Background: an optimization exercise with open tools, aiming at small area and a short achievable clock period. Do not read the settings as production practice.
Where RTL was checked, it was by simulation tests only, not by an equivalence proof against the original.
The series may have gaps, and a smaller design here may also do less where the tests do not look.
Function not checked in runs 2 to 7: the RTL went through the layout flow alone.
Power is estimated from default activity; no workload was simulated.

**Run 1: clock routing**

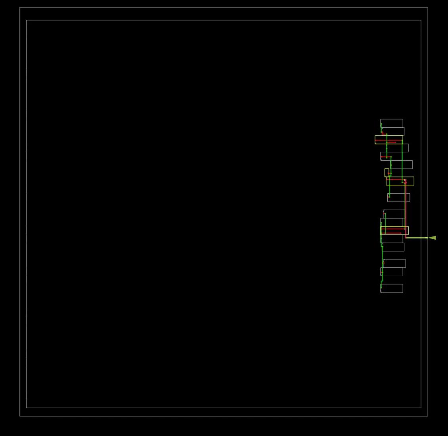
**Run 1: M1 wires**

Drawn at 3 px/um.
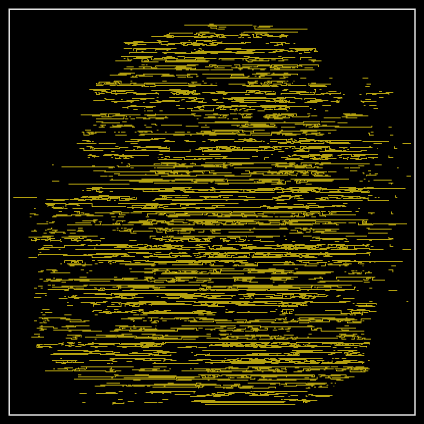
**Run 1: M4 wires**

Drawn at 4 px/um.
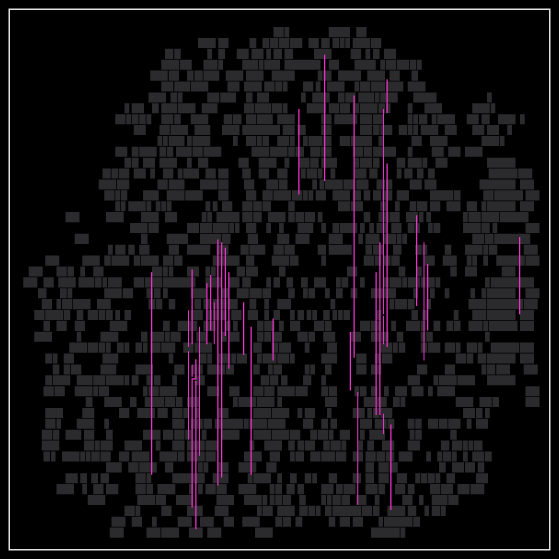
**Run 1: pin placement**

Drawn at 3 px/um. Pins as bars across the die edge, other pins in gray.
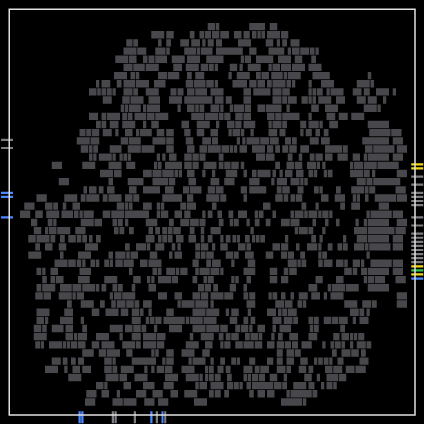
<file path="design/flow/design.v">
module addition_1(i_arg_A, i_arg_B, cache_status, cache_result);
	parameter M = 8;
	parameter K = 8;
	input logic [M-1:0] i_arg_A;
	input logic [M-1:0] i_arg_B;
	output logic [K-1:0] cache_result;
	output logic [3:0] cache_status;
	logic [M-1:0] cache_B;
	logic [M:0] cache;
	always_comb begin
		cache_status = 4'b0;
		cache_result = 8'b0;
		cache_B = ~(i_arg_B);
		cache = '0;
		if((i_arg_A[M-1] == 0) & (cache_B[M-1] == 0)) begin
			cache = i_arg_A + cache_B;
			if(cache[M-1] == 1) begin
				cache_status = 4'b1001;
				cache_result = 8'b0;
			end else begin
				cache_result = cache[M-1:0];
			end
		end
		if((i_arg_A[M-1] == 0) & (cache_B[M-1] == 1)) begin
			if((i_arg_A[M-2:0]) > cache_B[M-2:0]) begin
				cache_result = {1'b0, (i_arg_A[M-2:0] - cache_B[M-2:0])};
			end else begin
				cache_result = {1'b1, (cache_B[M-2:0] - i_arg_A[M-2:0])};
			end
		end
		if((i_arg_A[M-1] == 1) & (cache_B[M-1] == 0)) begin
			if((i_arg_A[M-2:0]) > cache_B[M-2:0]) begin
				cache_result = {1'b1, (i_arg_A[M-2:0] - cache_B[M-2:0])};
			end else begin
				cache_result = {1'b0, (cache_B[M-2:0] - i_arg_A[M-2:0])};
			end
		end
		if((i_arg_A[M-1] == 1) & (cache_B[M-1] == 1)) begin
			cache = i_arg_A[M-2:0] + cache_B[M-2:0];
			if(cache[M-1] == 1) begin
				cache_status = 4'b1001;
				cache_result = 8'b0;
			end else begin
				cache_result = {1'b1, cache[M-2:0]};
			end
		end
	end
endmodule
module division_1(i_arg_A, i_arg_B, cache_status, cache_result);
	parameter M = 8;
	parameter K = 8;
	input logic [M-1:0] i_arg_A;
	input logic [M-1:0] i_arg_B;
	output logic [K-1:0] cache_result;
	output logic [3:0] cache_status;
	always_comb begin
		cache_status = 4'b0;
		cache_result = 8'b0;
		if(i_arg_B == 8'b0) begin
			cache_status = 4'b1000;
			cache_result = 8'b0;
		end
		else begin
			if(i_arg_B[M-2:0] == '0) cache_result = {(i_arg_A[M-1] ^ i_arg_B[M-1]), {(M-1){1'b1}}};
			else cache_result = {(i_arg_A[M-1] ^ i_arg_B[M-1]), (i_arg_A[M-2:0] / i_arg_B[M-2:0])};
		end
	end	
endmodule
module right_shift_1(i_arg_A, i_arg_B, cache_status, cache_result);
	parameter M = 8;
	parameter K = 8;
	input logic [M-1:0] i_arg_A;
	input logic [M-1:0] i_arg_B;
	output logic [K-1:0] cache_result;
	output logic [3:0] cache_status;
	always_comb begin
		cache_status = 4'b0;
		cache_result = 8'b0;
		if(i_arg_B[M-1] == 0) begin
			cache_status = 4'b1000;
			cache_result = 8'b0;
		end
		else begin
			cache_result = i_arg_A >> ~(i_arg_B);
		end
	end
endmodule
module zm_to_u2(i_arg_A, i_arg_B, cache_status, cache_result);
	parameter M = 8;
	parameter K = 8;
	input logic [M-1:0] i_arg_A;
	input logic [M-1:0] i_arg_B;
	output logic [K-1:0] cache_result;
	output logic [3:0] cache_status;
	always_comb begin
		cache_status = 4'b0;
		cache_result = 8'b0;
		if(i_arg_A[M-1] == 0) begin
			cache_result = i_arg_A;
		end
		else begin
			cache_result = {1'b1, ~(i_arg_A[M-2:0]) + 1'b1};
		end
	end
endmodule
module absolute (i_arg_B, cache_result, cache_status);
    parameter M = 8;
    parameter K = 8;
    input logic signed [M-1:0] i_arg_B;
    output logic [K-1:0] cache_result;
    output logic [3:0] cache_status;
    always_comb
    begin
        cache_result = '0;
        cache_status = '0;
        begin
            if (i_arg_B >= 0) 
                begin
                    cache_result = i_arg_B;
                end 
            else 
                begin
                    cache_result = -i_arg_B;
                end
        end
        if (cache_result === (1 << M) - 1)
            cache_status[2] = 1;  
        if (~(^cache_result) && cache_result != 0)
            cache_status[1] = 1;  
        if (i_arg_B < -(2**(M-1)) || i_arg_B >= 2**(M-1)) begin
            cache_status[0] = 1;  
        end
    end
endmodule
module comparison_1 (i_arg_A, i_arg_B, cache_result, cache_status);
    parameter M = 8;
    parameter K = 8;
    input logic signed [M-1:0] i_arg_A;
    input logic signed [M-1:0] i_arg_B;
    output logic [K-1:0] cache_result;
    output logic [3:0] cache_status;
    always_comb 
    begin
        cache_status = '0;
        cache_result = '0;
        if ((~i_arg_A) >= i_arg_B) begin
            cache_result = 1;
            if (((i_arg_A >>> (M-1)) == 1) && ((i_arg_B >>> (M-1)) == 1) && ((cache_result >>> (K-1)) == 0) ||
            ((i_arg_A >>> (M-1)) == 0) && ((i_arg_B >>> (M-1)) == 0) && ((cache_result >>> (K-1)) == 1))
            begin
                cache_status[3] = 1;
            end
        end
    end
endmodule
module division (i_arg_A, i_arg_B, cache_result, cache_status);
    parameter M = 8;
    parameter K = 8;
    input logic signed [M-1:0] i_arg_A, i_arg_B;
    output logic [K-1:0] cache_result;
    output logic [3:0] cache_status;
    logic signed [K-1:0] s_divid;
    always_comb
    begin
        cache_status = '0;
        cache_result = '0;
        s_divid = '0;
        if (i_arg_B !== 0) 
        begin
            s_divid = i_arg_A / i_arg_B;
            if (s_divid <= K-1) 
            begin
                cache_result = s_divid;
            end 
            else
                cache_status[3] = 1;  
        end 
        else
            cache_status[0] = 1;
        if (cache_result === (1 << K) - 1)
            cache_status[2] = 1;  
        if (~(^cache_result) && cache_result != 0)
            cache_status[1] = 1;  
    end
endmodule
module right_shift_2 (i_arg_A, i_arg_B, cache_result, cache_status);
    parameter M = 8;
    parameter K = 8;
    input logic signed [M-1:0] i_arg_A, i_arg_B;
    output logic [K-1:0] cache_result;
    output logic [3:0] cache_status;
    logic [M-1:0] s_s;
    always_comb
    begin
        cache_result = '0;
        cache_status = '0;
        s_s = '0;
        if (i_arg_B >= 0)
        begin
            s_s = ~i_arg_A >> i_arg_B;
            if (s_s <= K-1)
            begin
                cache_result = s_s;
            end
            else
                cache_status[3] = 1;  
        end
        else
            cache_status[0] = 1;  
        if (cache_result === (1 << K) - 1)
            cache_status[2] = 1;  
        if (~(^cache_result) && cache_result != 0)
            cache_status[1] = 1;  
    end
endmodule
module add_bit(i_arg_A, i_arg_B, cache_status, cache_result);
	parameter M = 8;
	parameter K = 8;
	input logic [M-1:0] i_arg_A;
	input logic [M-1:0] i_arg_B;
	output logic [K-1:0] cache_result;
	output logic [3:0] cache_status;
	logic [M-1:0] sum;
	logic signed [M-1:0] s_A, s_B;
	always_comb begin
		cache_status = 4'b0;
		cache_result = 8'b0;
		sum = '0;
        s_A = $signed(i_arg_A);
        s_B = $signed(i_arg_B);
        if ((s_A + s_B) > ((2**(M-1)) - 1)) begin
        	cache_status = 4'b1001;
    		cache_result = 8'b0;
        end 
        else if ((s_A + s_B) < -(2**(M-1))) begin
        	cache_status = 4'b1001;
    		cache_result = 8'b0;
        end else begin
        sum = s_A + s_B;
        sum = (sum & ~(1 << s_B));
        cache_result = sum;
        end
	end
endmodule
module comparison_2(i_arg_A, i_arg_B, cache_status, cache_result);
	parameter M = 8;
	parameter K = 8;
	input logic [M-1:0] i_arg_A;
	input logic [M-1:0] i_arg_B;
	output logic [K-1:0] cache_result;
	output logic [3:0] cache_status;
	logic [M-1:0] comp_A, comp_B;
	always_comb begin
		cache_status = 4'b0;
		cache_result = 8'b0;
		comp_A = '0;
		comp_B = '0;
        if ((i_arg_A[M-1] == 1) && (i_arg_B[M-1] == 0)) 
        begin
        	cache_result = 2'b01; 
        end else 
        if (((i_arg_A[M-1] == 0) && (i_arg_B[M-1] == 1)) || (i_arg_A == i_arg_B)) 
        begin
             cache_result = 0;  
        end else if ((i_arg_A[M-1] == 0) && (i_arg_B[M-1] == 0)) 
        begin
        	if (i_arg_A < i_arg_B) 
        	begin
        		cache_result = 2'b01; 
        	end else 
        	begin 
            	cache_result = 0;
        	end
        end else if ((i_arg_A[M-1] == 1) && (i_arg_B[M-1] == 1)) 
        begin
            comp_A = i_arg_A;
            comp_B = i_arg_B;
            comp_A[M-1] = 0;
            comp_B[M-1] = 0;
        	if (comp_A > comp_B) 
        	begin
            	cache_result = 1;
        	end else 
        	begin
            	cache_result = 0;
        	end
        end
	end
endmodule
module sub_and_mul(i_arg_A, i_arg_B, cache_status, cache_result);
	parameter M = 8;
	parameter K = 8;
	input logic [M-1:0] i_arg_A;
	input logic [M-1:0] i_arg_B;
	output logic [K-1:0] cache_result;
	output logic [3:0] cache_status;
	logic [M-1:0] cache;
	logic [M-1:0] sum;
	logic signed [M-1:0] s_A, s_B;
	always_comb begin
		cache_status = 4'b0;
		cache_result = 8'b0;
		sum = '0;
		cache = (i_arg_B << 1);
        s_A = $signed(i_arg_A);
        s_B = $signed(cache);
        if ((s_A - s_B) > ((2**(M-1)) - 1)) 
        begin
        	cache_status = 4'b1001;
    		cache_result = 8'b0;
        end 
        else if ((s_A - s_B) < -(2**(M-1))) 
        begin
        	cache_status = 4'b1001;
    		cache_result = 8'b0;
        end else begin
        	sum = s_A - s_B;
        	cache_result = sum;
        end
	end
endmodule
module u2_to_zm(i_arg_A, i_arg_B, cache_status, cache_result);
	parameter M = 8;
	parameter K = 8;
	input logic [M-1:0] i_arg_A;
	input logic [M-1:0] i_arg_B;
	output logic [K-1:0] cache_result;
	output logic [3:0] cache_status;
	always_comb begin
		cache_status = 4'b0;
		cache_result = 8'b0;
    	if (i_arg_A == 8'b10000000) begin
    		cache_status = 4'b1001;
    		cache_result = {1'b1, ~(i_arg_A[M-2:0]) + 1'b1};
    	end
    	else if(i_arg_A[M-1] == 1) 
    	begin
        	cache_result = {1'b1, ~(i_arg_A[M-2:0]) + 1'b1};
    	end 
    	else begin
        	cache_result = i_arg_A;
    	end
	end
endmodule
module new_alu(i_op, i_arg_A, i_arg_B, i_clk, i_reset, o_result, o_status, o_op_rdy, o_alu_error);
	parameter N = 4;
	parameter M = 8;
	parameter K = 8;
	input logic [N-1:0] i_op;
	input logic [M-1:0] i_arg_A;
	input logic [M-1:0] i_arg_B;
	input logic i_clk;
	input logic i_reset;
	output logic [K-1:0] o_result;
	output logic [3:0] o_status;
	output logic o_op_rdy;
	output logic o_alu_error;
	logic [K-1:0] finale_cache_result;
	logic [3:0] finale_cache_status;
	logic cache_op_ready;
	logic cache_alu_error;
	logic [3:0] M_addition_status, M_division_status, M_right_shift_status, M_zm_to_u2_status;
	logic [M-1:0] M_addition_result, M_division_result, M_right_shift_result, M_zm_to_u2_result;
	logic [3:0] A_sub_and_mul_status, A_comparison_2_status, A_add_bit_status, A_u2_to_zm_status;
	logic [M-1:0] A_sub_and_mul_result, A_comparison_2_result, A_add_bit_result, A_u2_to_zm_result;
	logic [3:0] K_absolute_status, K_comparison_1_status, K_division_status, K_right_shift_2_status;
	logic [M-1:0] K_absolute_result, K_comparison_1_result, K_division_result, K_right_shift_2_result;
	addition_1 #(.M(M), .K(K)) mod_addition_1(.i_arg_A(i_arg_A), .i_arg_B(i_arg_B), .cache_status(M_addition_status), .cache_result(M_addition_result));
	division_1 #(.M(M), .K(K)) mod_division_1(.i_arg_A(i_arg_A), .i_arg_B(i_arg_B), .cache_status(M_division_status), .cache_result(M_division_result));
	right_shift_1 #(.M(M), .K(K)) mod_right_shift_1(.i_arg_A(i_arg_A), .i_arg_B(i_arg_B), .cache_status(M_right_shift_status), .cache_result(M_right_shift_result));
	zm_to_u2 #(.M(M), .K(K)) mod_zm_to_u2(.i_arg_A(i_arg_A), .i_arg_B(i_arg_B), .cache_status(M_zm_to_u2_status), .cache_result(M_zm_to_u2_result));
	sub_and_mul #(.M(M), .K(K)) mod_sub_and_mul(.i_arg_A(i_arg_A), .i_arg_B(i_arg_B), .cache_status(A_sub_and_mul_status), .cache_result(A_sub_and_mul_result));
	comparison_2 #(.M(M), .K(K)) mod_comparison_2(.i_arg_A(i_arg_A), .i_arg_B(i_arg_B), .cache_status(A_comparison_2_status), .cache_result(A_comparison_2_result));	
	add_bit #(.M(M), .K(K)) mod_add_bit(.i_arg_A(i_arg_A), .i_arg_B(i_arg_B), .cache_status(A_add_bit_status), .cache_result(A_add_bit_result));	
	u2_to_zm #(.M(M), .K(K)) mod_u2_to_zm(.i_arg_A(i_arg_A), .i_arg_B(i_arg_B), .cache_status(A_u2_to_zm_status), .cache_result(A_u2_to_zm_result));
	absolute #(.M(M), .K(K)) mod_absolute(.i_arg_B(i_arg_B), .cache_status(K_absolute_status), .cache_result(K_absolute_result));
	comparison_1 #(.M(M), .K(K)) mod_comparison_1(.i_arg_A(i_arg_A), .i_arg_B(i_arg_B), .cache_status(K_comparison_1_status), .cache_result(K_comparison_1_result));	
	division #(.M(M), .K(K)) mod_division(.i_arg_A(i_arg_A), .i_arg_B(i_arg_B), .cache_status(K_division_status), .cache_result(K_division_result));	
	right_shift_2 #(.M(M), .K(K)) mod_right_shift_2(.i_arg_A(i_arg_A), .i_arg_B(i_arg_B), .cache_status(K_right_shift_2_status), .cache_result(K_right_shift_2_result));
	always_comb begin
		finale_cache_status = 4'b0;
		finale_cache_result = 8'b0;
		cache_op_ready = 1'b0;
		cache_alu_error = 1'b0;
		case(i_op[3:2])
			2'b00 : begin
				case(i_op[1:0])
					2'b00 : begin
						finale_cache_status = M_right_shift_status;
						finale_cache_result = M_right_shift_result;
					end
					2'b01 : begin
						finale_cache_status = M_addition_status;
						finale_cache_result = M_addition_result;
					end
					2'b10 : begin
						finale_cache_status = M_division_status;
						finale_cache_result = M_division_result;
					end
					2'b11 : begin
						finale_cache_status = M_zm_to_u2_status;
						finale_cache_result = M_zm_to_u2_result;
					end
				endcase
			end
			2'b01 : begin
				case(i_op[1:0])
					2'b00 : begin
						finale_cache_status = A_sub_and_mul_status;
						finale_cache_result = A_sub_and_mul_result;
					end
					2'b01 : begin
						finale_cache_status = A_comparison_2_status;
						finale_cache_result = A_comparison_2_result;
					end
					2'b10 : begin
						finale_cache_status = A_add_bit_status;
						finale_cache_result = A_add_bit_result;
					end
					2'b11 : begin
						finale_cache_status = A_u2_to_zm_status;
						finale_cache_result = A_u2_to_zm_result;
					end
				endcase
			end
			2'b10 : begin
				case(i_op[1:0])
					2'b00 : begin
						finale_cache_status = K_absolute_status;
						finale_cache_result = K_absolute_result;
					end
					2'b01 : begin
						finale_cache_status = K_comparison_1_status;
						finale_cache_result = K_comparison_1_result;
					end
					2'b10 : begin
						finale_cache_status = K_division_status;
						finale_cache_result = K_division_result;
					end
					2'b11 : begin
						finale_cache_status = K_right_shift_2_status;
						finale_cache_result = K_right_shift_2_result;
					end
				endcase
			end
		endcase
		if(finale_cache_result == 8'b0) begin
			finale_cache_status[1] = 1'b1;
		end
		if(^finale_cache_result == 1'b1) begin
			finale_cache_status[2] = 1'b1;
		end
		if(i_reset == 1'b0) begin
			finale_cache_status = 4'b0;
			finale_cache_result = 8'b0;
		end
		if(finale_cache_status[0] == 1) begin
			cache_op_ready = 1'b0;
			cache_alu_error = 1'b1;
		end else begin
			cache_op_ready = 1'b1;
			cache_alu_error = 1'b0;
		end
	end
    always_ff @(posedge i_clk) begin
    	o_result <= finale_cache_result;
    	o_status <= finale_cache_status;
    	o_op_rdy <= cache_op_ready;
		o_alu_error <= cache_alu_error;
    end
endmodule
</file>
<file path="design/flow/run.sh">
#!/bin/bash
# synth_recipe.tcl (not shown) runs the flow's synth.tcl, then flattens the netlist and writes it again
# the make line also repeats each setting of config.mk as NAME=value (left out here)
make -C /OpenROAD-flow-scripts/flow DESIGN_CONFIG=/design/flow/config.mk WORK_HOME=/design/flow/orfs CLKGATE_MAP_FILE= SYNTH_SCRIPT=/design/flow/synth_recipe.tcl finish
</file>
<file path="design/flow/config.mk">
export PLATFORM = sky130hd
export DESIGN_NAME = new_alu
export DESIGN_NICKNAME = new_alu
export VERILOG_FILES = /design/flow/design.v
export SDC_FILE = /design/flow/constraint.sdc
export NUM_CORES = 4
export LEC_CHECK = 0
export CAP_MARGIN = 20
export CORE_MARGIN = 2
export CORE_UTILIZATION = 40
export SLEW_MARGIN = 20
</file>
<file path="design/flow/constraint.sdc">
create_clock -name core_clock -period 18.0 [get_ports {i_clk}]
set_input_delay 3.6000 -clock core_clock [delete_from_list [all_inputs] [get_ports {i_clk}]]
set_output_delay 3.6000 -clock core_clock [all_outputs]
set_load 0.01 [all_outputs]
</file>
==> results.yml, run 1 <==
status:
  status: "finished clean"
timing:
  period_minus_slack_ns: 17.34
route:
  dr_wl_met2_um: 10770
  dr.pass1.iters: 5
flow_run:
  max-cap-violations: 0
floorplanning:
  io-pin-count: 36
logic_synthesis:
  synthAdderAreaFrac_pct: 22.40
  synthDominantCellAreaShare_pct: 21.23
  synth.distinct_cells: 86
  synth_top_family_by_area: "compound AO/OA/AOI/OAI gates"
  synthMuxAreaShare_pct: 5.436
  yosysWarnings: 13
  synth_most_common_cell: "ha_1"
power:
  p_comb_share_pct: 89.0
  p_leak_uw: 0.003325
  peakVddDrop_v: 0.00006339
  sequentialPowerShare_pct: 5.0
placement:
  dp_cells: 1224
  placed_area_sq_mm: 0.007632
critical_path:
  end_kind: "flop"
  path_depth: 60
finish:
  n_sequential_cell: 13
  fillCellCount: 1722
  multiInputGateArea_sq_mm: 0.006321
  clock_area_share_pct: 0.9898
  top_regs: "o_result x8, o_status x4, o_op_rdy x1"
  largest_register_ffs: 8
grt:
  met1_usage_pct: 37.57
  use_met3_pct: 3.904
cts:
  cts-htree-levels: 1
  cts_num_sinks: 13
Back to the opening pictures, 'clock routing':
Clock Buffer Count: 4
CTS Buf Count: 3

Back to the opening pictures, 'M1 wires':
main direction: horizontal
wire length on this layer: 11000 um
share of all routed wire: 44%

Back to the opening pictures, 'M4 wires':
nets with wire on the layer: 33
main direction: vertical
wire length on this layer: 935 um
share of all routed wire: 3.8%

Back to the opening pictures, 'pin placement':
[yellow] `o_status` | pins: 4 | direction: output | edge: east
[blue] `i_arg_A` | pins: 8 | direction: input | edge: 4 south, 3 west, 1 east
[green] `o_alu_error` | pins: 1 | direction: output | edge: east
all pins by edge: 22 east, 9 south, 5 west

==> run 2: a larger rewrite; changed files in full <==
==> design/flow/design.v <==
module alu_core(i_op, i_arg_A, i_arg_B, res, st);
  input  [3:0] i_op;
  input  [7:0] i_arg_A;
  input  [7:0] i_arg_B;
  output [7:0] res;
  output [3:0] st;
  wire new_n33, new_n34, new_n35, new_n36, new_n37, new_n38, new_n39,
    new_n40, new_n41, new_n42, new_n43, new_n44, new_n45, new_n46, new_n47,
    new_n48, new_n49, new_n50, new_n51, new_n52, new_n53, new_n54, new_n55,
    new_n56, new_n57, new_n58, new_n59, new_n60, new_n61, new_n62, new_n63,
    new_n64, new_n65, new_n66, new_n67, new_n68, new_n69, new_n70, new_n71,
    new_n72, new_n73, new_n74, new_n75, new_n76, new_n77, new_n78, new_n79,
    new_n80, new_n81, new_n82, new_n83, new_n84, new_n85, new_n86, new_n87,
    new_n88, new_n89, new_n90, new_n91, new_n92, new_n93, new_n94, new_n95,
    new_n96, new_n97, new_n98, new_n99, new_n100, new_n101, new_n102,
    new_n103, new_n104, new_n105, new_n106, new_n107, new_n108, new_n109,
    new_n110, new_n111, new_n112, new_n113, new_n114, new_n115, new_n116,
    new_n117, new_n118, new_n119, new_n120, new_n121, new_n122, new_n123,
    new_n124, new_n125, new_n126, new_n127, new_n128, new_n129, new_n130,
    new_n131, new_n132, new_n133, new_n134, new_n135, new_n136, new_n137,
    new_n138, new_n139, new_n140, new_n141, new_n142, new_n143, new_n144,
    new_n145, new_n146, new_n147, new_n148, new_n149, new_n150, new_n151,
    new_n152, new_n153, new_n154, new_n155, new_n156, new_n157, new_n158,
    new_n159, new_n160, new_n161, new_n162, new_n163, new_n164, new_n165,
    new_n166, new_n167, new_n168, new_n169, new_n170, new_n171, new_n172,
    new_n173, new_n174, new_n175, new_n176, new_n177, new_n178, new_n179,
    new_n180, new_n181, new_n182, new_n183, new_n184, new_n185, new_n186,
    new_n187, new_n188, new_n189, new_n190, new_n191, new_n192, new_n193,
    new_n194, new_n195, new_n196, new_n197, new_n198, new_n199, new_n200,
    new_n201, new_n202, new_n203, new_n204, new_n205, new_n206, new_n207,
    new_n208, new_n209, new_n210, new_n211, new_n212, new_n213, new_n214,
    new_n215, new_n216, new_n217, new_n218, new_n219, new_n220, new_n221,
    new_n222, new_n223, new_n224, new_n225, new_n226, new_n227, new_n228,
    new_n229, new_n230, new_n231, new_n232, new_n233, new_n234, new_n235,
    new_n236, new_n237, new_n238, new_n239, new_n240, new_n241, new_n242,
    new_n243, new_n244, new_n245, new_n246, new_n247, new_n248, new_n249,
    new_n250, new_n251, new_n252, new_n253, new_n254, new_n255, new_n256,
    new_n257, new_n258, new_n259, new_n260, new_n261, new_n262, new_n263,
    new_n264, new_n265, new_n266, new_n267, new_n268, new_n269, new_n270,
    new_n271, new_n272, new_n273, new_n274, new_n275, new_n276, new_n277,
    new_n278, new_n279, new_n280, new_n281, new_n282, new_n283, new_n284,
    new_n285, new_n286, new_n287, new_n288, new_n289, new_n290, new_n291,
    new_n292, new_n293, new_n294, new_n295, new_n296, new_n297, new_n298,
    new_n299, new_n300, new_n301, new_n302, new_n303, new_n304, new_n305,
    new_n306, new_n307, new_n308, new_n309, new_n310, new_n311, new_n312,
    new_n313, new_n314, new_n315, new_n316, new_n317, new_n318, new_n319,
    new_n320, new_n321, new_n322, new_n323, new_n324, new_n325, new_n326,
    new_n327, new_n328, new_n329, new_n330, new_n331, new_n332, new_n333,
    new_n334, new_n335, new_n336, new_n337, new_n338, new_n339, new_n340,
    new_n341, new_n342, new_n343, new_n344, new_n345, new_n346, new_n347,
    new_n348, new_n349, new_n350, new_n351, new_n352, new_n353, new_n354,
    new_n355, new_n356, new_n357, new_n358, new_n359, new_n360, new_n361,
    new_n362, new_n363, new_n364, new_n365, new_n366, new_n367, new_n368,
    new_n369, new_n370, new_n371, new_n372, new_n373, new_n374, new_n375,
    new_n376, new_n377, new_n378, new_n379, new_n380, new_n381, new_n382,
    new_n383, new_n384, new_n385, new_n386, new_n387, new_n388, new_n389,
    new_n390, new_n391, new_n392, new_n393, new_n394, new_n395, new_n396,
    new_n397, new_n398, new_n399, new_n400, new_n401, new_n402, new_n403,
    new_n404, new_n405, new_n406, new_n407, new_n408, new_n409, new_n410,
    new_n411, new_n412, new_n413, new_n414, new_n415, new_n416, new_n417,
    new_n418, new_n419, new_n420, new_n421, new_n422, new_n423, new_n424,
    new_n425, new_n426, new_n427, new_n428, new_n429, new_n430, new_n431,
    new_n432, new_n433, new_n434, new_n435, new_n436, new_n437, new_n438,
    new_n439, new_n440, new_n441, new_n442, new_n443, new_n444, new_n445,
    new_n446, new_n447, new_n448, new_n449, new_n450, new_n451, new_n452,
    new_n453, new_n454, new_n455, new_n456, new_n457, new_n458, new_n459,
    new_n460, new_n461, new_n462, new_n463, new_n464, new_n465, new_n466,
    new_n467, new_n468, new_n469, new_n470, new_n471, new_n472, new_n473,
    new_n474, new_n475, new_n476, new_n477, new_n478, new_n479, new_n480,
    new_n481, new_n482, new_n483, new_n484, new_n485, new_n486, new_n487,
    new_n488, new_n489, new_n490, new_n491, new_n492, new_n493, new_n494,
    new_n495, new_n496, new_n497, new_n498, new_n499, new_n500, new_n501,
    new_n502, new_n503, new_n504, new_n505, new_n506, new_n507, new_n508,
    new_n509, new_n510, new_n511, new_n512, new_n513, new_n514, new_n515,
    new_n516, new_n517, new_n518, new_n519, new_n520, new_n521, new_n522,
    new_n523, new_n524, new_n525, new_n526, new_n527, new_n528, new_n529,
    new_n530, new_n531, new_n532, new_n533, new_n534, new_n535, new_n536,
    new_n537, new_n538, new_n539, new_n540, new_n541, new_n542, new_n543,
    new_n544, new_n545, new_n546, new_n547, new_n548, new_n549, new_n550,
    new_n551, new_n552, new_n553, new_n554, new_n555, new_n556, new_n557,
    new_n558, new_n559, new_n560, new_n561, new_n562, new_n563, new_n564,
    new_n565, new_n566, new_n567, new_n568, new_n569, new_n570, new_n571,
    new_n572, new_n573, new_n574, new_n575, new_n576, new_n577, new_n578,
    new_n579, new_n580, new_n581, new_n582, new_n583, new_n584, new_n585,
    new_n586, new_n587, new_n588, new_n589, new_n590, new_n591, new_n592,
    new_n593, new_n594, new_n595, new_n596, new_n597, new_n598, new_n599,
    new_n600, new_n601, new_n602, new_n603, new_n604, new_n605, new_n606,
    new_n607, new_n608, new_n609, new_n610, new_n611, new_n612, new_n613,
    new_n615, new_n616, new_n617, new_n618, new_n619, new_n620, new_n621,
    new_n622, new_n623, new_n624, new_n625, new_n626, new_n627, new_n628,
    new_n629, new_n630, new_n631, new_n632, new_n633, new_n634, new_n635,
    new_n636, new_n637, new_n638, new_n639, new_n640, new_n641, new_n642,
    new_n643, new_n644, new_n645, new_n646, new_n647, new_n648, new_n649,
    new_n650, new_n651, new_n652, new_n653, new_n654, new_n655, new_n656,
    new_n658, new_n659, new_n660, new_n661, new_n662, new_n663, new_n664,
    new_n665, new_n666, new_n667, new_n668, new_n669, new_n670, new_n671,
    new_n672, new_n673, new_n674, new_n675, new_n676, new_n677, new_n678,
    new_n679, new_n680, new_n681, new_n682, new_n683, new_n684, new_n685,
    new_n686, new_n687, new_n688, new_n689, new_n690, new_n691, new_n692,
    new_n693, new_n695, new_n696, new_n697, new_n698, new_n699, new_n700,
    new_n701, new_n702, new_n703, new_n704, new_n705, new_n706, new_n707,
    new_n708, new_n709, new_n710, new_n711, new_n712, new_n713, new_n714,
    new_n715, new_n716, new_n717, new_n718, new_n719, new_n720, new_n721,
    new_n722, new_n723, new_n724, new_n726, new_n727, new_n728, new_n729,
    new_n730, new_n731, new_n732, new_n733, new_n734, new_n735, new_n736,
    new_n737, new_n738, new_n739, new_n740, new_n741, new_n742, new_n743,
    new_n744, new_n745, new_n746, new_n747, new_n748, new_n749, new_n750,
    new_n751, new_n752, new_n753, new_n755, new_n756, new_n757, new_n758,
    new_n759, new_n760, new_n761, new_n762, new_n763, new_n764, new_n765,
    new_n766, new_n767, new_n768, new_n769, new_n770, new_n771, new_n772,
    new_n773, new_n774, new_n775, new_n776, new_n777, new_n778, new_n779,
    new_n780, new_n781, new_n782, new_n783, new_n784, new_n786, new_n787,
    new_n788, new_n789, new_n790, new_n791, new_n792, new_n793, new_n794,
    new_n795, new_n796, new_n797, new_n798, new_n799, new_n800, new_n801,
    new_n802, new_n803, new_n804, new_n805, new_n806, new_n807, new_n808,
    new_n809, new_n810, new_n811, new_n812, new_n814, new_n815, new_n816,
    new_n817, new_n818, new_n819, new_n820, new_n821, new_n822, new_n823,
    new_n824, new_n825, new_n826, new_n827, new_n828, new_n829, new_n830,
    new_n831, new_n832, new_n833, new_n834, new_n835, new_n836, new_n837,
    new_n838, new_n839, new_n841, new_n842, new_n843, new_n844, new_n845,
    new_n846, new_n847, new_n848, new_n849, new_n850, new_n851, new_n853,
    new_n854, new_n855, new_n856, new_n857, new_n858, new_n859, new_n860,
    new_n861, new_n862, new_n863, new_n864, new_n865, new_n866, new_n867,
    new_n868, new_n869, new_n870, new_n871, new_n872, new_n873, new_n874,
    new_n875, new_n876, new_n877, new_n878, new_n880, new_n881, new_n882,
    new_n883, new_n885, new_n886, new_n887, new_n888, new_n889, new_n890,
    new_n891;
  assign new_n33 = ~i_op[0] & i_op[1];
  assign new_n34 = ~i_op[2] & i_op[3];
  assign new_n35 = new_n33 & new_n34;
  assign new_n36 = i_arg_B[5] & i_arg_B[7];
  assign new_n37 = ~i_arg_B[0] & ~i_arg_B[1];
  assign new_n38 = ~i_arg_B[2] & new_n37;
  assign new_n39 = ~i_arg_B[3] & new_n38;
  assign new_n40 = ~i_arg_B[4] & new_n39;
  assign new_n41 = i_arg_B[7] & ~new_n40;
  assign new_n42 = ~new_n36 & ~new_n41;
  assign new_n43 = ~i_arg_B[6] & new_n42;
  assign new_n44 = i_arg_B[6] & ~new_n42;
  assign new_n45 = ~new_n43 & ~new_n44;
  assign new_n46 = new_n35 & new_n45;
  assign new_n47 = i_arg_B[6] & ~new_n35;
  assign new_n48 = ~new_n46 & ~new_n47;
  assign new_n49 = i_arg_B[7] & ~new_n37;
  assign new_n50 = ~i_arg_B[2] & new_n49;
  assign new_n51 = i_arg_B[2] & ~new_n49;
  assign new_n52 = ~new_n50 & ~new_n51;
  assign new_n53 = new_n35 & ~new_n52;
  assign new_n54 = i_arg_B[2] & ~new_n35;
  assign new_n55 = ~new_n53 & ~new_n54;
  assign new_n56 = i_arg_B[7] & new_n35;
  assign new_n57 = i_arg_B[1] & ~new_n56;
  assign new_n58 = i_arg_B[0] & i_arg_B[1];
  assign new_n59 = new_n49 & ~new_n58;
  assign new_n60 = new_n35 & new_n59;
  assign new_n61 = ~new_n57 & ~new_n60;
  assign new_n62 = i_arg_B[5] & new_n41;
  assign new_n63 = ~i_arg_B[5] & ~new_n41;
  assign new_n64 = ~new_n62 & ~new_n63;
  assign new_n65 = new_n35 & new_n64;
  assign new_n66 = i_arg_B[5] & ~new_n35;
  assign new_n67 = ~new_n65 & ~new_n66;
  assign new_n68 = new_n48 & new_n67;
  assign new_n69 = ~i_arg_B[4] & ~new_n35;
  assign new_n70 = i_arg_B[7] & ~new_n39;
  assign new_n71 = i_arg_B[4] & new_n70;
  assign new_n72 = ~i_arg_B[4] & ~new_n70;
  assign new_n73 = ~new_n71 & ~new_n72;
  assign new_n74 = new_n35 & ~new_n73;
  assign new_n75 = ~new_n69 & ~new_n74;
  assign new_n76 = new_n68 & ~new_n75;
  assign new_n77 = i_arg_B[7] & ~new_n38;
  assign new_n78 = i_arg_B[3] & new_n77;
  assign new_n79 = ~i_arg_B[3] & ~new_n77;
  assign new_n80 = ~new_n78 & ~new_n79;
  assign new_n81 = new_n35 & new_n80;
  assign new_n82 = i_arg_B[3] & ~new_n35;
  assign new_n83 = ~new_n81 & ~new_n82;
  assign new_n84 = new_n76 & new_n83;
  assign new_n85 = new_n55 & new_n84;
  assign new_n86 = new_n61 & new_n85;
  assign new_n87 = ~i_arg_A[0] & ~i_arg_A[1];
  assign new_n88 = ~i_arg_A[2] & new_n87;
  assign new_n89 = ~i_arg_A[3] & new_n88;
  assign new_n90 = ~i_arg_A[4] & new_n89;
  assign new_n91 = ~i_arg_A[5] & new_n90;
  assign new_n92 = i_arg_A[7] & new_n91;
  assign new_n93 = ~i_arg_A[6] & new_n92;
  assign new_n94 = new_n35 & new_n93;
  assign new_n95 = new_n85 & new_n94;
  assign new_n96 = ~new_n86 & ~new_n95;
  assign new_n97 = i_arg_B[0] & ~new_n96;
  assign new_n98 = i_arg_A[7] & ~new_n91;
  assign new_n99 = i_arg_A[6] & new_n98;
  assign new_n100 = ~i_arg_A[6] & ~new_n98;
  assign new_n101 = ~new_n99 & ~new_n100;
  assign new_n102 = new_n35 & new_n101;
  assign new_n103 = i_arg_A[6] & ~new_n35;
  assign new_n104 = ~new_n102 & ~new_n103;
  assign new_n105 = ~new_n97 & ~new_n104;
  assign new_n106 = new_n61 & new_n105;
  assign new_n107 = i_arg_A[7] & ~new_n90;
  assign new_n108 = i_arg_A[5] & new_n107;
  assign new_n109 = ~i_arg_A[5] & ~new_n107;
  assign new_n110 = ~new_n108 & ~new_n109;
  assign new_n111 = new_n35 & new_n110;
  assign new_n112 = i_arg_A[5] & ~new_n35;
  assign new_n113 = ~new_n111 & ~new_n112;
  assign new_n114 = i_arg_B[0] & new_n113;
  assign new_n115 = ~new_n61 & ~new_n105;
  assign new_n116 = ~new_n106 & ~new_n115;
  assign new_n117 = ~new_n114 & new_n116;
  assign new_n118 = ~new_n106 & ~new_n117;
  assign new_n119 = new_n55 & ~new_n118;
  assign new_n120 = i_arg_B[0] & new_n86;
  assign new_n121 = new_n94 & ~new_n120;
  assign new_n122 = new_n61 & new_n121;
  assign new_n123 = i_arg_B[0] & ~new_n122;
  assign new_n124 = new_n104 & new_n123;
  assign new_n125 = ~new_n96 & ~new_n124;
  assign new_n126 = ~new_n61 & new_n125;
  assign new_n127 = new_n121 & ~new_n126;
  assign new_n128 = ~new_n119 & ~new_n127;
  assign new_n129 = new_n84 & ~new_n118;
  assign new_n130 = ~new_n85 & ~new_n129;
  assign new_n131 = ~new_n128 & ~new_n130;
  assign new_n132 = new_n114 & ~new_n116;
  assign new_n133 = ~new_n117 & ~new_n132;
  assign new_n134 = new_n131 & new_n133;
  assign new_n135 = new_n105 & ~new_n131;
  assign new_n136 = ~new_n119 & ~new_n130;
  assign new_n137 = new_n127 & ~new_n136;
  assign new_n138 = ~new_n134 & ~new_n135;
  assign new_n139 = ~new_n55 & new_n138;
  assign new_n140 = ~i_arg_A[4] & ~new_n35;
  assign new_n141 = i_arg_A[7] & ~new_n89;
  assign new_n142 = i_arg_A[4] & new_n141;
  assign new_n143 = ~i_arg_A[4] & ~new_n141;
  assign new_n144 = ~new_n142 & ~new_n143;
  assign new_n145 = new_n35 & ~new_n144;
  assign new_n146 = ~new_n140 & ~new_n145;
  assign new_n147 = i_arg_B[0] & ~new_n146;
  assign new_n148 = i_arg_B[0] & new_n131;
  assign new_n149 = ~new_n113 & ~new_n148;
  assign new_n150 = new_n113 & new_n148;
  assign new_n151 = ~new_n149 & ~new_n150;
  assign new_n152 = new_n61 & ~new_n151;
  assign new_n153 = ~new_n61 & new_n151;
  assign new_n154 = ~new_n152 & ~new_n153;
  assign new_n155 = ~new_n147 & new_n154;
  assign new_n156 = new_n55 & ~new_n138;
  assign new_n157 = ~new_n152 & ~new_n156;
  assign new_n158 = ~new_n155 & new_n157;
  assign new_n159 = ~new_n139 & ~new_n158;
  assign new_n160 = new_n83 & new_n159;
  assign new_n161 = ~new_n137 & ~new_n160;
  assign new_n162 = ~new_n83 & ~new_n159;
  assign new_n163 = new_n76 & ~new_n162;
  assign new_n164 = ~new_n161 & new_n163;
  assign new_n165 = new_n135 & ~new_n164;
  assign new_n166 = ~new_n134 & ~new_n165;
  assign new_n167 = ~new_n83 & new_n166;
  assign new_n168 = ~new_n151 & ~new_n164;
  assign new_n169 = new_n147 & ~new_n154;
  assign new_n170 = ~new_n155 & ~new_n169;
  assign new_n171 = new_n164 & new_n170;
  assign new_n172 = ~new_n168 & ~new_n171;
  assign new_n173 = new_n55 & ~new_n172;
  assign new_n174 = ~new_n55 & new_n172;
  assign new_n175 = ~new_n173 & ~new_n174;
  assign new_n176 = i_arg_B[0] & new_n164;
  assign new_n177 = new_n146 & ~new_n176;
  assign new_n178 = ~new_n146 & new_n176;
  assign new_n179 = ~new_n177 & ~new_n178;
  assign new_n180 = new_n61 & ~new_n179;
  assign new_n181 = ~i_arg_A[3] & ~new_n35;
  assign new_n182 = i_arg_A[7] & ~new_n88;
  assign new_n183 = i_arg_A[3] & new_n182;
  assign new_n184 = ~i_arg_A[3] & ~new_n182;
  assign new_n185 = ~new_n183 & ~new_n184;
  assign new_n186 = new_n35 & ~new_n185;
  assign new_n187 = ~new_n181 & ~new_n186;
  assign new_n188 = i_arg_B[0] & ~new_n187;
  assign new_n189 = ~new_n61 & new_n179;
  assign new_n190 = ~new_n180 & ~new_n189;
  assign new_n191 = ~new_n188 & new_n190;
  assign new_n192 = ~new_n180 & ~new_n191;
  assign new_n193 = new_n175 & ~new_n192;
  assign new_n194 = new_n83 & ~new_n166;
  assign new_n195 = ~new_n173 & ~new_n194;
  assign new_n196 = ~new_n193 & new_n195;
  assign new_n197 = ~new_n167 & ~new_n196;
  assign new_n198 = ~new_n160 & new_n163;
  assign new_n199 = new_n137 & ~new_n198;
  assign new_n200 = ~new_n75 & new_n199;
  assign new_n201 = ~new_n197 & ~new_n200;
  assign new_n202 = new_n68 & new_n137;
  assign new_n203 = ~new_n76 & ~new_n202;
  assign new_n204 = ~new_n201 & ~new_n203;
  assign new_n205 = new_n165 & ~new_n204;
  assign new_n206 = new_n68 & new_n75;
  assign new_n207 = new_n197 & new_n206;
  assign new_n208 = new_n76 & ~new_n197;
  assign new_n209 = new_n199 & ~new_n208;
  assign new_n210 = ~new_n207 & new_n209;
  assign new_n211 = new_n68 & new_n210;
  assign new_n212 = ~new_n134 & ~new_n205;
  assign new_n213 = new_n75 & new_n212;
  assign new_n214 = ~new_n179 & ~new_n204;
  assign new_n215 = new_n188 & ~new_n190;
  assign new_n216 = ~new_n191 & ~new_n215;
  assign new_n217 = new_n204 & new_n216;
  assign new_n218 = ~new_n214 & ~new_n217;
  assign new_n219 = new_n55 & ~new_n218;
  assign new_n220 = ~new_n55 & new_n218;
  assign new_n221 = ~new_n219 & ~new_n220;
  assign new_n222 = i_arg_B[0] & new_n204;
  assign new_n223 = new_n187 & ~new_n222;
  assign new_n224 = ~new_n187 & new_n222;
  assign new_n225 = ~new_n223 & ~new_n224;
  assign new_n226 = new_n61 & ~new_n225;
  assign new_n227 = ~i_arg_A[2] & ~new_n35;
  assign new_n228 = i_arg_A[7] & ~new_n87;
  assign new_n229 = i_arg_A[2] & new_n228;
  assign new_n230 = ~i_arg_A[2] & ~new_n228;
  assign new_n231 = ~new_n229 & ~new_n230;
  assign new_n232 = new_n35 & ~new_n231;
  assign new_n233 = ~new_n227 & ~new_n232;
  assign new_n234 = i_arg_B[0] & ~new_n233;
  assign new_n235 = ~new_n61 & new_n225;
  assign new_n236 = ~new_n226 & ~new_n235;
  assign new_n237 = ~new_n234 & new_n236;
  assign new_n238 = ~new_n226 & ~new_n237;
  assign new_n239 = new_n221 & ~new_n238;
  assign new_n240 = ~new_n219 & ~new_n239;
  assign new_n241 = new_n172 & ~new_n204;
  assign new_n242 = ~new_n175 & new_n192;
  assign new_n243 = ~new_n193 & ~new_n242;
  assign new_n244 = new_n204 & ~new_n243;
  assign new_n245 = ~new_n241 & ~new_n244;
  assign new_n246 = ~new_n83 & ~new_n245;
  assign new_n247 = ~new_n240 & ~new_n246;
  assign new_n248 = ~new_n75 & ~new_n212;
  assign new_n249 = new_n83 & new_n245;
  assign new_n250 = ~new_n248 & ~new_n249;
  assign new_n251 = ~new_n247 & new_n250;
  assign new_n252 = ~new_n213 & ~new_n251;
  assign new_n253 = new_n48 & new_n252;
  assign new_n254 = ~new_n67 & ~new_n199;
  assign new_n255 = new_n253 & ~new_n254;
  assign new_n256 = ~new_n211 & ~new_n255;
  assign new_n257 = new_n205 & new_n256;
  assign new_n258 = new_n68 & ~new_n252;
  assign new_n259 = ~new_n67 & new_n253;
  assign new_n260 = new_n210 & ~new_n259;
  assign new_n261 = ~new_n258 & new_n260;
  assign new_n262 = new_n48 & new_n261;
  assign new_n263 = ~new_n48 & ~new_n199;
  assign new_n264 = ~new_n134 & ~new_n257;
  assign new_n265 = ~new_n67 & new_n264;
  assign new_n266 = ~new_n245 & new_n256;
  assign new_n267 = ~new_n246 & ~new_n249;
  assign new_n268 = new_n240 & new_n267;
  assign new_n269 = ~new_n240 & ~new_n267;
  assign new_n270 = ~new_n268 & ~new_n269;
  assign new_n271 = ~new_n256 & new_n270;
  assign new_n272 = ~new_n266 & ~new_n271;
  assign new_n273 = ~new_n75 & new_n272;
  assign new_n274 = new_n75 & ~new_n272;
  assign new_n275 = ~new_n273 & ~new_n274;
  assign new_n276 = new_n218 & new_n256;
  assign new_n277 = ~new_n221 & new_n238;
  assign new_n278 = ~new_n239 & ~new_n277;
  assign new_n279 = ~new_n256 & ~new_n278;
  assign new_n280 = ~new_n276 & ~new_n279;
  assign new_n281 = new_n83 & new_n280;
  assign new_n282 = ~new_n83 & ~new_n280;
  assign new_n283 = ~new_n225 & new_n256;
  assign new_n284 = new_n234 & ~new_n236;
  assign new_n285 = ~new_n237 & ~new_n284;
  assign new_n286 = ~new_n256 & new_n285;
  assign new_n287 = ~new_n283 & ~new_n286;
  assign new_n288 = new_n55 & ~new_n287;
  assign new_n289 = ~new_n55 & new_n287;
  assign new_n290 = ~new_n288 & ~new_n289;
  assign new_n291 = i_arg_B[0] & ~new_n256;
  assign new_n292 = ~new_n233 & new_n291;
  assign new_n293 = new_n233 & ~new_n291;
  assign new_n294 = ~new_n292 & ~new_n293;
  assign new_n295 = new_n61 & ~new_n294;
  assign new_n296 = ~i_arg_A[1] & ~new_n35;
  assign new_n297 = i_arg_A[0] & i_arg_A[7];
  assign new_n298 = ~i_arg_A[1] & ~new_n297;
  assign new_n299 = i_arg_A[1] & new_n297;
  assign new_n300 = ~new_n298 & ~new_n299;
  assign new_n301 = new_n35 & ~new_n300;
  assign new_n302 = ~new_n296 & ~new_n301;
  assign new_n303 = i_arg_B[0] & ~new_n302;
  assign new_n304 = ~new_n61 & new_n294;
  assign new_n305 = ~new_n295 & ~new_n304;
  assign new_n306 = ~new_n303 & new_n305;
  assign new_n307 = ~new_n295 & ~new_n306;
  assign new_n308 = new_n290 & ~new_n307;
  assign new_n309 = ~new_n288 & ~new_n308;
  assign new_n310 = ~new_n282 & ~new_n309;
  assign new_n311 = ~new_n281 & ~new_n310;
  assign new_n312 = new_n275 & ~new_n311;
  assign new_n313 = new_n67 & ~new_n264;
  assign new_n314 = ~new_n273 & ~new_n313;
  assign new_n315 = ~new_n312 & new_n314;
  assign new_n316 = ~new_n265 & ~new_n315;
  assign new_n317 = ~new_n263 & new_n316;
  assign new_n318 = ~new_n262 & ~new_n317;
  assign new_n319 = new_n257 & new_n318;
  assign new_n320 = ~new_n134 & ~new_n319;
  assign new_n321 = new_n48 & ~new_n320;
  assign new_n322 = new_n272 & new_n318;
  assign new_n323 = ~new_n275 & new_n311;
  assign new_n324 = ~new_n312 & ~new_n323;
  assign new_n325 = ~new_n318 & new_n324;
  assign new_n326 = ~new_n322 & ~new_n325;
  assign new_n327 = ~new_n67 & new_n326;
  assign new_n328 = ~new_n48 & new_n320;
  assign new_n329 = new_n67 & ~new_n326;
  assign new_n330 = ~new_n280 & new_n318;
  assign new_n331 = ~new_n281 & ~new_n282;
  assign new_n332 = ~new_n309 & new_n331;
  assign new_n333 = new_n309 & ~new_n331;
  assign new_n334 = ~new_n332 & ~new_n333;
  assign new_n335 = ~new_n318 & ~new_n334;
  assign new_n336 = ~new_n330 & ~new_n335;
  assign new_n337 = new_n75 & ~new_n336;
  assign new_n338 = new_n294 & new_n318;
  assign new_n339 = new_n303 & ~new_n305;
  assign new_n340 = ~new_n306 & ~new_n339;
  assign new_n341 = ~new_n318 & ~new_n340;
  assign new_n342 = ~new_n338 & ~new_n341;
  assign new_n343 = new_n55 & new_n342;
  assign new_n344 = ~i_arg_A[0] & i_arg_B[0];
  assign new_n345 = new_n61 & ~new_n344;
  assign new_n346 = ~new_n61 & new_n344;
  assign new_n347 = i_arg_B[0] & ~new_n318;
  assign new_n348 = new_n302 & new_n347;
  assign new_n349 = ~new_n302 & ~new_n347;
  assign new_n350 = ~new_n348 & ~new_n349;
  assign new_n351 = ~new_n346 & new_n350;
  assign new_n352 = ~new_n345 & ~new_n351;
  assign new_n353 = ~new_n343 & new_n352;
  assign new_n354 = ~new_n55 & ~new_n342;
  assign new_n355 = new_n287 & new_n318;
  assign new_n356 = ~new_n290 & new_n307;
  assign new_n357 = ~new_n308 & ~new_n356;
  assign new_n358 = ~new_n318 & ~new_n357;
  assign new_n359 = ~new_n355 & ~new_n358;
  assign new_n360 = ~new_n83 & ~new_n359;
  assign new_n361 = ~new_n354 & ~new_n360;
  assign new_n362 = ~new_n353 & new_n361;
  assign new_n363 = ~new_n75 & new_n336;
  assign new_n364 = new_n83 & new_n359;
  assign new_n365 = ~new_n363 & ~new_n364;
  assign new_n366 = ~new_n362 & new_n365;
  assign new_n367 = ~new_n337 & ~new_n366;
  assign new_n368 = ~new_n329 & ~new_n367;
  assign new_n369 = ~new_n328 & ~new_n368;
  assign new_n370 = ~new_n327 & new_n369;
  assign new_n371 = new_n48 & new_n316;
  assign new_n372 = ~new_n318 & ~new_n371;
  assign new_n373 = new_n261 & ~new_n372;
  assign new_n374 = ~new_n370 & ~new_n373;
  assign new_n375 = ~new_n321 & new_n374;
  assign new_n376 = ~i_arg_B[5] & ~i_arg_B[6];
  assign new_n377 = ~i_arg_B[3] & ~i_arg_B[7];
  assign new_n378 = ~i_arg_B[4] & new_n377;
  assign new_n379 = new_n376 & new_n378;
  assign new_n380 = ~i_arg_B[2] & new_n379;
  assign new_n381 = new_n37 & new_n380;
  assign new_n382 = ~i_op[2] & ~i_op[3];
  assign new_n383 = new_n33 & new_n382;
  assign new_n384 = ~new_n381 & new_n383;
  assign new_n385 = ~i_arg_A[7] & ~i_arg_B[7];
  assign new_n386 = i_arg_A[7] & i_arg_B[7];
  assign new_n387 = ~new_n385 & ~new_n386;
  assign new_n388 = ~new_n131 & ~new_n164;
  assign new_n389 = ~new_n125 & new_n388;
  assign new_n390 = ~new_n204 & new_n389;
  assign new_n391 = ~new_n387 & ~new_n390;
  assign new_n392 = new_n40 & new_n376;
  assign new_n393 = new_n391 & ~new_n392;
  assign new_n394 = new_n35 & ~new_n392;
  assign new_n395 = new_n56 & new_n93;
  assign new_n396 = ~new_n394 & ~new_n395;
  assign new_n397 = ~new_n393 & ~new_n396;
  assign new_n398 = ~new_n384 & ~new_n397;
  assign new_n399 = ~new_n375 & ~new_n398;
  assign new_n400 = ~i_op[0] & ~i_op[1];
  assign new_n401 = i_op[2] & ~i_op[3];
  assign new_n402 = new_n400 & new_n401;
  assign new_n403 = ~i_arg_B[5] & new_n402;
  assign new_n404 = i_op[0] & ~i_op[1];
  assign new_n405 = ~i_op[3] & new_n404;
  assign new_n406 = ~i_op[2] & ~new_n387;
  assign new_n407 = new_n405 & ~new_n406;
  assign new_n408 = i_arg_B[6] & new_n407;
  assign new_n409 = ~i_arg_B[6] & ~new_n407;
  assign new_n410 = ~new_n408 & ~new_n409;
  assign new_n411 = ~new_n402 & new_n410;
  assign new_n412 = ~new_n403 & ~new_n411;
  assign new_n413 = i_arg_A[6] & ~new_n412;
  assign new_n414 = ~i_arg_A[6] & new_n412;
  assign new_n415 = ~new_n413 & ~new_n414;
  assign new_n416 = i_arg_B[4] & new_n402;
  assign new_n417 = ~i_arg_B[5] & new_n407;
  assign new_n418 = i_arg_B[5] & ~new_n407;
  assign new_n419 = ~new_n417 & ~new_n418;
  assign new_n420 = ~new_n402 & new_n419;
  assign new_n421 = ~new_n416 & ~new_n420;
  assign new_n422 = i_arg_A[5] & new_n421;
  assign new_n423 = ~i_arg_A[5] & ~new_n421;
  assign new_n424 = ~i_arg_B[3] & new_n402;
  assign new_n425 = i_arg_B[4] & new_n407;
  assign new_n426 = ~i_arg_B[4] & ~new_n407;
  assign new_n427 = ~new_n425 & ~new_n426;
  assign new_n428 = ~new_n402 & new_n427;
  assign new_n429 = ~new_n424 & ~new_n428;
  assign new_n430 = i_arg_A[4] & ~new_n429;
  assign new_n431 = ~i_arg_A[4] & new_n429;
  assign new_n432 = ~new_n430 & ~new_n431;
  assign new_n433 = i_arg_B[2] & new_n402;
  assign new_n434 = ~i_arg_B[3] & new_n407;
  assign new_n435 = i_arg_B[3] & ~new_n407;
  assign new_n436 = ~new_n434 & ~new_n435;
  assign new_n437 = ~new_n402 & new_n436;
  assign new_n438 = ~new_n433 & ~new_n437;
  assign new_n439 = i_arg_A[3] & new_n438;
  assign new_n440 = ~i_arg_A[3] & ~new_n438;
  assign new_n441 = i_arg_B[1] & new_n402;
  assign new_n442 = ~i_arg_B[2] & new_n407;
  assign new_n443 = i_arg_B[2] & ~new_n407;
  assign new_n444 = ~new_n442 & ~new_n443;
  assign new_n445 = ~new_n402 & new_n444;
  assign new_n446 = ~new_n441 & ~new_n445;
  assign new_n447 = i_arg_A[2] & new_n446;
  assign new_n448 = ~i_arg_A[2] & ~new_n446;
  assign new_n449 = ~new_n447 & ~new_n448;
  assign new_n450 = ~i_arg_B[0] & new_n402;
  assign new_n451 = i_arg_B[1] & ~new_n407;
  assign new_n452 = ~i_arg_B[1] & new_n407;
  assign new_n453 = ~new_n451 & ~new_n452;
  assign new_n454 = ~new_n402 & ~new_n453;
  assign new_n455 = ~new_n450 & ~new_n454;
  assign new_n456 = i_arg_A[1] & ~new_n455;
  assign new_n457 = ~i_arg_A[1] & new_n455;
  assign new_n458 = ~new_n456 & ~new_n457;
  assign new_n459 = i_arg_B[0] & new_n407;
  assign new_n460 = ~i_arg_B[0] & ~new_n407;
  assign new_n461 = ~new_n459 & ~new_n460;
  assign new_n462 = ~new_n402 & ~new_n461;
  assign new_n463 = i_arg_A[0] & ~new_n462;
  assign new_n464 = ~i_arg_A[0] & new_n462;
  assign new_n465 = ~new_n463 & ~new_n464;
  assign new_n466 = i_op[2] & ~i_arg_A[7];
  assign new_n467 = ~new_n406 & ~new_n466;
  assign new_n468 = new_n405 & ~new_n467;
  assign new_n469 = ~new_n402 & ~new_n468;
  assign new_n470 = new_n465 & ~new_n469;
  assign new_n471 = ~new_n463 & ~new_n470;
  assign new_n472 = new_n458 & ~new_n471;
  assign new_n473 = ~new_n456 & ~new_n472;
  assign new_n474 = new_n449 & ~new_n473;
  assign new_n475 = ~new_n447 & ~new_n474;
  assign new_n476 = ~new_n440 & ~new_n475;
  assign new_n477 = ~new_n439 & ~new_n476;
  assign new_n478 = new_n432 & ~new_n477;
  assign new_n479 = ~new_n430 & ~new_n478;
  assign new_n480 = ~new_n423 & ~new_n479;
  assign new_n481 = ~new_n422 & ~new_n480;
  assign new_n482 = new_n415 & ~new_n481;
  assign new_n483 = ~new_n413 & ~new_n482;
  assign new_n484 = ~i_arg_B[6] & new_n402;
  assign new_n485 = i_arg_B[7] & ~new_n405;
  assign new_n486 = ~new_n402 & new_n485;
  assign new_n487 = ~new_n484 & ~new_n486;
  assign new_n488 = ~new_n483 & new_n487;
  assign new_n489 = new_n483 & ~new_n487;
  assign new_n490 = ~new_n488 & ~new_n489;
  assign new_n491 = ~i_arg_A[7] & ~new_n490;
  assign new_n492 = i_arg_B[6] & new_n491;
  assign new_n493 = i_arg_A[7] & ~new_n405;
  assign new_n494 = ~new_n490 & ~new_n493;
  assign new_n495 = new_n490 & new_n493;
  assign new_n496 = ~new_n494 & ~new_n495;
  assign new_n497 = i_arg_A[7] & ~i_arg_B[6];
  assign new_n498 = new_n496 & new_n497;
  assign new_n499 = ~new_n492 & ~new_n498;
  assign new_n500 = new_n402 & new_n499;
  assign new_n501 = i_op[0] & i_op[1];
  assign new_n502 = ~i_op[3] & new_n501;
  assign new_n503 = ~new_n500 & ~new_n502;
  assign new_n504 = i_arg_A[0] & ~new_n503;
  assign new_n505 = ~new_n465 & new_n469;
  assign new_n506 = ~new_n470 & ~new_n505;
  assign new_n507 = new_n387 & ~new_n496;
  assign new_n508 = new_n382 & new_n404;
  assign new_n509 = ~new_n507 & new_n508;
  assign new_n510 = i_arg_B[7] & new_n496;
  assign new_n511 = ~new_n491 & ~new_n510;
  assign new_n512 = ~new_n387 & ~new_n511;
  assign new_n513 = new_n401 & ~new_n512;
  assign new_n514 = new_n33 & new_n513;
  assign new_n515 = ~new_n381 & new_n514;
  assign new_n516 = ~new_n509 & ~new_n515;
  assign new_n517 = new_n506 & ~new_n516;
  assign new_n518 = ~new_n386 & new_n496;
  assign new_n519 = new_n34 & ~new_n385;
  assign new_n520 = new_n404 & new_n519;
  assign new_n521 = ~new_n518 & new_n520;
  assign new_n522 = new_n401 & new_n404;
  assign new_n523 = new_n511 & new_n522;
  assign new_n524 = new_n34 & new_n400;
  assign new_n525 = i_arg_B[0] & new_n524;
  assign new_n526 = ~new_n523 & ~new_n525;
  assign new_n527 = ~new_n521 & new_n526;
  assign new_n528 = ~new_n517 & new_n527;
  assign new_n529 = ~new_n504 & new_n528;
  assign new_n530 = new_n382 & new_n400;
  assign new_n531 = i_arg_B[3] & new_n530;
  assign new_n532 = i_arg_B[4] & new_n36;
  assign new_n533 = i_arg_B[6] & new_n532;
  assign new_n534 = new_n531 & new_n533;
  assign new_n535 = ~i_arg_B[0] & ~new_n534;
  assign new_n536 = i_arg_B[0] & new_n534;
  assign new_n537 = ~new_n535 & ~new_n536;
  assign new_n538 = i_arg_A[6] & ~new_n534;
  assign new_n539 = ~i_arg_A[6] & new_n534;
  assign new_n540 = ~new_n538 & ~new_n539;
  assign new_n541 = new_n537 & ~new_n540;
  assign new_n542 = i_arg_A[5] & ~new_n534;
  assign new_n543 = ~i_arg_A[5] & new_n534;
  assign new_n544 = ~new_n542 & ~new_n543;
  assign new_n545 = ~new_n537 & ~new_n544;
  assign new_n546 = ~new_n541 & ~new_n545;
  assign new_n547 = ~i_arg_B[1] & ~new_n534;
  assign new_n548 = i_arg_B[1] & new_n534;
  assign new_n549 = ~new_n547 & ~new_n548;
  assign new_n550 = ~new_n546 & new_n549;
  assign new_n551 = i_arg_B[2] & new_n534;
  assign new_n552 = ~i_arg_B[2] & ~new_n534;
  assign new_n553 = ~new_n551 & ~new_n552;
  assign new_n554 = ~i_arg_A[3] & ~new_n534;
  assign new_n555 = i_arg_A[3] & new_n534;
  assign new_n556 = ~new_n554 & ~new_n555;
  assign new_n557 = ~new_n537 & new_n556;
  assign new_n558 = ~i_arg_A[4] & ~new_n534;
  assign new_n559 = i_arg_A[4] & new_n534;
  assign new_n560 = ~new_n558 & ~new_n559;
  assign new_n561 = new_n537 & new_n560;
  assign new_n562 = ~new_n557 & ~new_n561;
  assign new_n563 = ~new_n549 & ~new_n562;
  assign new_n564 = ~new_n553 & ~new_n563;
  assign new_n565 = ~new_n550 & new_n564;
  assign new_n566 = ~i_arg_A[7] & ~new_n534;
  assign new_n567 = i_arg_A[7] & new_n534;
  assign new_n568 = ~new_n566 & ~new_n567;
  assign new_n569 = ~new_n537 & ~new_n568;
  assign new_n570 = ~new_n549 & new_n569;
  assign new_n571 = new_n553 & new_n570;
  assign new_n572 = ~new_n565 & ~new_n571;
  assign new_n573 = ~new_n537 & new_n560;
  assign new_n574 = new_n537 & ~new_n544;
  assign new_n575 = ~new_n573 & ~new_n574;
  assign new_n576 = ~new_n549 & new_n575;
  assign new_n577 = new_n537 & ~new_n568;
  assign new_n578 = ~new_n537 & new_n540;
  assign new_n579 = ~new_n577 & ~new_n578;
  assign new_n580 = ~new_n576 & new_n579;
  assign new_n581 = new_n546 & ~new_n549;
  assign new_n582 = new_n580 & ~new_n581;
  assign new_n583 = ~new_n569 & new_n582;
  assign new_n584 = ~new_n553 & ~new_n583;
  assign new_n585 = new_n572 & ~new_n584;
  assign new_n586 = new_n34 & new_n501;
  assign new_n587 = new_n379 & new_n586;
  assign new_n588 = new_n585 & new_n587;
  assign new_n589 = ~new_n534 & ~new_n588;
  assign new_n590 = new_n549 & ~new_n579;
  assign new_n591 = ~new_n576 & ~new_n590;
  assign new_n592 = new_n553 & ~new_n591;
  assign new_n593 = new_n537 & ~new_n556;
  assign new_n594 = i_arg_A[2] & ~new_n534;
  assign new_n595 = ~i_arg_A[2] & new_n534;
  assign new_n596 = ~new_n594 & ~new_n595;
  assign new_n597 = ~new_n537 & new_n596;
  assign new_n598 = ~new_n593 & ~new_n597;
  assign new_n599 = new_n549 & new_n598;
  assign new_n600 = i_arg_A[1] & ~new_n534;
  assign new_n601 = ~i_arg_A[1] & new_n534;
  assign new_n602 = ~new_n600 & ~new_n601;
  assign new_n603 = new_n537 & new_n602;
  assign new_n604 = ~i_arg_A[0] & new_n37;
  assign new_n605 = i_arg_A[0] & new_n536;
  assign new_n606 = ~new_n604 & ~new_n605;
  assign new_n607 = ~new_n603 & new_n606;
  assign new_n608 = ~new_n549 & new_n607;
  assign new_n609 = ~new_n553 & ~new_n608;
  assign new_n610 = ~new_n599 & new_n609;
  assign new_n611 = ~new_n592 & ~new_n610;
  assign new_n612 = ~new_n589 & ~new_n611;
  assign new_n613 = new_n529 & ~new_n612;
  assign res[0] = new_n399 | ~new_n613;
  assign new_n615 = ~new_n318 & new_n384;
  assign new_n616 = i_arg_B[1] & ~i_arg_B[7];
  assign new_n617 = ~new_n59 & ~new_n616;
  assign new_n618 = new_n524 & ~new_n617;
  assign new_n619 = ~new_n458 & new_n471;
  assign new_n620 = ~new_n472 & ~new_n619;
  assign new_n621 = i_arg_B[0] & ~i_arg_B[1];
  assign new_n622 = new_n380 & new_n621;
  assign new_n623 = new_n514 & ~new_n622;
  assign new_n624 = ~new_n500 & ~new_n623;
  assign new_n625 = new_n620 & ~new_n624;
  assign new_n626 = new_n549 & new_n562;
  assign new_n627 = ~new_n537 & ~new_n602;
  assign new_n628 = new_n537 & ~new_n596;
  assign new_n629 = ~new_n549 & ~new_n628;
  assign new_n630 = ~new_n627 & new_n629;
  assign new_n631 = ~new_n626 & ~new_n630;
  assign new_n632 = ~new_n553 & ~new_n631;
  assign new_n633 = new_n549 & new_n569;
  assign new_n634 = ~new_n581 & ~new_n633;
  assign new_n635 = new_n553 & ~new_n634;
  assign new_n636 = ~new_n632 & ~new_n635;
  assign new_n637 = ~new_n589 & ~new_n636;
  assign new_n638 = new_n300 & new_n502;
  assign new_n639 = ~new_n637 & ~new_n638;
  assign new_n640 = ~new_n625 & new_n639;
  assign new_n641 = ~new_n618 & new_n640;
  assign new_n642 = ~new_n387 & new_n496;
  assign new_n643 = new_n506 & new_n642;
  assign new_n644 = new_n620 & new_n643;
  assign new_n645 = ~new_n507 & new_n620;
  assign new_n646 = ~new_n643 & ~new_n645;
  assign new_n647 = new_n508 & ~new_n646;
  assign new_n648 = ~new_n644 & new_n647;
  assign new_n649 = new_n641 & ~new_n648;
  assign new_n650 = ~new_n615 & new_n649;
  assign new_n651 = ~new_n391 & new_n394;
  assign new_n652 = ~new_n375 & new_n387;
  assign new_n653 = new_n318 & new_n652;
  assign new_n654 = ~new_n318 & ~new_n652;
  assign new_n655 = ~new_n653 & ~new_n654;
  assign new_n656 = new_n651 & ~new_n655;
  assign res[1] = ~new_n650 | new_n656;
  assign new_n658 = ~new_n256 & new_n384;
  assign new_n659 = ~new_n449 & new_n473;
  assign new_n660 = ~new_n474 & ~new_n659;
  assign new_n661 = ~new_n506 & ~new_n620;
  assign new_n662 = new_n642 & ~new_n661;
  assign new_n663 = new_n660 & new_n662;
  assign new_n664 = ~new_n507 & new_n660;
  assign new_n665 = ~new_n662 & ~new_n664;
  assign new_n666 = new_n508 & ~new_n665;
  assign new_n667 = ~new_n663 & new_n666;
  assign new_n668 = ~new_n52 & new_n524;
  assign new_n669 = new_n231 & new_n502;
  assign new_n670 = ~new_n668 & ~new_n669;
  assign new_n671 = new_n549 & new_n575;
  assign new_n672 = ~new_n549 & ~new_n598;
  assign new_n673 = ~new_n553 & ~new_n672;
  assign new_n674 = ~new_n671 & new_n673;
  assign new_n675 = ~new_n549 & ~new_n579;
  assign new_n676 = new_n553 & ~new_n675;
  assign new_n677 = ~new_n674 & ~new_n676;
  assign new_n678 = ~new_n589 & new_n677;
  assign new_n679 = new_n670 & ~new_n678;
  assign new_n680 = ~new_n667 & new_n679;
  assign new_n681 = ~i_arg_B[0] & i_arg_B[1];
  assign new_n682 = new_n380 & new_n681;
  assign new_n683 = new_n514 & ~new_n682;
  assign new_n684 = ~new_n500 & ~new_n683;
  assign new_n685 = new_n660 & ~new_n684;
  assign new_n686 = new_n680 & ~new_n685;
  assign new_n687 = ~new_n658 & new_n686;
  assign new_n688 = new_n318 & new_n375;
  assign new_n689 = new_n387 & ~new_n688;
  assign new_n690 = new_n256 & new_n689;
  assign new_n691 = ~new_n256 & ~new_n689;
  assign new_n692 = ~new_n690 & ~new_n691;
  assign new_n693 = new_n651 & ~new_n692;
  assign res[2] = ~new_n687 | new_n693;
  assign new_n695 = new_n204 & new_n384;
  assign new_n696 = ~new_n660 & new_n661;
  assign new_n697 = new_n642 & ~new_n696;
  assign new_n698 = ~new_n439 & ~new_n440;
  assign new_n699 = new_n475 & ~new_n698;
  assign new_n700 = ~new_n475 & new_n698;
  assign new_n701 = ~new_n699 & ~new_n700;
  assign new_n702 = new_n697 & new_n701;
  assign new_n703 = ~new_n507 & new_n701;
  assign new_n704 = ~new_n697 & ~new_n703;
  assign new_n705 = new_n508 & ~new_n704;
  assign new_n706 = ~new_n702 & new_n705;
  assign new_n707 = new_n58 & new_n380;
  assign new_n708 = new_n514 & ~new_n707;
  assign new_n709 = ~new_n500 & ~new_n708;
  assign new_n710 = new_n701 & ~new_n709;
  assign new_n711 = new_n534 & ~new_n572;
  assign new_n712 = new_n185 & new_n502;
  assign new_n713 = ~new_n711 & ~new_n712;
  assign new_n714 = new_n80 & new_n524;
  assign new_n715 = new_n713 & ~new_n714;
  assign new_n716 = ~new_n710 & new_n715;
  assign new_n717 = ~new_n706 & new_n716;
  assign new_n718 = ~new_n695 & new_n717;
  assign new_n719 = new_n256 & new_n688;
  assign new_n720 = new_n387 & ~new_n719;
  assign new_n721 = new_n204 & new_n720;
  assign new_n722 = ~new_n204 & ~new_n720;
  assign new_n723 = new_n651 & ~new_n722;
  assign new_n724 = ~new_n721 & new_n723;
  assign res[3] = ~new_n718 | new_n724;
  assign new_n726 = new_n164 & new_n384;
  assign new_n727 = ~new_n432 & new_n477;
  assign new_n728 = ~new_n478 & ~new_n727;
  assign new_n729 = i_arg_B[2] & new_n379;
  assign new_n730 = new_n37 & new_n729;
  assign new_n731 = new_n514 & ~new_n730;
  assign new_n732 = ~new_n500 & ~new_n731;
  assign new_n733 = new_n728 & ~new_n732;
  assign new_n734 = new_n696 & ~new_n701;
  assign new_n735 = new_n642 & ~new_n734;
  assign new_n736 = new_n728 & new_n735;
  assign new_n737 = ~new_n507 & new_n728;
  assign new_n738 = ~new_n735 & ~new_n737;
  assign new_n739 = ~new_n736 & ~new_n738;
  assign new_n740 = new_n508 & new_n739;
  assign new_n741 = new_n551 & ~new_n591;
  assign new_n742 = new_n73 & new_n524;
  assign new_n743 = ~new_n741 & ~new_n742;
  assign new_n744 = new_n144 & new_n502;
  assign new_n745 = new_n743 & ~new_n744;
  assign new_n746 = ~new_n740 & new_n745;
  assign new_n747 = ~new_n733 & new_n746;
  assign new_n748 = ~new_n726 & new_n747;
  assign new_n749 = new_n387 & ~new_n722;
  assign new_n750 = new_n164 & new_n749;
  assign new_n751 = ~new_n164 & ~new_n749;
  assign new_n752 = ~new_n750 & ~new_n751;
  assign new_n753 = new_n651 & new_n752;
  assign res[4] = ~new_n748 | new_n753;
  assign new_n755 = ~new_n422 & ~new_n423;
  assign new_n756 = new_n479 & ~new_n755;
  assign new_n757 = ~new_n479 & new_n755;
  assign new_n758 = ~new_n756 & ~new_n757;
  assign new_n759 = new_n621 & new_n729;
  assign new_n760 = new_n514 & ~new_n759;
  assign new_n761 = ~new_n500 & ~new_n760;
  assign new_n762 = new_n758 & ~new_n761;
  assign new_n763 = new_n131 & new_n384;
  assign new_n764 = new_n110 & new_n502;
  assign new_n765 = new_n64 & new_n524;
  assign new_n766 = ~new_n764 & ~new_n765;
  assign new_n767 = ~new_n763 & new_n766;
  assign new_n768 = ~new_n762 & new_n767;
  assign new_n769 = ~new_n728 & new_n734;
  assign new_n770 = new_n642 & ~new_n769;
  assign new_n771 = ~new_n507 & new_n758;
  assign new_n772 = ~new_n770 & ~new_n771;
  assign new_n773 = new_n758 & new_n770;
  assign new_n774 = new_n508 & ~new_n773;
  assign new_n775 = ~new_n772 & new_n774;
  assign new_n776 = new_n551 & ~new_n634;
  assign new_n777 = ~new_n775 & ~new_n776;
  assign new_n778 = new_n768 & new_n777;
  assign new_n779 = ~new_n164 & new_n722;
  assign new_n780 = new_n387 & ~new_n779;
  assign new_n781 = new_n131 & new_n780;
  assign new_n782 = ~new_n131 & ~new_n780;
  assign new_n783 = ~new_n781 & ~new_n782;
  assign new_n784 = new_n651 & new_n783;
  assign res[5] = ~new_n778 | new_n784;
  assign new_n786 = ~new_n415 & new_n481;
  assign new_n787 = ~new_n482 & ~new_n786;
  assign new_n788 = new_n681 & new_n729;
  assign new_n789 = new_n514 & ~new_n788;
  assign new_n790 = ~new_n758 & new_n769;
  assign new_n791 = new_n642 & ~new_n790;
  assign new_n792 = new_n509 & ~new_n791;
  assign new_n793 = ~new_n500 & ~new_n792;
  assign new_n794 = ~new_n789 & new_n793;
  assign new_n795 = new_n787 & ~new_n794;
  assign new_n796 = new_n508 & new_n791;
  assign new_n797 = ~new_n787 & new_n796;
  assign new_n798 = new_n125 & new_n384;
  assign new_n799 = new_n551 & new_n675;
  assign new_n800 = new_n45 & new_n524;
  assign new_n801 = new_n101 & new_n502;
  assign new_n802 = ~new_n800 & ~new_n801;
  assign new_n803 = ~new_n799 & new_n802;
  assign new_n804 = ~new_n798 & new_n803;
  assign new_n805 = ~new_n797 & new_n804;
  assign new_n806 = ~new_n795 & new_n805;
  assign new_n807 = new_n388 & new_n722;
  assign new_n808 = new_n387 & ~new_n807;
  assign new_n809 = new_n125 & new_n808;
  assign new_n810 = ~new_n125 & ~new_n808;
  assign new_n811 = ~new_n809 & ~new_n810;
  assign new_n812 = new_n651 & new_n811;
  assign res[6] = ~new_n806 | new_n812;
  assign new_n814 = new_n58 & new_n729;
  assign new_n815 = new_n514 & ~new_n814;
  assign new_n816 = ~new_n500 & ~new_n815;
  assign new_n817 = ~new_n496 & ~new_n816;
  assign new_n818 = i_arg_B[0] & ~new_n94;
  assign new_n819 = new_n86 & ~new_n818;
  assign new_n820 = new_n387 & ~new_n390;
  assign new_n821 = ~new_n819 & ~new_n820;
  assign new_n822 = ~new_n720 & new_n821;
  assign new_n823 = new_n394 & ~new_n822;
  assign new_n824 = ~new_n787 & new_n790;
  assign new_n825 = ~new_n496 & ~new_n824;
  assign new_n826 = ~i_arg_B[7] & new_n825;
  assign new_n827 = i_arg_B[7] & ~new_n825;
  assign new_n828 = ~new_n826 & ~new_n827;
  assign new_n829 = new_n509 & new_n828;
  assign new_n830 = new_n384 & new_n387;
  assign new_n831 = i_arg_B[7] & new_n524;
  assign new_n832 = new_n392 & new_n831;
  assign new_n833 = ~new_n830 & ~new_n832;
  assign new_n834 = new_n551 & new_n570;
  assign new_n835 = i_arg_A[7] & new_n502;
  assign new_n836 = ~new_n834 & ~new_n835;
  assign new_n837 = new_n833 & new_n836;
  assign new_n838 = ~new_n829 & new_n837;
  assign new_n839 = ~new_n823 & new_n838;
  assign res[7] = new_n817 | ~new_n839;
  assign new_n841 = new_n507 & new_n508;
  assign new_n842 = new_n33 & new_n512;
  assign new_n843 = new_n93 & new_n501;
  assign new_n844 = ~new_n842 & ~new_n843;
  assign new_n845 = new_n401 & ~new_n844;
  assign new_n846 = new_n402 & ~new_n499;
  assign new_n847 = ~new_n845 & ~new_n846;
  assign new_n848 = ~new_n841 & new_n847;
  assign new_n849 = i_arg_B[7] & new_n586;
  assign new_n850 = new_n35 & new_n381;
  assign new_n851 = ~new_n849 & ~new_n850;
  assign st[0] = ~new_n848 | ~new_n851;
  assign new_n853 = ~res[2] & ~res[3];
  assign new_n854 = res[2] & res[3];
  assign new_n855 = ~new_n853 & ~new_n854;
  assign new_n856 = ~res[0] & ~res[1];
  assign new_n857 = res[0] & res[1];
  assign new_n858 = ~new_n856 & ~new_n857;
  assign new_n859 = new_n855 & ~new_n858;
  assign new_n860 = ~new_n855 & new_n858;
  assign new_n861 = ~new_n859 & ~new_n860;
  assign new_n862 = ~res[4] & ~res[5];
  assign new_n863 = res[4] & res[5];
  assign new_n864 = ~new_n862 & ~new_n863;
  assign new_n865 = ~res[6] & ~res[7];
  assign new_n866 = res[6] & res[7];
  assign new_n867 = ~new_n865 & ~new_n866;
  assign new_n868 = new_n864 & ~new_n867;
  assign new_n869 = ~new_n864 & new_n867;
  assign new_n870 = ~new_n868 & ~new_n869;
  assign new_n871 = ~new_n861 & ~new_n870;
  assign new_n872 = new_n861 & new_n870;
  assign new_n873 = ~new_n871 & ~new_n872;
  assign new_n874 = new_n34 & ~new_n873;
  assign new_n875 = ~new_n34 & new_n853;
  assign new_n876 = new_n856 & new_n875;
  assign new_n877 = new_n865 & new_n876;
  assign new_n878 = new_n862 & new_n877;
  assign st[1] = new_n874 | new_n878;
  assign new_n880 = new_n854 & new_n857;
  assign new_n881 = new_n863 & new_n866;
  assign new_n882 = new_n880 & new_n881;
  assign new_n883 = new_n35 & new_n882;
  assign st[2] = new_n873 | new_n883;
  assign new_n885 = new_n383 & new_n392;
  assign new_n886 = ~new_n530 & ~new_n885;
  assign new_n887 = ~i_arg_B[7] & ~new_n886;
  assign new_n888 = ~new_n585 & new_n587;
  assign new_n889 = ~new_n887 & ~new_n888;
  assign new_n890 = new_n848 & new_n889;
  assign new_n891 = new_n391 & new_n394;
  assign st[3] = ~new_n890 | new_n891;
endmodule
module new_alu(i_op, i_arg_A, i_arg_B, i_clk, i_reset, o_result, o_status, o_op_rdy, o_alu_error);
	input  logic [3:0] i_op;
	input  logic [7:0] i_arg_A;
	input  logic [7:0] i_arg_B;
	input  logic       i_clk;
	input  logic       i_reset;
	output logic [7:0] o_result;
	output logic [3:0] o_status;
	output logic       o_op_rdy;
	output logic       o_alu_error;
	logic [7:0] res;
	logic [3:0] st;
	alu_core core(.i_op(i_op), .i_arg_A(i_arg_A), .i_arg_B(i_arg_B), .res(res), .st(st));
	always_ff @(posedge i_clk) begin
		if (!i_reset) begin
			o_result <= 8'd0;
			o_status <= 4'd0;
		end else begin
			o_result <= res;
			o_status <= st;
		end
	end
	assign o_alu_error = o_status[0];
	assign o_op_rdy = ~o_status[0];
endmodule
==> results.yml, run 2 <==
critical_path:
  end_kind: "flop"
  path_depth: 60
cts:
  cts_buffers: 3
  cts_num_sinks: 12
logic_synthesis:
  yosysWarnings: 1
  synth_most_common_cell: "nor2_1"
  synthAdderAreaFrac_pct: 11.05
  synth.distinct_cells: 92
finish:
  n_sequential_cell: 12
  largest_register_ffs: 8
  clock_area_share_pct: 1.620
  multiInputGateArea_sq_mm: 0.004262
  top_regs: "o_result x8, o_status x4"
  fillCellCount: 1200
power:
  p_leak_uw: 0.002120
  p_comb_share_pct: 71.6
  sequentialPowerShare_pct: 11.4
  peakVddDrop_v: 0.00007120
floorplanning:
  io-pin-count: 36
placement:
  placed_area_sq_mm: 0.005165
  dp_cells: 830
grt:
  use_met3_pct: 2.268
status:
  status: "finished clean"
flow_run:
  max-cap-violations: 0
route:
  dr.pass1.iters: 6
  dr_wl_met2_um: 7644
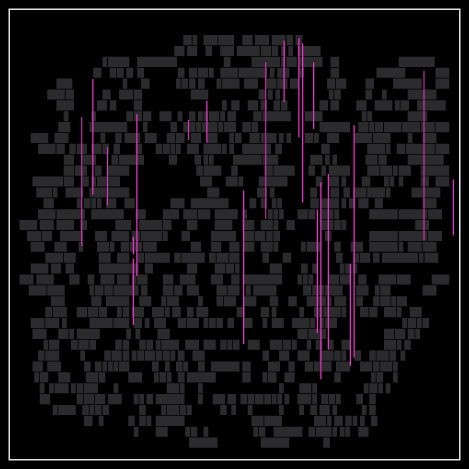
**Above:** run 2 (M4 wires).
Drawn at 4 px/um.
wire length on this layer: 584 um
share of all routed wire: 3.3%

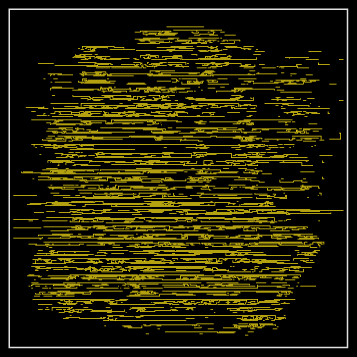
**Above:** run 2 (M1 wires).
Drawn at 3 px/um.
share of all routed wire: 46%
main direction: horizontal
wire length on this layer: 8060 um
longest straight run: 45.1 um
nets with wire on the layer: 696

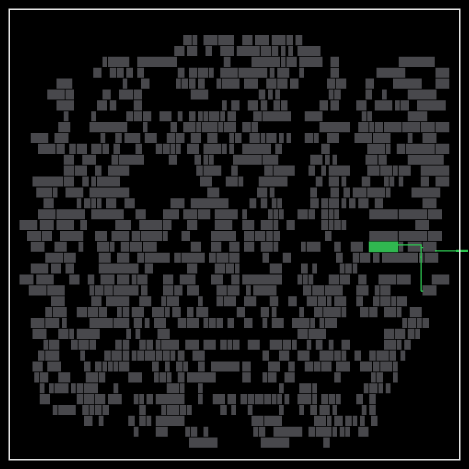
**Above:** run 2 (nets reached from selected ports).
Drawn at 4 px/um.
[green] `o_alu_error` | bits: 1 | direction: output | edge: east | end cells: 1 | wire: 24.0 um

## Run 3: what changed since run 2
--- a/design/flow/config.mk
+++ b/design/flow/config.mk
@@ -7,2 +7,3 @@
 export LEC_CHECK = 0
+export ABC_AREA = 1
 export CAP_MARGIN = 20
==> results.yml, run 3 <==
status:
  status: "finished clean"
route:
  dr_wl_met2_um: 5739
  dr.pass1.iters: 5
  viasPerCell: 5.388
  finalWirelength_um: 12610
grt:
  use_met3_pct: 1.449
  grt_pass1_vias: 4080
  met1_usage_pct: 36.40
finish:
  nets: 730
  clock_area_share_pct: 0.9610
  seq_share_pct: 5.591
  layout_common_cells: "157 x nand2_1, 99 x inv_1, 55 x nor2_1"
  largest_register_ffs: 8
  diodes: 0
  fillCellCount: 1007
  multiInputGateArea_sq_mm: 0.003058
  top_regs: "o_result x8, o_status x4"
  largest_cell_class: "multi-input combinational cells"
power:
  power.switching_uw: 102.8
  clkPwrFrac_pct: 10.9
  sequentialPowerShare_pct: 15.1
  peakVddDrop_v: 0.00002108
  power_uw: 202.1
  p_comb_share_pct: 74.0
  p_int_uw: 99.28
  p_leak_uw: 0.002113
timing:
  hold_viol: 0
  slew_violations: 0
  period_minus_slack_ns: 15.55
  setup_viol: 0
logic_synthesis:
  synth.distinct_cells: 50
  ys_async_sr_fraction_pct: 0
  synth_most_common_cell: "nand2_1"
  synthMuxAreaShare_pct: 0.7877
  synth_cells: 646
  synthDominantCellAreaShare_pct: 15.46
  synthAdderAreaFrac_pct: 13.59
  synth_top_family_by_area: "simple AND/OR/NAND/NOR gates"
  yosysWarnings: 1
flow_run:
  max-cap-violations: 0
critical_path:
  end_kind: "flop"
  critPathCapture: "o_status[2]"
  arrival_ns: 15.67
  path_depth: 86
floorplanning:
  die_w_um: 101.6
  die_y_um: 101.6
  io-pin-count: 36
  tap_cells: 129
placement:
  dp_cells: 799
  placed_area_sq_mm: 0.004255
cts:
  cts_buffers: 3
  cts-htree-levels: 1
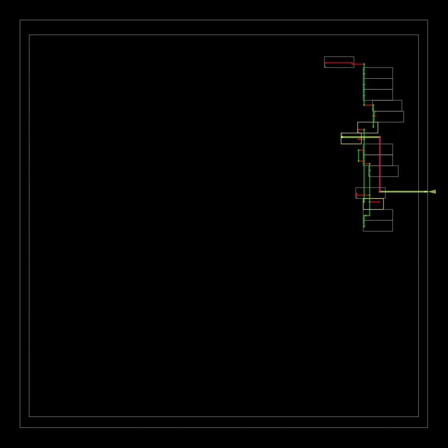
**Above:** run 3 (clock routing).
clock-net power: 21.9 uW
seq_cells: 12
Clock Buffer Count: 3
clock sink count: 12

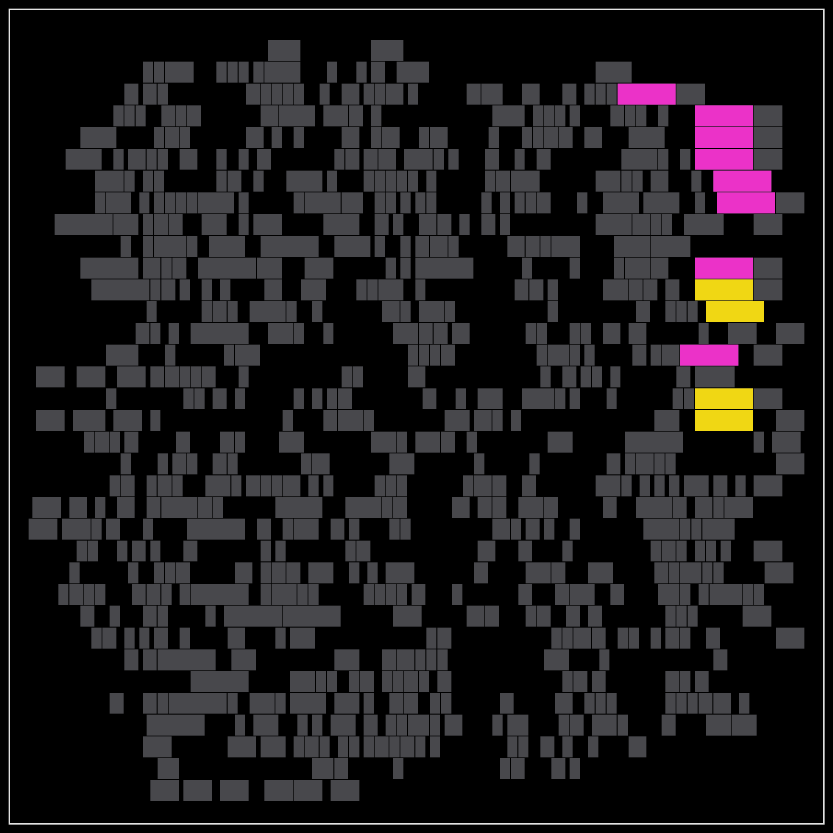
**Above:** run 3 (where the registers sit).
Drawn at 8 px/um. Other cells in gray.
[yellow] `o_status` | flops: 4 | where: east
[magenta] `o_result` | flops: 8 | where: north-east

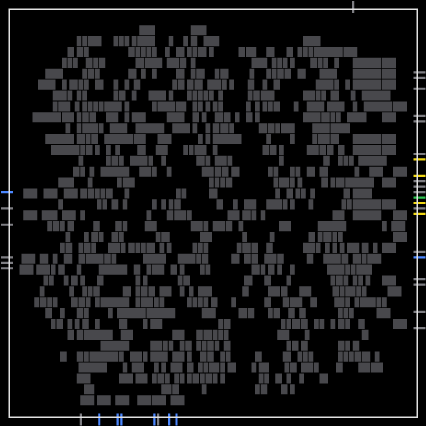
**Above:** run 3 (pin placement).
Drawn at 4 px/um. Pins as bars across the die edge, other pins in gray.
[yellow] `o_status` | pins: 4 | direction: output | edge: east
[green] `o_alu_error` | pins: 1 | direction: output | edge: east
[blue] `i_arg_A` | pins: 8 | direction: input | edge: 6 south, 1 west, 1 east

## Run 4: what changed since run 3
--- a/design/flow/config.mk
+++ b/design/flow/config.mk
@@ -8,2 +8,3 @@
 export ABC_AREA = 1
+export ABC_CLOCK_PERIOD_IN_PS = 6000
 export CAP_MARGIN = 20
==> results.yml, run 4 <==
status:
  status: "finished clean"
power:
  power_uw: 202.1
  p_int_uw: 99.28
  p_comb_share_pct: 74.0
  peakVddDrop_v: 0.00002108
  power.switching_uw: 102.8
  p_leak_uw: 0.002113
  sequentialPowerShare_pct: 15.1
timing:
  hold_viol: 0
  slew_violations: 0
  setup_viol: 0
  period_minus_slack_ns: 15.55
logic_synthesis:
  synth_cells: 646
  synth_top_family_by_area: "simple AND/OR/NAND/NOR gates"
  synthMuxAreaShare_pct: 0.7877
  ys_async_sr_fraction_pct: 0
  synthAdderAreaFrac_pct: 13.59
  synth.distinct_cells: 50
  synthDominantCellAreaShare_pct: 15.46
  synth_most_common_cell: "nand2_1"
finish:
  seq_share_pct: 5.591
  multiInputGateArea_sq_mm: 0.003058
  n_clock_buffer: 3
  clock_area_share_pct: 0.9610
  buffers: 36
  largest_register_ffs: 8
  nets: 730
  fin_util_pct: 46.50
  regArea_sq_um: 240.2
  top_regs: "o_result x8, o_status x4"
  diodes: 0
  n_sequential_cell: 12
  fillCellCount: 1007
  layout_common_cells: "157 x nand2_1, 99 x inv_1, 55 x nor2_1"
  largest_cell_class: "multi-input combinational cells"
grt:
  met1_usage_pct: 36.40
  grt_pass1_vias: 4080
  use_met3_pct: 1.449
  antenna_found_initial: 0
placement:
  portBuffers: 35
  placed_area_sq_mm: 0.004255
  hpwlAfterDp_um: 10540
route:
  dr.pass1.iters: 5
  viasPerCell: 5.388
  dr_wl_met2_um: 5739
  finalWirelength_um: 12610
floorplanning:
  die_y_um: 101.6
  tap_cells: 129
critical_path:
  path_depth: 86
  critPathCapture: "o_status[2]"
  end_kind: "flop"
cts:
  cts_num_sinks: 12
  cts_buffers: 3
  cts-htree-levels: 1
flow_run:
  max-cap-violations: 0
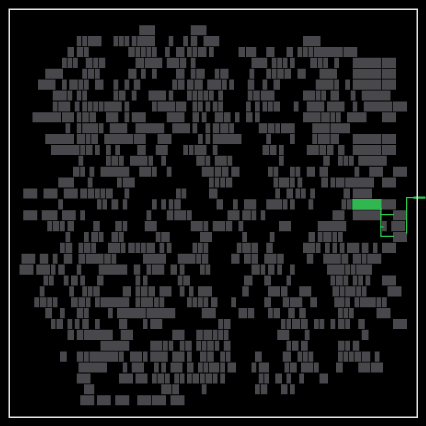
**Above:** run 4 (nets reached from selected ports).
Drawn at 4 px/um.
[green] `o_alu_error` | bits: 1 | direction: output | edge: east | end cells: 1 | wire: 25.3 um

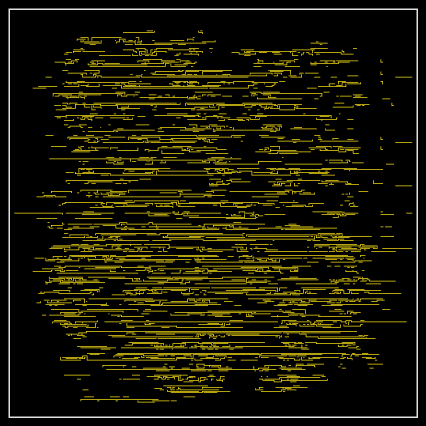
**Above:** run 4 (M1 wires).
Drawn at 4 px/um.
main direction: horizontal
wire length on this layer: 5930 um
longest straight run: 67.6 um

## Run 5: what changed since run 4
--- a/design/flow/config.mk
+++ b/design/flow/config.mk
@@ -7,3 +7,3 @@
 export LEC_CHECK = 0
-export ABC_AREA = 1
+export ABC_AREA = 0
 export ABC_CLOCK_PERIOD_IN_PS = 6000
==> results.yml, run 5 <==
status:
  status: "finished clean"
power:
  power.switching_uw: 129.2
  p_int_uw: 138.1
  peakVddDrop_v: 0.00007120
placement:
  hpwlAfterDp_um: 13720
  dp_cells: 830
  portBuffers: 35
  placed_area_sq_mm: 0.005165
finish:
  top_regs: "o_result x8, o_status x4"
  diodes: 0
  clock_area_share_pct: 1.620
  buffers: 62
  multiInputGateArea_sq_mm: 0.004262
  nets: 755
  largest_cell_class: "multi-input combinational cells"
  largest_register_ffs: 8
flow_run:
  max-cap-violations: 0
grt:
  grt_pass1_vias: 5059
route:
  dr_wl_met2_um: 7644
  dr.pass1.iters: 6
logic_synthesis:
  synthAdderAreaFrac_pct: 11.05
  synth_top_family_by_area: "compound AO/OA/AOI/OAI gates"
timing:
  hold_viol: 0
  period_minus_slack_ns: 17.10
  setup_viol: 0
floorplanning:
  io-pin-count: 36
  tap_cells: 143
  die_w_um: 112.2
  die_y_um: 112.2
cts:
  cts_buffers: 3
critical_path:
  path_depth: 60
  arrival_ns: 17.21
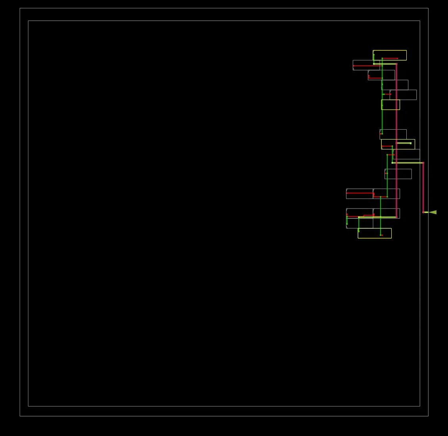
**Above:** run 5 (clock routing).
Clock Buffer Count: 4
clock-net power: 45.2 uW

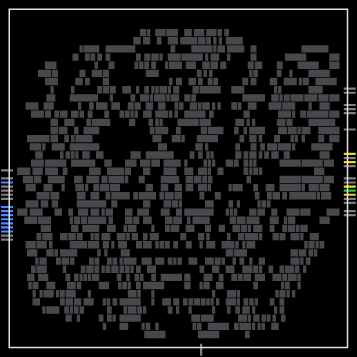
**Above:** run 5 (pin placement).
Drawn at 3 px/um. Pins as bars across the die edge, other pins in gray.
[yellow] `o_status` | pins: 4 | direction: output | edge: east
[green] `o_alu_error` | pins: 1 | direction: output | edge: east
[blue] `i_arg_A` | pins: 8 | direction: input | edge: west

--- run 6: outline of the changes from run 5 ---
design/flow/design.v: 1013 -> 1382 lines; modules unchanged: 1
  alu_core: edited, 988 -> 1357 lines
==> design/flow/flow/run.sh (new file) <==
#!/bin/bash
# The standard layout, with Yosys's full/half-adder cell extraction turned off
# (ADDER_MAP_FILE empty) so that ABC maps the adders' logic with the rest.
set -euo pipefail
bash standard.sh ADDER_MAP_FILE= finish > standard.log 2>&1
==> design/flow/standard.sh (new file) <==
#!/bin/bash
# synth_recipe.tcl (not shown) runs the flow's synth.tcl, then flattens the netlist and writes it again
# the make line also repeats each setting of config.mk as NAME=value (left out here)
make -C /OpenROAD-flow-scripts/flow DESIGN_CONFIG=/design/flow/config.mk WORK_HOME=/design/flow/orfs CLKGATE_MAP_FILE= SYNTH_SCRIPT=/design/flow/synth_recipe.tcl "${@:-finish}"
--- a/design/flow/config.mk
+++ b/design/flow/config.mk
@@ -6,6 +6,5 @@
 export NUM_CORES = 4
 export LEC_CHECK = 0
-export ABC_AREA = 0
-export ABC_CLOCK_PERIOD_IN_PS = 6000
+export ABC_AREA = 1
 export CAP_MARGIN = 20
 export CORE_MARGIN = 2
removed: design/flow/run.sh
==> results.yml, run 6 <==
grt:
  use_met3_pct: 0.7770
  met1_usage_pct: 39.07
finish:
  largest_register_ffs: 8
  diodes: 0
  multiInputGateArea_sq_mm: 0.003603
  nets: 903
  buffers: 37
  regArea_sq_um: 240.2
  largest_cell_class: "multi-input combinational cells"
  layout_common_cells: "290 x nand2_1, 108 x nand3_1, 98 x inv_1"
  fillCellCount: 1220
  fin_util_pct: 45.35
  seq_share_pct: 4.908
  n_sequential_cell: 12
  top_regs: "o_result x8, o_status x4"
timing:
  slew_violations: 0
  hold_viol: 0
  setup_viol: 0
logic_synthesis:
  synth_cells: 856
  synthAdderAreaFrac_pct: 0.4555
  synth.distinct_cells: 56
  synthMuxAreaShare_pct: 0
  synthDominantCellAreaShare_pct: 24.77
  synth_top_family_by_area: "simple AND/OR/NAND/NOR gates"
critical_path:
  critPathCapture: "o_status[1]"
  arrival_ns: 10.37
  path_depth: 49
power:
  clkPwrFrac_pct: 12.0
  p_int_uw: 106.5
  peakVddDrop_v: 0.00003661
  power_uw: 229.0
  power.switching_uw: 122.5
  p_leak_uw: 0.002504
placement:
  hpwlAfterDp_um: 12240
  placed_area_sq_mm: 0.004840
  portBuffers: 35
route:
  viasPerCell: 5.510
  finalWirelength_um: 14920
  dr.pass1.iters: 5
  dr_wl_met2_um: 6428
status:
  status: "finished clean"
floorplanning:
  die_y_um: 108.8
cts:
  cts_buffers: 3
  cts_num_sinks: 12
  cts-htree-levels: 1
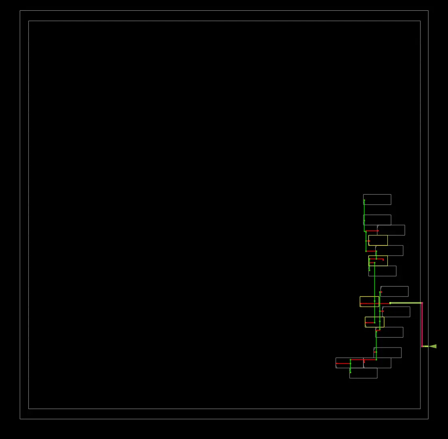
**Above:** run 6 (clock routing).
clock-net power: 27.5 uW

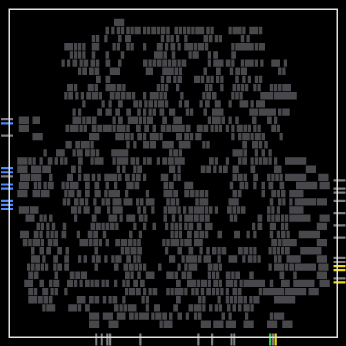
**Above:** run 6 (pin placement).
Drawn at 3 px/um. Pins as bars across the die edge, other pins in gray.
[yellow] `o_status` | pins: 4 | direction: output | edge: 3 east, 1 south
[green] `o_alu_error` | pins: 1 | direction: output | edge: south
[blue] `i_arg_A` | pins: 8 | direction: input | edge: west
all pins by edge: 13 east, 12 south, 11 west

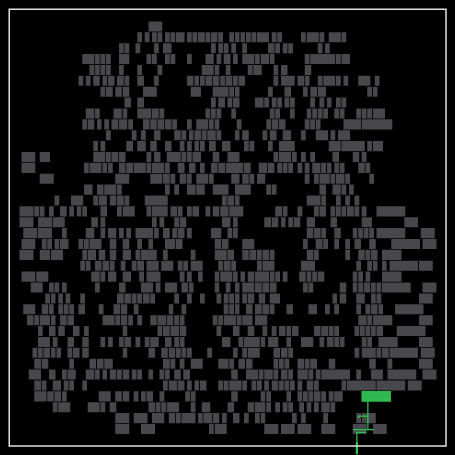
**Above:** run 6 (nets reached from selected ports).
Drawn at 4 px/um.
[green] `o_alu_error` | bits: 1 | direction: output | edge: south | end cells: 1 | wire: 26.0 um

## Run 7: large edit since run 6, in outline
design/flow/design.v: 1382 -> 1065 lines; modules unchanged: 0
  alu_core: edited, 1357 -> 1017 lines
  new_alu: edited, 25 -> 48 lines
==> module new_alu as of run 7 <==
module new_alu(i_op, i_arg_A, i_arg_B, i_clk, i_reset, o_result, o_status, o_op_rdy, o_alu_error);
	input  logic [3:0] i_op;
	input  logic [7:0] i_arg_A;
	input  logic [7:0] i_arg_B;
	input  logic       i_clk;
	input  logic       i_reset;
	output logic [7:0] o_result;
	output logic [3:0] o_status;
	output logic       o_op_rdy;
	output logic       o_alu_error;
	logic [7:0] res;
	logic [4:0] ctl;
	alu_core core(.i_op(i_op), .i_arg_A(i_arg_A), .i_arg_B(i_arg_B), .res(res), .ctl(ctl));
	logic [7:0] r_res;
	logic r_neg, r_st3, r_st0;
	logic [1:0] r_cls;
	always_ff @(posedge i_clk) begin
		if (!i_reset) begin
			r_res <= 8'd0;
			r_neg <= 1'b0;
			r_st3 <= 1'b0;
			r_st0 <= 1'b0;
			r_cls <= 2'b01;
		end else begin
			r_res <= res;
			r_neg <= ctl[4];
			r_cls <= ctl[3:2];
			r_st3 <= ctl[1];
			r_st0 <= ctl[0];
		end
	end
	logic [7:0] low;
	always_comb
		for (int i = 0; i < 8; i++) begin
			low[i] = 1'b0;
			for (int j = 0; j < i; j++)
				low[i] = low[i] | r_res[j];
		end
	assign o_result = r_res ^ ({8{r_neg}} & low);
	logic par;
	assign par = ^o_result;
	assign o_status = {r_st3,
	                   par | (r_cls == 2'b11 && o_result == 8'hFF),
	                   r_cls[1] ? ~par : (~r_cls[0] && o_result == 8'd0),
	                   r_st0};
	assign o_alu_error = r_st0;
	assign o_op_rdy = ~r_st0;
endmodule
==> design/flow/flow/run.sh (replaced) <==
#!/bin/bash
# The standard layout (standard.sh), with two changes:
# - Yosys's full/half-adder cell extraction is off (ADDER_MAP_FILE empty), so
#   that ABC maps the adders' logic together with the rest of the logic;
# - the port buffers are sky130_fd_sc_hd__buf_2 cells (BUFFER_PORTS_ARGS).
set -euo pipefail
bash standard.sh ADDER_MAP_FILE= "BUFFER_PORTS_ARGS=-buffer_cell sky130_fd_sc_hd__buf_2" finish > standard.log 2>&1
--- a/design/flow/config.mk
+++ b/design/flow/config.mk
@@ -9,4 +9,5 @@
 export CAP_MARGIN = 20
 export CORE_MARGIN = 2
-export CORE_UTILIZATION = 40
+export CORE_UTILIZATION = 70
+export PLACE_DENSITY = 0.85
 export SLEW_MARGIN = 20
==> results.yml, run 7 <==
finish:
  fillCellCount: 543
  buffers: 35
  clock_area_share_pct: 0.9751
  nets: 855
  layout_common_cells: "239 x nand2_1, 87 x inv_1, 63 x nand3_1"
  fin_util_pct: 76.66
  regArea_sq_um: 260.3
power:
  peakVddDrop_v: 0.00006432
  clkPwrFrac_pct: 12.6
  p_comb_share_pct: 72.0
  power.switching_uw: 112.1
  sequentialPowerShare_pct: 15.4
  p_int_uw: 93.66
route:
  viasPerCell: 6.192
  dr.pass1.iters: 7
grt:
  antenna_found_initial: 0
logic_synthesis:
  synth.distinct_cells: 59
  synthAdderAreaFrac_pct: 0
  synth_most_common_cell: "nand2_1"
  ys_async_sr_fraction_pct: 0
  synthDominantCellAreaShare_pct: 20.31
floorplanning:
  io-pin-count: 36
  tap_cells: 75
  die_w_um: 83.44
timing:
  hold_viol: 0
  period_minus_slack_ns: 7.466
  setup_viol: 0
  slew_violations: 0
critical_path:
  arrival_ns: 7.59
  path_depth: 36
  critPathCapture: "r_res[0]"
  end_kind: "flop"
cts:
  cts_buffers: 3
status:
  status: "finished clean"
placement:
  portBuffers: 35
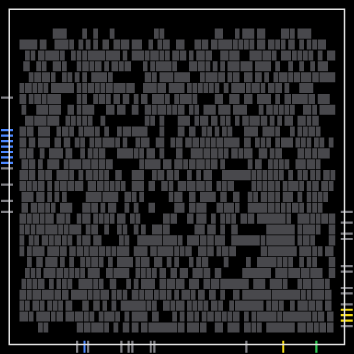
**Above:** run 7 (pin placement).
Drawn at 4 px/um. Pins as bars across the die edge, other pins in gray.
[green] `o_alu_error` | pins: 1 | direction: output | edge: south
[yellow] `o_status` | pins: 4 | direction: output | edge: 3 east, 1 south
[blue] `i_arg_A` | pins: 8 | direction: input | edge: 7 west, 1 south

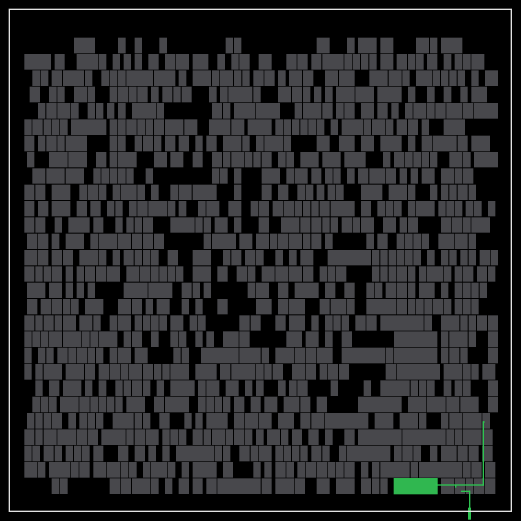
**Above:** run 7 (nets reached from selected ports).
Drawn at 6 px/um.
[green] `o_alu_error` | bits: 1 | direction: output | edge: south | end cells: 1 | wire: 23.5 um

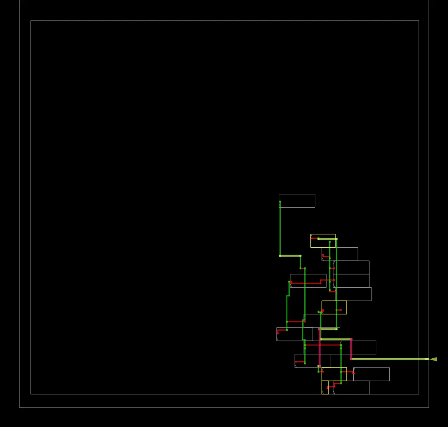
**Above:** run 7 (clock routing).
clock-net power: 26.0 uW
seq_cells: 13
clock sink count: 13

==> run 8: too many edits to list; what changed since run 7 <==
design/flow/design.v: 1065 -> 1087 lines; modules unchanged: 0
  alu_core: edited, 1017 -> 1062 lines
  new_alu: edited, 48 -> 25 lines
==> module new_alu as of run 8 <==
module new_alu(i_op, i_arg_A, i_arg_B, i_clk, i_reset, o_result, o_status, o_op_rdy, o_alu_error);
	input  logic [3:0] i_op;
	input  logic [7:0] i_arg_A;
	input  logic [7:0] i_arg_B;
	input  logic       i_clk;
	input  logic       i_reset;
	output logic [7:0] o_result;
	output logic [3:0] o_status;
	output logic       o_op_rdy;
	output logic       o_alu_error;
	logic [7:0] res;
	logic [3:0] st;
	alu_core core(.i_op(i_op), .i_arg_A(i_arg_A), .i_arg_B(i_arg_B), .res(res), .st(st));
	always_ff @(posedge i_clk) begin
		if (!i_reset) begin
			o_result <= 8'd0;
			o_status <= 4'd0;
		end else begin
			o_result <= res;
			o_status <= st;
		end
	end
	assign o_alu_error = o_status[0];
	assign o_op_rdy = ~o_status[0];
endmodule
==> design/flow/flow/run.sh (replaced) <==
#!/bin/bash
# The standard layout, with two changes:
# - Yosys's full/half-adder cell extraction off (ADDER_MAP_FILE empty), so that
#   ABC maps the adders' logic together with the rest;
# - repair_timing aims at 9 ns of setup slack (SETUP_SLACK_MARGIN), i.e. it
#   keeps sizing and buffering until the paths fit in 18 - 9 ns.
set -euo pipefail
bash standard.sh ADDER_MAP_FILE= SETUP_SLACK_MARGIN=9 finish > standard.log 2>&1
--- a/design/flow/config.mk
+++ b/design/flow/config.mk
@@ -9,5 +9,4 @@
 export CAP_MARGIN = 20
 export CORE_MARGIN = 2
-export CORE_UTILIZATION = 70
-export PLACE_DENSITY = 0.85
+export CORE_UTILIZATION = 40
 export SLEW_MARGIN = 20
==> results.yml, run 8 <==
power:
  sequentialPowerShare_pct: 12.6
  peakVddDrop_v: 0.00004265
  power_uw: 242.4
  clkPwrFrac_pct: 9.6
route:
  viasPerCell: 5.532
  dr_wl_met2_um: 7972
finish:
  top_regs: "o_result x8, o_status x4"
  clock_area_share_pct: 0.7639
  buffers: 81
  diodes: 0
  largest_register_ffs: 8
  fillCellCount: 1098
  layout_common_cells: "242 x nand2_1, 98 x inv_1, 84 x nand3_1"
  fin_util_pct: 53.07
timing:
  setup_viol: 0
  hold_viol: 0
  slew_violations: 0
logic_synthesis:
  ys_async_sr_fraction_pct: 0
  yosysWarnings: 1
  synth_cells: 816
  synthAdderAreaFrac_pct: 0
  synthMuxAreaShare_pct: 0.2409
placement:
  hpwlAfterDp_um: 12870
  portBuffers: 35
status:
  status: "finished clean"
cts:
  cts_buffers: 3
  cts-htree-levels: 1
floorplanning:
  tap_cells: 136
  die_w_um: 105.9
flow_run:
  max-cap-violations: 0
grt:
  met1_usage_pct: 35.84
  antenna_found_initial: 0
critical_path:
  path_depth: 50
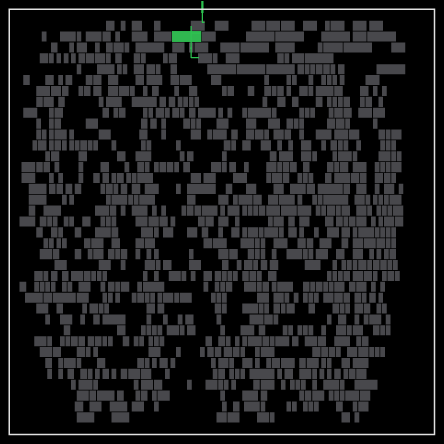
**Above:** run 8 (nets reached from selected ports).
Drawn at 4 px/um.
[green] `o_alu_error` | bits: 1 | direction: output | edge: north | end cells: 1 | wire: 15.4 um

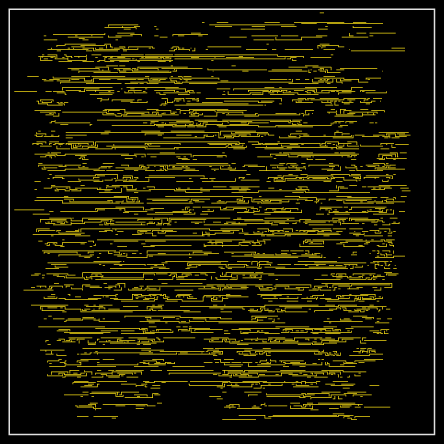
**Above:** run 8 (M1 wires).
Drawn at 4 px/um.
main direction: horizontal
wire length on this layer: 7260 um
share of all routed wire: 44%
nets with wire on the layer: 863
longest straight run: 38.2 um

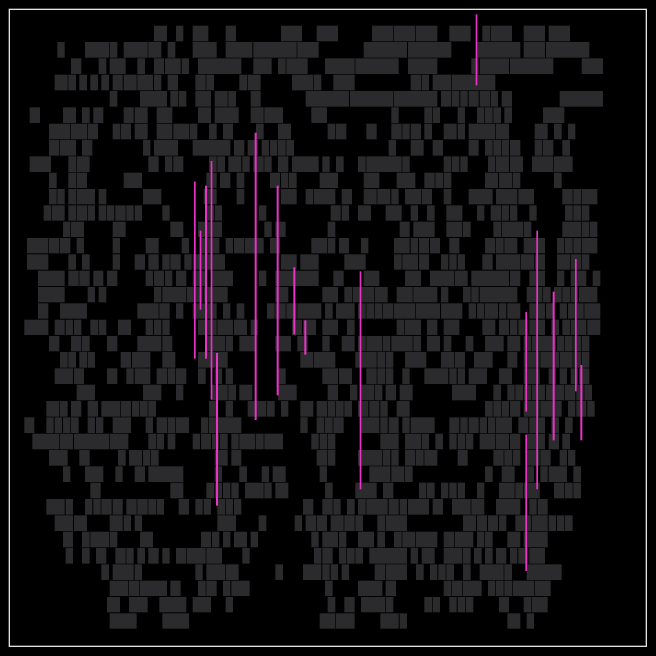
**Above:** run 8 (M4 wires).
Drawn at 6 px/um.
longest straight run: 47.6 um
main direction: vertical
nets with wire on the layer: 17

## Run 9: what changed since run 8
==> design/flow/flow/run.sh (replaced) <==
#!/bin/bash
# The standard layout (standard.sh), with these changes:
# - Yosys's full/half-adder cell extraction off (ADDER_MAP_FILE empty), so that
#   ABC maps the adders' logic together with the rest;
# - the port buffers are sky130_fd_sc_hd__buf_2 cells;
# - repair_timing aims at 9 ns of setup slack (SETUP_SLACK_MARGIN).
set -euo pipefail
bash standard.sh ADDER_MAP_FILE= "BUFFER_PORTS_ARGS=-buffer_cell sky130_fd_sc_hd__buf_2" SETUP_SLACK_MARGIN=9 finish > standard.log 2>&1
--- a/design/flow/config.mk
+++ b/design/flow/config.mk
@@ -10,3 +10,3 @@
 export CORE_MARGIN = 2
-export CORE_UTILIZATION = 40
+export CORE_UTILIZATION = 70
 export SLEW_MARGIN = 20
==> results.yml, run 9 <==
logic_synthesis:
  yosysWarnings: 1
  synth_top_family_by_area: "simple AND/OR/NAND/NOR gates"
  synth_cells: 816
  synth.distinct_cells: 50
  ys_async_sr_fraction_pct: 0
  synthDominantCellAreaShare_pct: 24.21
  synthMuxAreaShare_pct: 0.2409
  synth_most_common_cell: "nand2_1"
timing:
  slew_violations: 0
  setup_viol: 0
  hold_viol: 0
grt:
  use_met3_pct: 8.000
  antenna_found_initial: 0
critical_path:
  critPathCapture: "o_status[1]"
  arrival_ns: 9.28
  end_kind: "flop"
  path_depth: 51
flow_run:
  max-cap-violations: 0
power:
  clkPwrFrac_pct: 10.6
  power_uw: 240.0
  p_int_uw: 103.5
  sequentialPowerShare_pct: 12.6
  p_comb_share_pct: 76.8
  p_clk_uw: 25.4
  p_leak_uw: 0.002655
finish:
  layout_common_cells: "251 x nand2_1, 102 x inv_1, 85 x nand3_1"
  top_regs: "o_result x8, o_status x4"
  regArea_sq_um: 240.2
  fillCellCount: 386
  n_clock_buffer: 3
  buffers: 70
  nets: 901
  seq_share_pct: 4.811
  multiInputGateArea_sq_mm: 0.003704
  largest_register_ffs: 8
  n_sequential_cell: 12
  diodes: 0
  fin_util_pct: 85.86
floorplanning:
  io-pin-count: 36
  tap_cells: 75
  die_w_um: 81.05
  die_y_um: 81.05
route:
  dr.pass1.iters: 8
  dr_wl_met2_um: 7165
  finalWirelength_um: 16610
placement:
  placed_area_sq_mm: 0.004367
  portBuffers: 35
cts:
  cts-htree-levels: 1
  cts_buffers: 3
status:
  status: "finished clean"
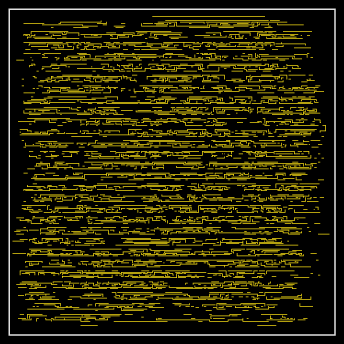
**Above:** run 9 (M1 wires).
Drawn at 4 px/um.
nets with wire on the layer: 845
share of all routed wire: 34%

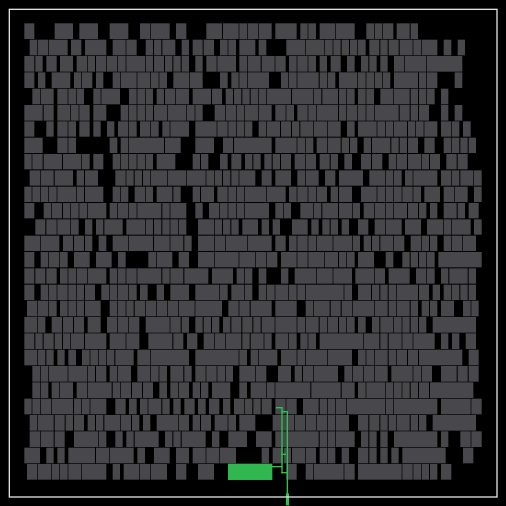
**Above:** run 9 (nets reached from selected ports).
Drawn at 6 px/um.
[green] `o_alu_error` | bits: 1 | direction: output | edge: south | end cells: 1 | wire: 29.9 um

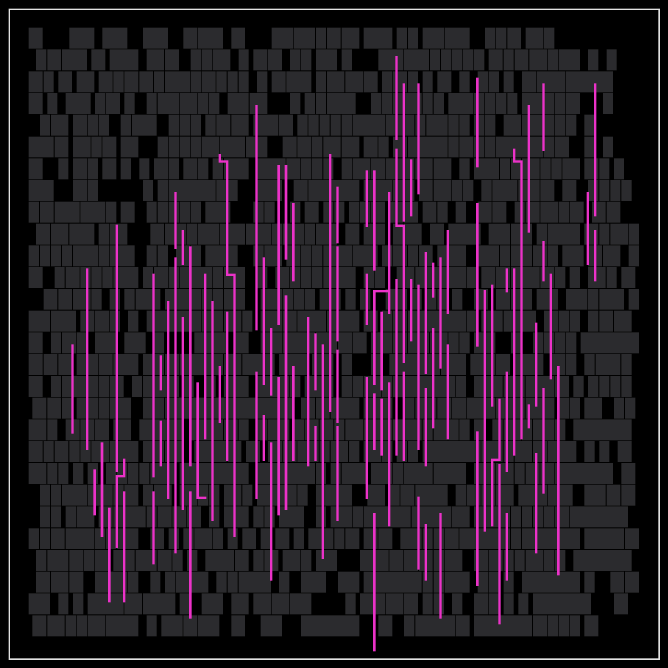
**Above:** run 9 (M4 wires).
Drawn at 8 px/um.
wire length on this layer: 1460 um
share of all routed wire: 8.8%
nets with wire on the layer: 90
longest straight run: 36.7 um

## Run 10: what changed since run 9
==> design/flow/flow/run.sh (replaced) <==
#!/bin/bash
# The standard layout (standard.sh), with these changes:
# - Yosys's full/half-adder cell extraction off (ADDER_MAP_FILE empty), so that
#   ABC maps the adders' logic together with the rest;
# - the port buffers are sky130_fd_sc_hd__buf_2 cells;
# - repair_timing aims at 0 ns of setup slack (SETUP_SLACK_MARGIN).
set -euo pipefail
bash standard.sh ADDER_MAP_FILE= "BUFFER_PORTS_ARGS=-buffer_cell sky130_fd_sc_hd__buf_2" SETUP_SLACK_MARGIN=0 finish > standard.log 2>&1
==> results.yml, run 10 <==
status:
  status: "finished clean"
power:
  peakVddDrop_v: 0.00007019
  clkPwrFrac_pct: 11.6
  power_uw: 212.0
  p_int_uw: 94.06
  p_comb_share_pct: 74.1
placement:
  dp_cells: 914
  portBuffers: 35
  hpwlAfterDp_um: 11380
route:
  dr_wl_met2_um: 6192
grt:
  met1_usage_pct: 54.22
  antenna_found_initial: 0
  grt_pass1_vias: 4941
logic_synthesis:
  synthMuxAreaShare_pct: 0.2409
  synth_most_common_cell: "nand2_1"
  synth.distinct_cells: 50
  yosysWarnings: 1
  synthAdderAreaFrac_pct: 0
  synth_top_family_by_area: "simple AND/OR/NAND/NOR gates"
  ys_async_sr_fraction_pct: 0
finish:
  largest_register_ffs: 8
  regArea_sq_um: 240.2
  diodes: 0
  fin_util_pct: 75.80
  seq_share_pct: 5.450
  multiInputGateArea_sq_mm: 0.003407
  top_regs: "o_result x8, o_status x4"
critical_path:
  arrival_ns: 9.28
  critPathCapture: "o_status[1]"
floorplanning:
  die_w_um: 81.05
  die_y_um: 81.05
  tap_cells: 75
flow_run:
  max-cap-violations: 0
timing:
  hold_viol: 0
  slew_violations: 0
  period_minus_slack_ns: 9.101
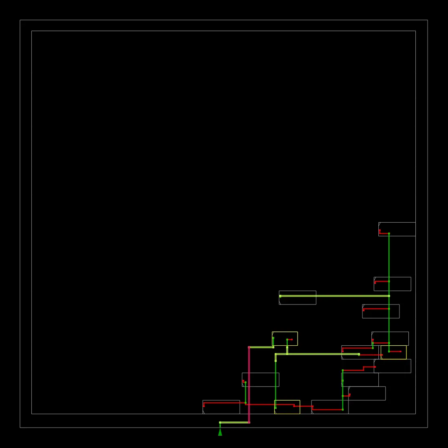
**Above:** run 10 (clock routing).
clock-net power: 24.6 uW
seq_cells: 12
Clock Buffer Count: 3
clock sink count: 12

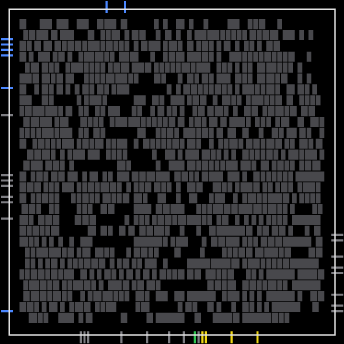
**Above:** run 10 (pin placement).
Drawn at 4 px/um. Pins as bars across the die edge, other pins in gray.
[yellow] `o_status` | pins: 4 | direction: output | edge: south
[green] `o_alu_error` | pins: 1 | direction: output | edge: south
[blue] `i_arg_A` | pins: 8 | direction: input | edge: 6 west, 2 north
all pins by edge: 13 west, 13 south, 8 east, 2 north

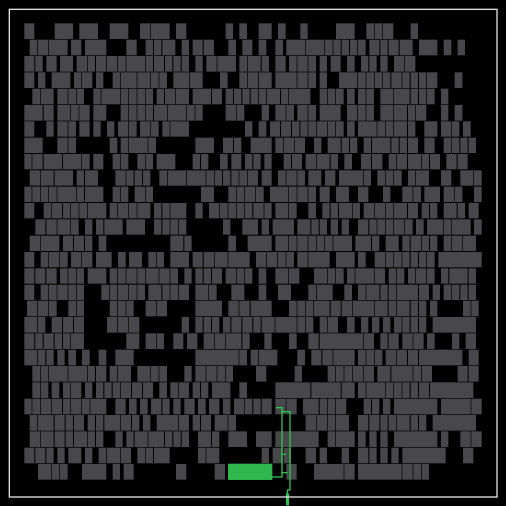
**Above:** run 10 (nets reached from selected ports).
Drawn at 6 px/um.
[green] `o_alu_error` | bits: 1 | direction: output | edge: south | end cells: 1 | wire: 31.5 um

## Run 11: what changed since run 10
==> design/flow/flow/run.sh (replaced) <==
#!/bin/bash
# The standard layout (standard.sh), with these changes:
# - Yosys's full/half-adder cell extraction off (ADDER_MAP_FILE empty), so that
#   ABC maps the adders' logic together with the rest;
# - the port buffers are sky130_fd_sc_hd__buf_2 cells;
# - extra make settings: RECOVER_POWER=100 SETUP_SLACK_MARGIN=8.5
set -euo pipefail
bash standard.sh ADDER_MAP_FILE= "BUFFER_PORTS_ARGS=-buffer_cell sky130_fd_sc_hd__buf_2" RECOVER_POWER=100 SETUP_SLACK_MARGIN=8.5 finish > standard.log 2>&1
==> results.yml, run 11 <==
status:
  status: "finished clean"
placement:
  placed_area_sq_mm: 0.004367
  dp_cells: 914
  portBuffers: 35
floorplanning:
  tap_cells: 75
  die_y_um: 81.05
route:
  viasPerCell: 6.185
  finalWirelength_um: 14000
  dr.pass1.iters: 6
logic_synthesis:
  ys_async_sr_fraction_pct: 0
  synth.distinct_cells: 50
  synth_cells: 816
  synth_top_family_by_area: "simple AND/OR/NAND/NOR gates"
  synthAdderAreaFrac_pct: 0
  synth_most_common_cell: "nand2_1"
grt:
  use_met3_pct: 8.000
  met1_usage_pct: 54.22
  antenna_found_initial: 0
critical_path:
  arrival_ns: 9.85
  end_kind: "flop"
finish:
  layout_common_cells: "269 x nand2_1, 110 x inv_1, 100 x nand3_1"
  diodes: 0
  n_clock_buffer: 3
  fillCellCount: 520
  nets: 866
  buffers: 35
  largest_cell_class: "multi-input combinational cells"
  regArea_sq_um: 240.2
  multiInputGateArea_sq_mm: 0.003383
  fin_util_pct: 75.11
  top_regs: "o_result x8, o_status x4"
  seq_share_pct: 5.500
cts:
  cts-htree-levels: 1
  cts_buffers: 3
  cts_num_sinks: 12
power:
  p_int_uw: 92.77
  sequentialPowerShare_pct: 14.4
  p_comb_share_pct: 73.9
  peakVddDrop_v: 0.00006970
timing:
  hold_viol: 0
  slew_violations: 0
  period_minus_slack_ns: 9.681
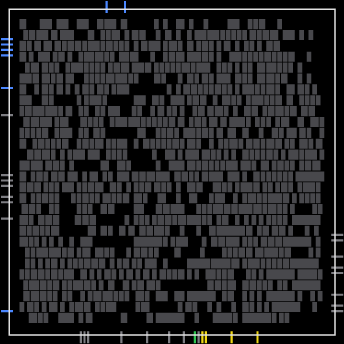
**Above:** run 11 (pin placement).
Drawn at 4 px/um. Pins as bars across the die edge, other pins in gray.
[blue] `i_arg_A` | pins: 8 | direction: input | edge: 6 west, 2 north
[yellow] `o_status` | pins: 4 | direction: output | edge: south
[green] `o_alu_error` | pins: 1 | direction: output | edge: south
all pins by edge: 13 west, 13 south, 8 east, 2 north

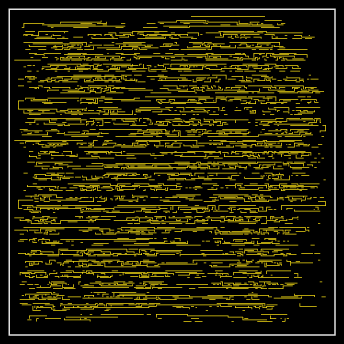
**Above:** run 11 (M1 wires).
Drawn at 4 px/um.
wire length on this layer: 5360 um
share of all routed wire: 38%
longest straight run: 22.1 um

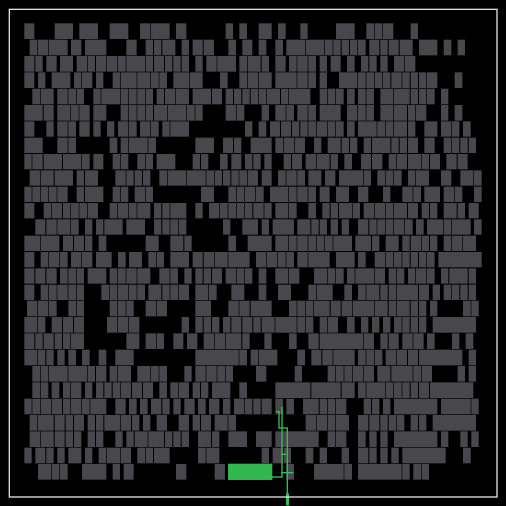
**Above:** run 11 (nets reached from selected ports).
Drawn at 6 px/um.
[green] `o_alu_error` | bits: 1 | direction: output | edge: south | end cells: 1 | wire: 31.5 um

## Run 12: what changed since run 11
==> design/flow/flow/run.sh (replaced) <==
#!/bin/bash
# The standard layout, with Yosys's full/half-adder cell extraction turned off
# (ADDER_MAP_FILE empty) so that ABC maps the adders' logic with the rest.
set -euo pipefail
bash standard.sh ADDER_MAP_FILE= finish > standard.log 2>&1
--- a/design/flow/config.mk
+++ b/design/flow/config.mk
@@ -10,3 +10,3 @@
 export CORE_MARGIN = 2
-export CORE_UTILIZATION = 70
+export CORE_UTILIZATION = 40
 export SLEW_MARGIN = 20
==> results.yml, run 12 <==
logic_synthesis:
  yosysWarnings: 1
  ys_async_sr_fraction_pct: 0
  synth_cells: 816
  synth.distinct_cells: 50
  syn_area_per_cell_sq_um: 5.092
  synth.area.top_cells: "nand2_1 24%, nand3_1 12%, inv_1 9.8%"
  synthDominantCellAreaShare_pct: 24.21
  synthMuxAreaShare_pct: 0.2409
placement:
  dp_cells: 975
  placed_area_sq_mm: 0.004618
  portBuffers: 35
finish:
  diodes: 0
  n_clock_buffer: 3
  largest_cell_class: "multi-input combinational cells"
  fillCellCount: 1157
  buffers: 35
  fin_util_pct: 45.75
  multiInputGateArea_sq_mm: 0.003407
  clock_area_share_pct: 0.8861
  top_regs: "o_result x8, o_status x4"
  regArea_sq_um: 240.2
critical_path:
  worstSetupPathType: "input pin to flop"
  arrival_ns: 10.23
  path_depth: 48
status:
  status: "finished clean"
grt:
  antenna_found_initial: 0
  met1_usage_pct: 35.77
  grt_pass1_vias: 5107
  use_met3_pct: 3.433
floorplanning:
  tap_cells: 136
  die_y_um: 105.9
min_path:
  min-delay-start: "i_reset"
route:
  drc: 0
  finalWirelength_um: 15380
  viasPerCell: 5.483
flow_run:
  max-cap-violations: 0
power:
  p_clk_uw: 23.4
  p_comb_share_pct: 75.2
  p_int_uw: 99.29
  p_leak_uw: 0.002419
  clkPwrFrac_pct: 10.8
  sequentialPowerShare_pct: 14.0
  power_uw: 217.5
  power.switching_uw: 118.2
cts:
  cts_num_sinks: 12
timing:
  hold_viol: 0
  setup_viol: 0
  period_minus_slack_ns: 10.06
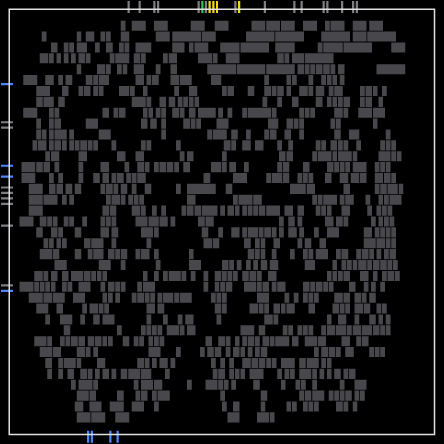
**Above:** run 12 (pin placement).
Drawn at 4 px/um. Pins as bars across the die edge, other pins in gray.
[green] `o_alu_error` | pins: 1 | direction: output | edge: north
[blue] `i_arg_A` | pins: 8 | direction: input | edge: 4 south, 4 west
[yellow] `o_status` | pins: 4 | direction: output | edge: north
all pins by edge: 20 north, 12 west, 4 south

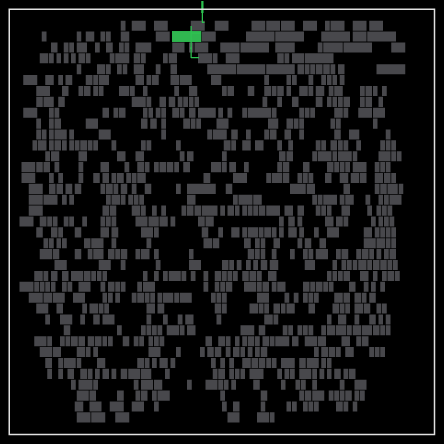
**Above:** run 12 (nets reached from selected ports).
Drawn at 4 px/um.
[green] `o_alu_error` | bits: 1 | direction: output | edge: north | end cells: 1 | wire: 15.4 um

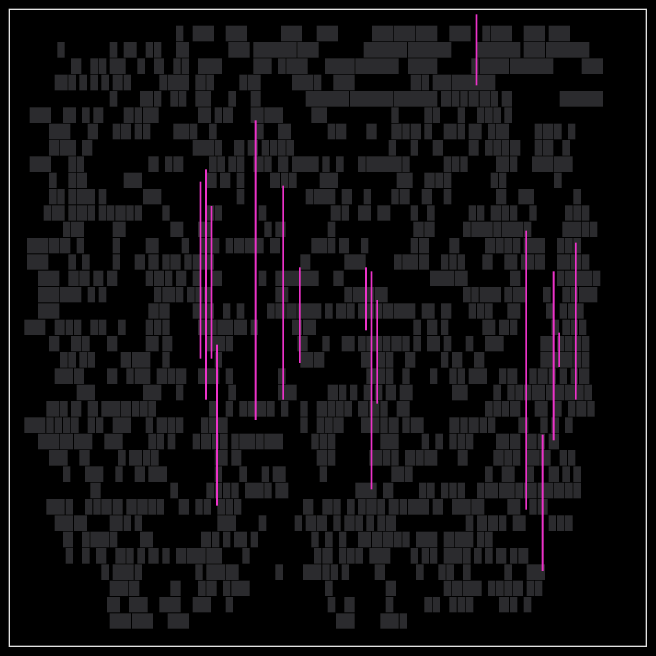
**Above:** run 12 (M4 wires).
Drawn at 6 px/um.
main direction: vertical
nets with wire on the layer: 16
wire length on this layer: 422 um
share of all routed wire: 2.8%
longest straight run: 49.6 um

[re-timing with driven ports]
How much do the figures lean on ideal ports? The routed layouts below were timed once more, with nothing changed but the port constraints.
Step 1 sets driving cells, clkbuf_16 on the clock port and buf_2 on the other inputs (assumed; they add their load-dependent delay and slew).
Step 2 moves the port delays by t, midway between the first and last clock arrival at a register: inputs arrive t later, outputs are due t later. That takes back most of the time a late clock gives input paths.
Three values: ideal, step 1, step 2; two values: the first two.
run	t (ns)	slack for setup (ns)	worst slew at a driven data input, ns
run 1	0.262	0.663 / 0.667 / 0.406	0.04
run 2	0.268	0.901 / 0.897 / 0.629	0.04
run 3	0.246	2.453 / 2.449 / 2.202	0.04
run 4	0.246	2.453 / 2.449 / 2.202	0.04
run 5	0.268	0.901 / 0.897 / 0.629	0.04
run 6	0.249	7.794 / 7.791 / 7.542	0.03
run 7	0.264	10.534 / 10.537 / 10.273	0.03
run 8	0.255	9.420 / 9.420 / 9.166	0.04
run 9	0.266	8.894 / 8.893 / 8.627	0.03
run 10	0.260	8.899 / 8.898 / 8.638	0.03
run 11	0.263	8.319 / 8.319 / 8.056	0.03
run 12	0.256	7.942 / 7.943 / 7.687	0.03
After both steps every run listed still meets setup and hold.
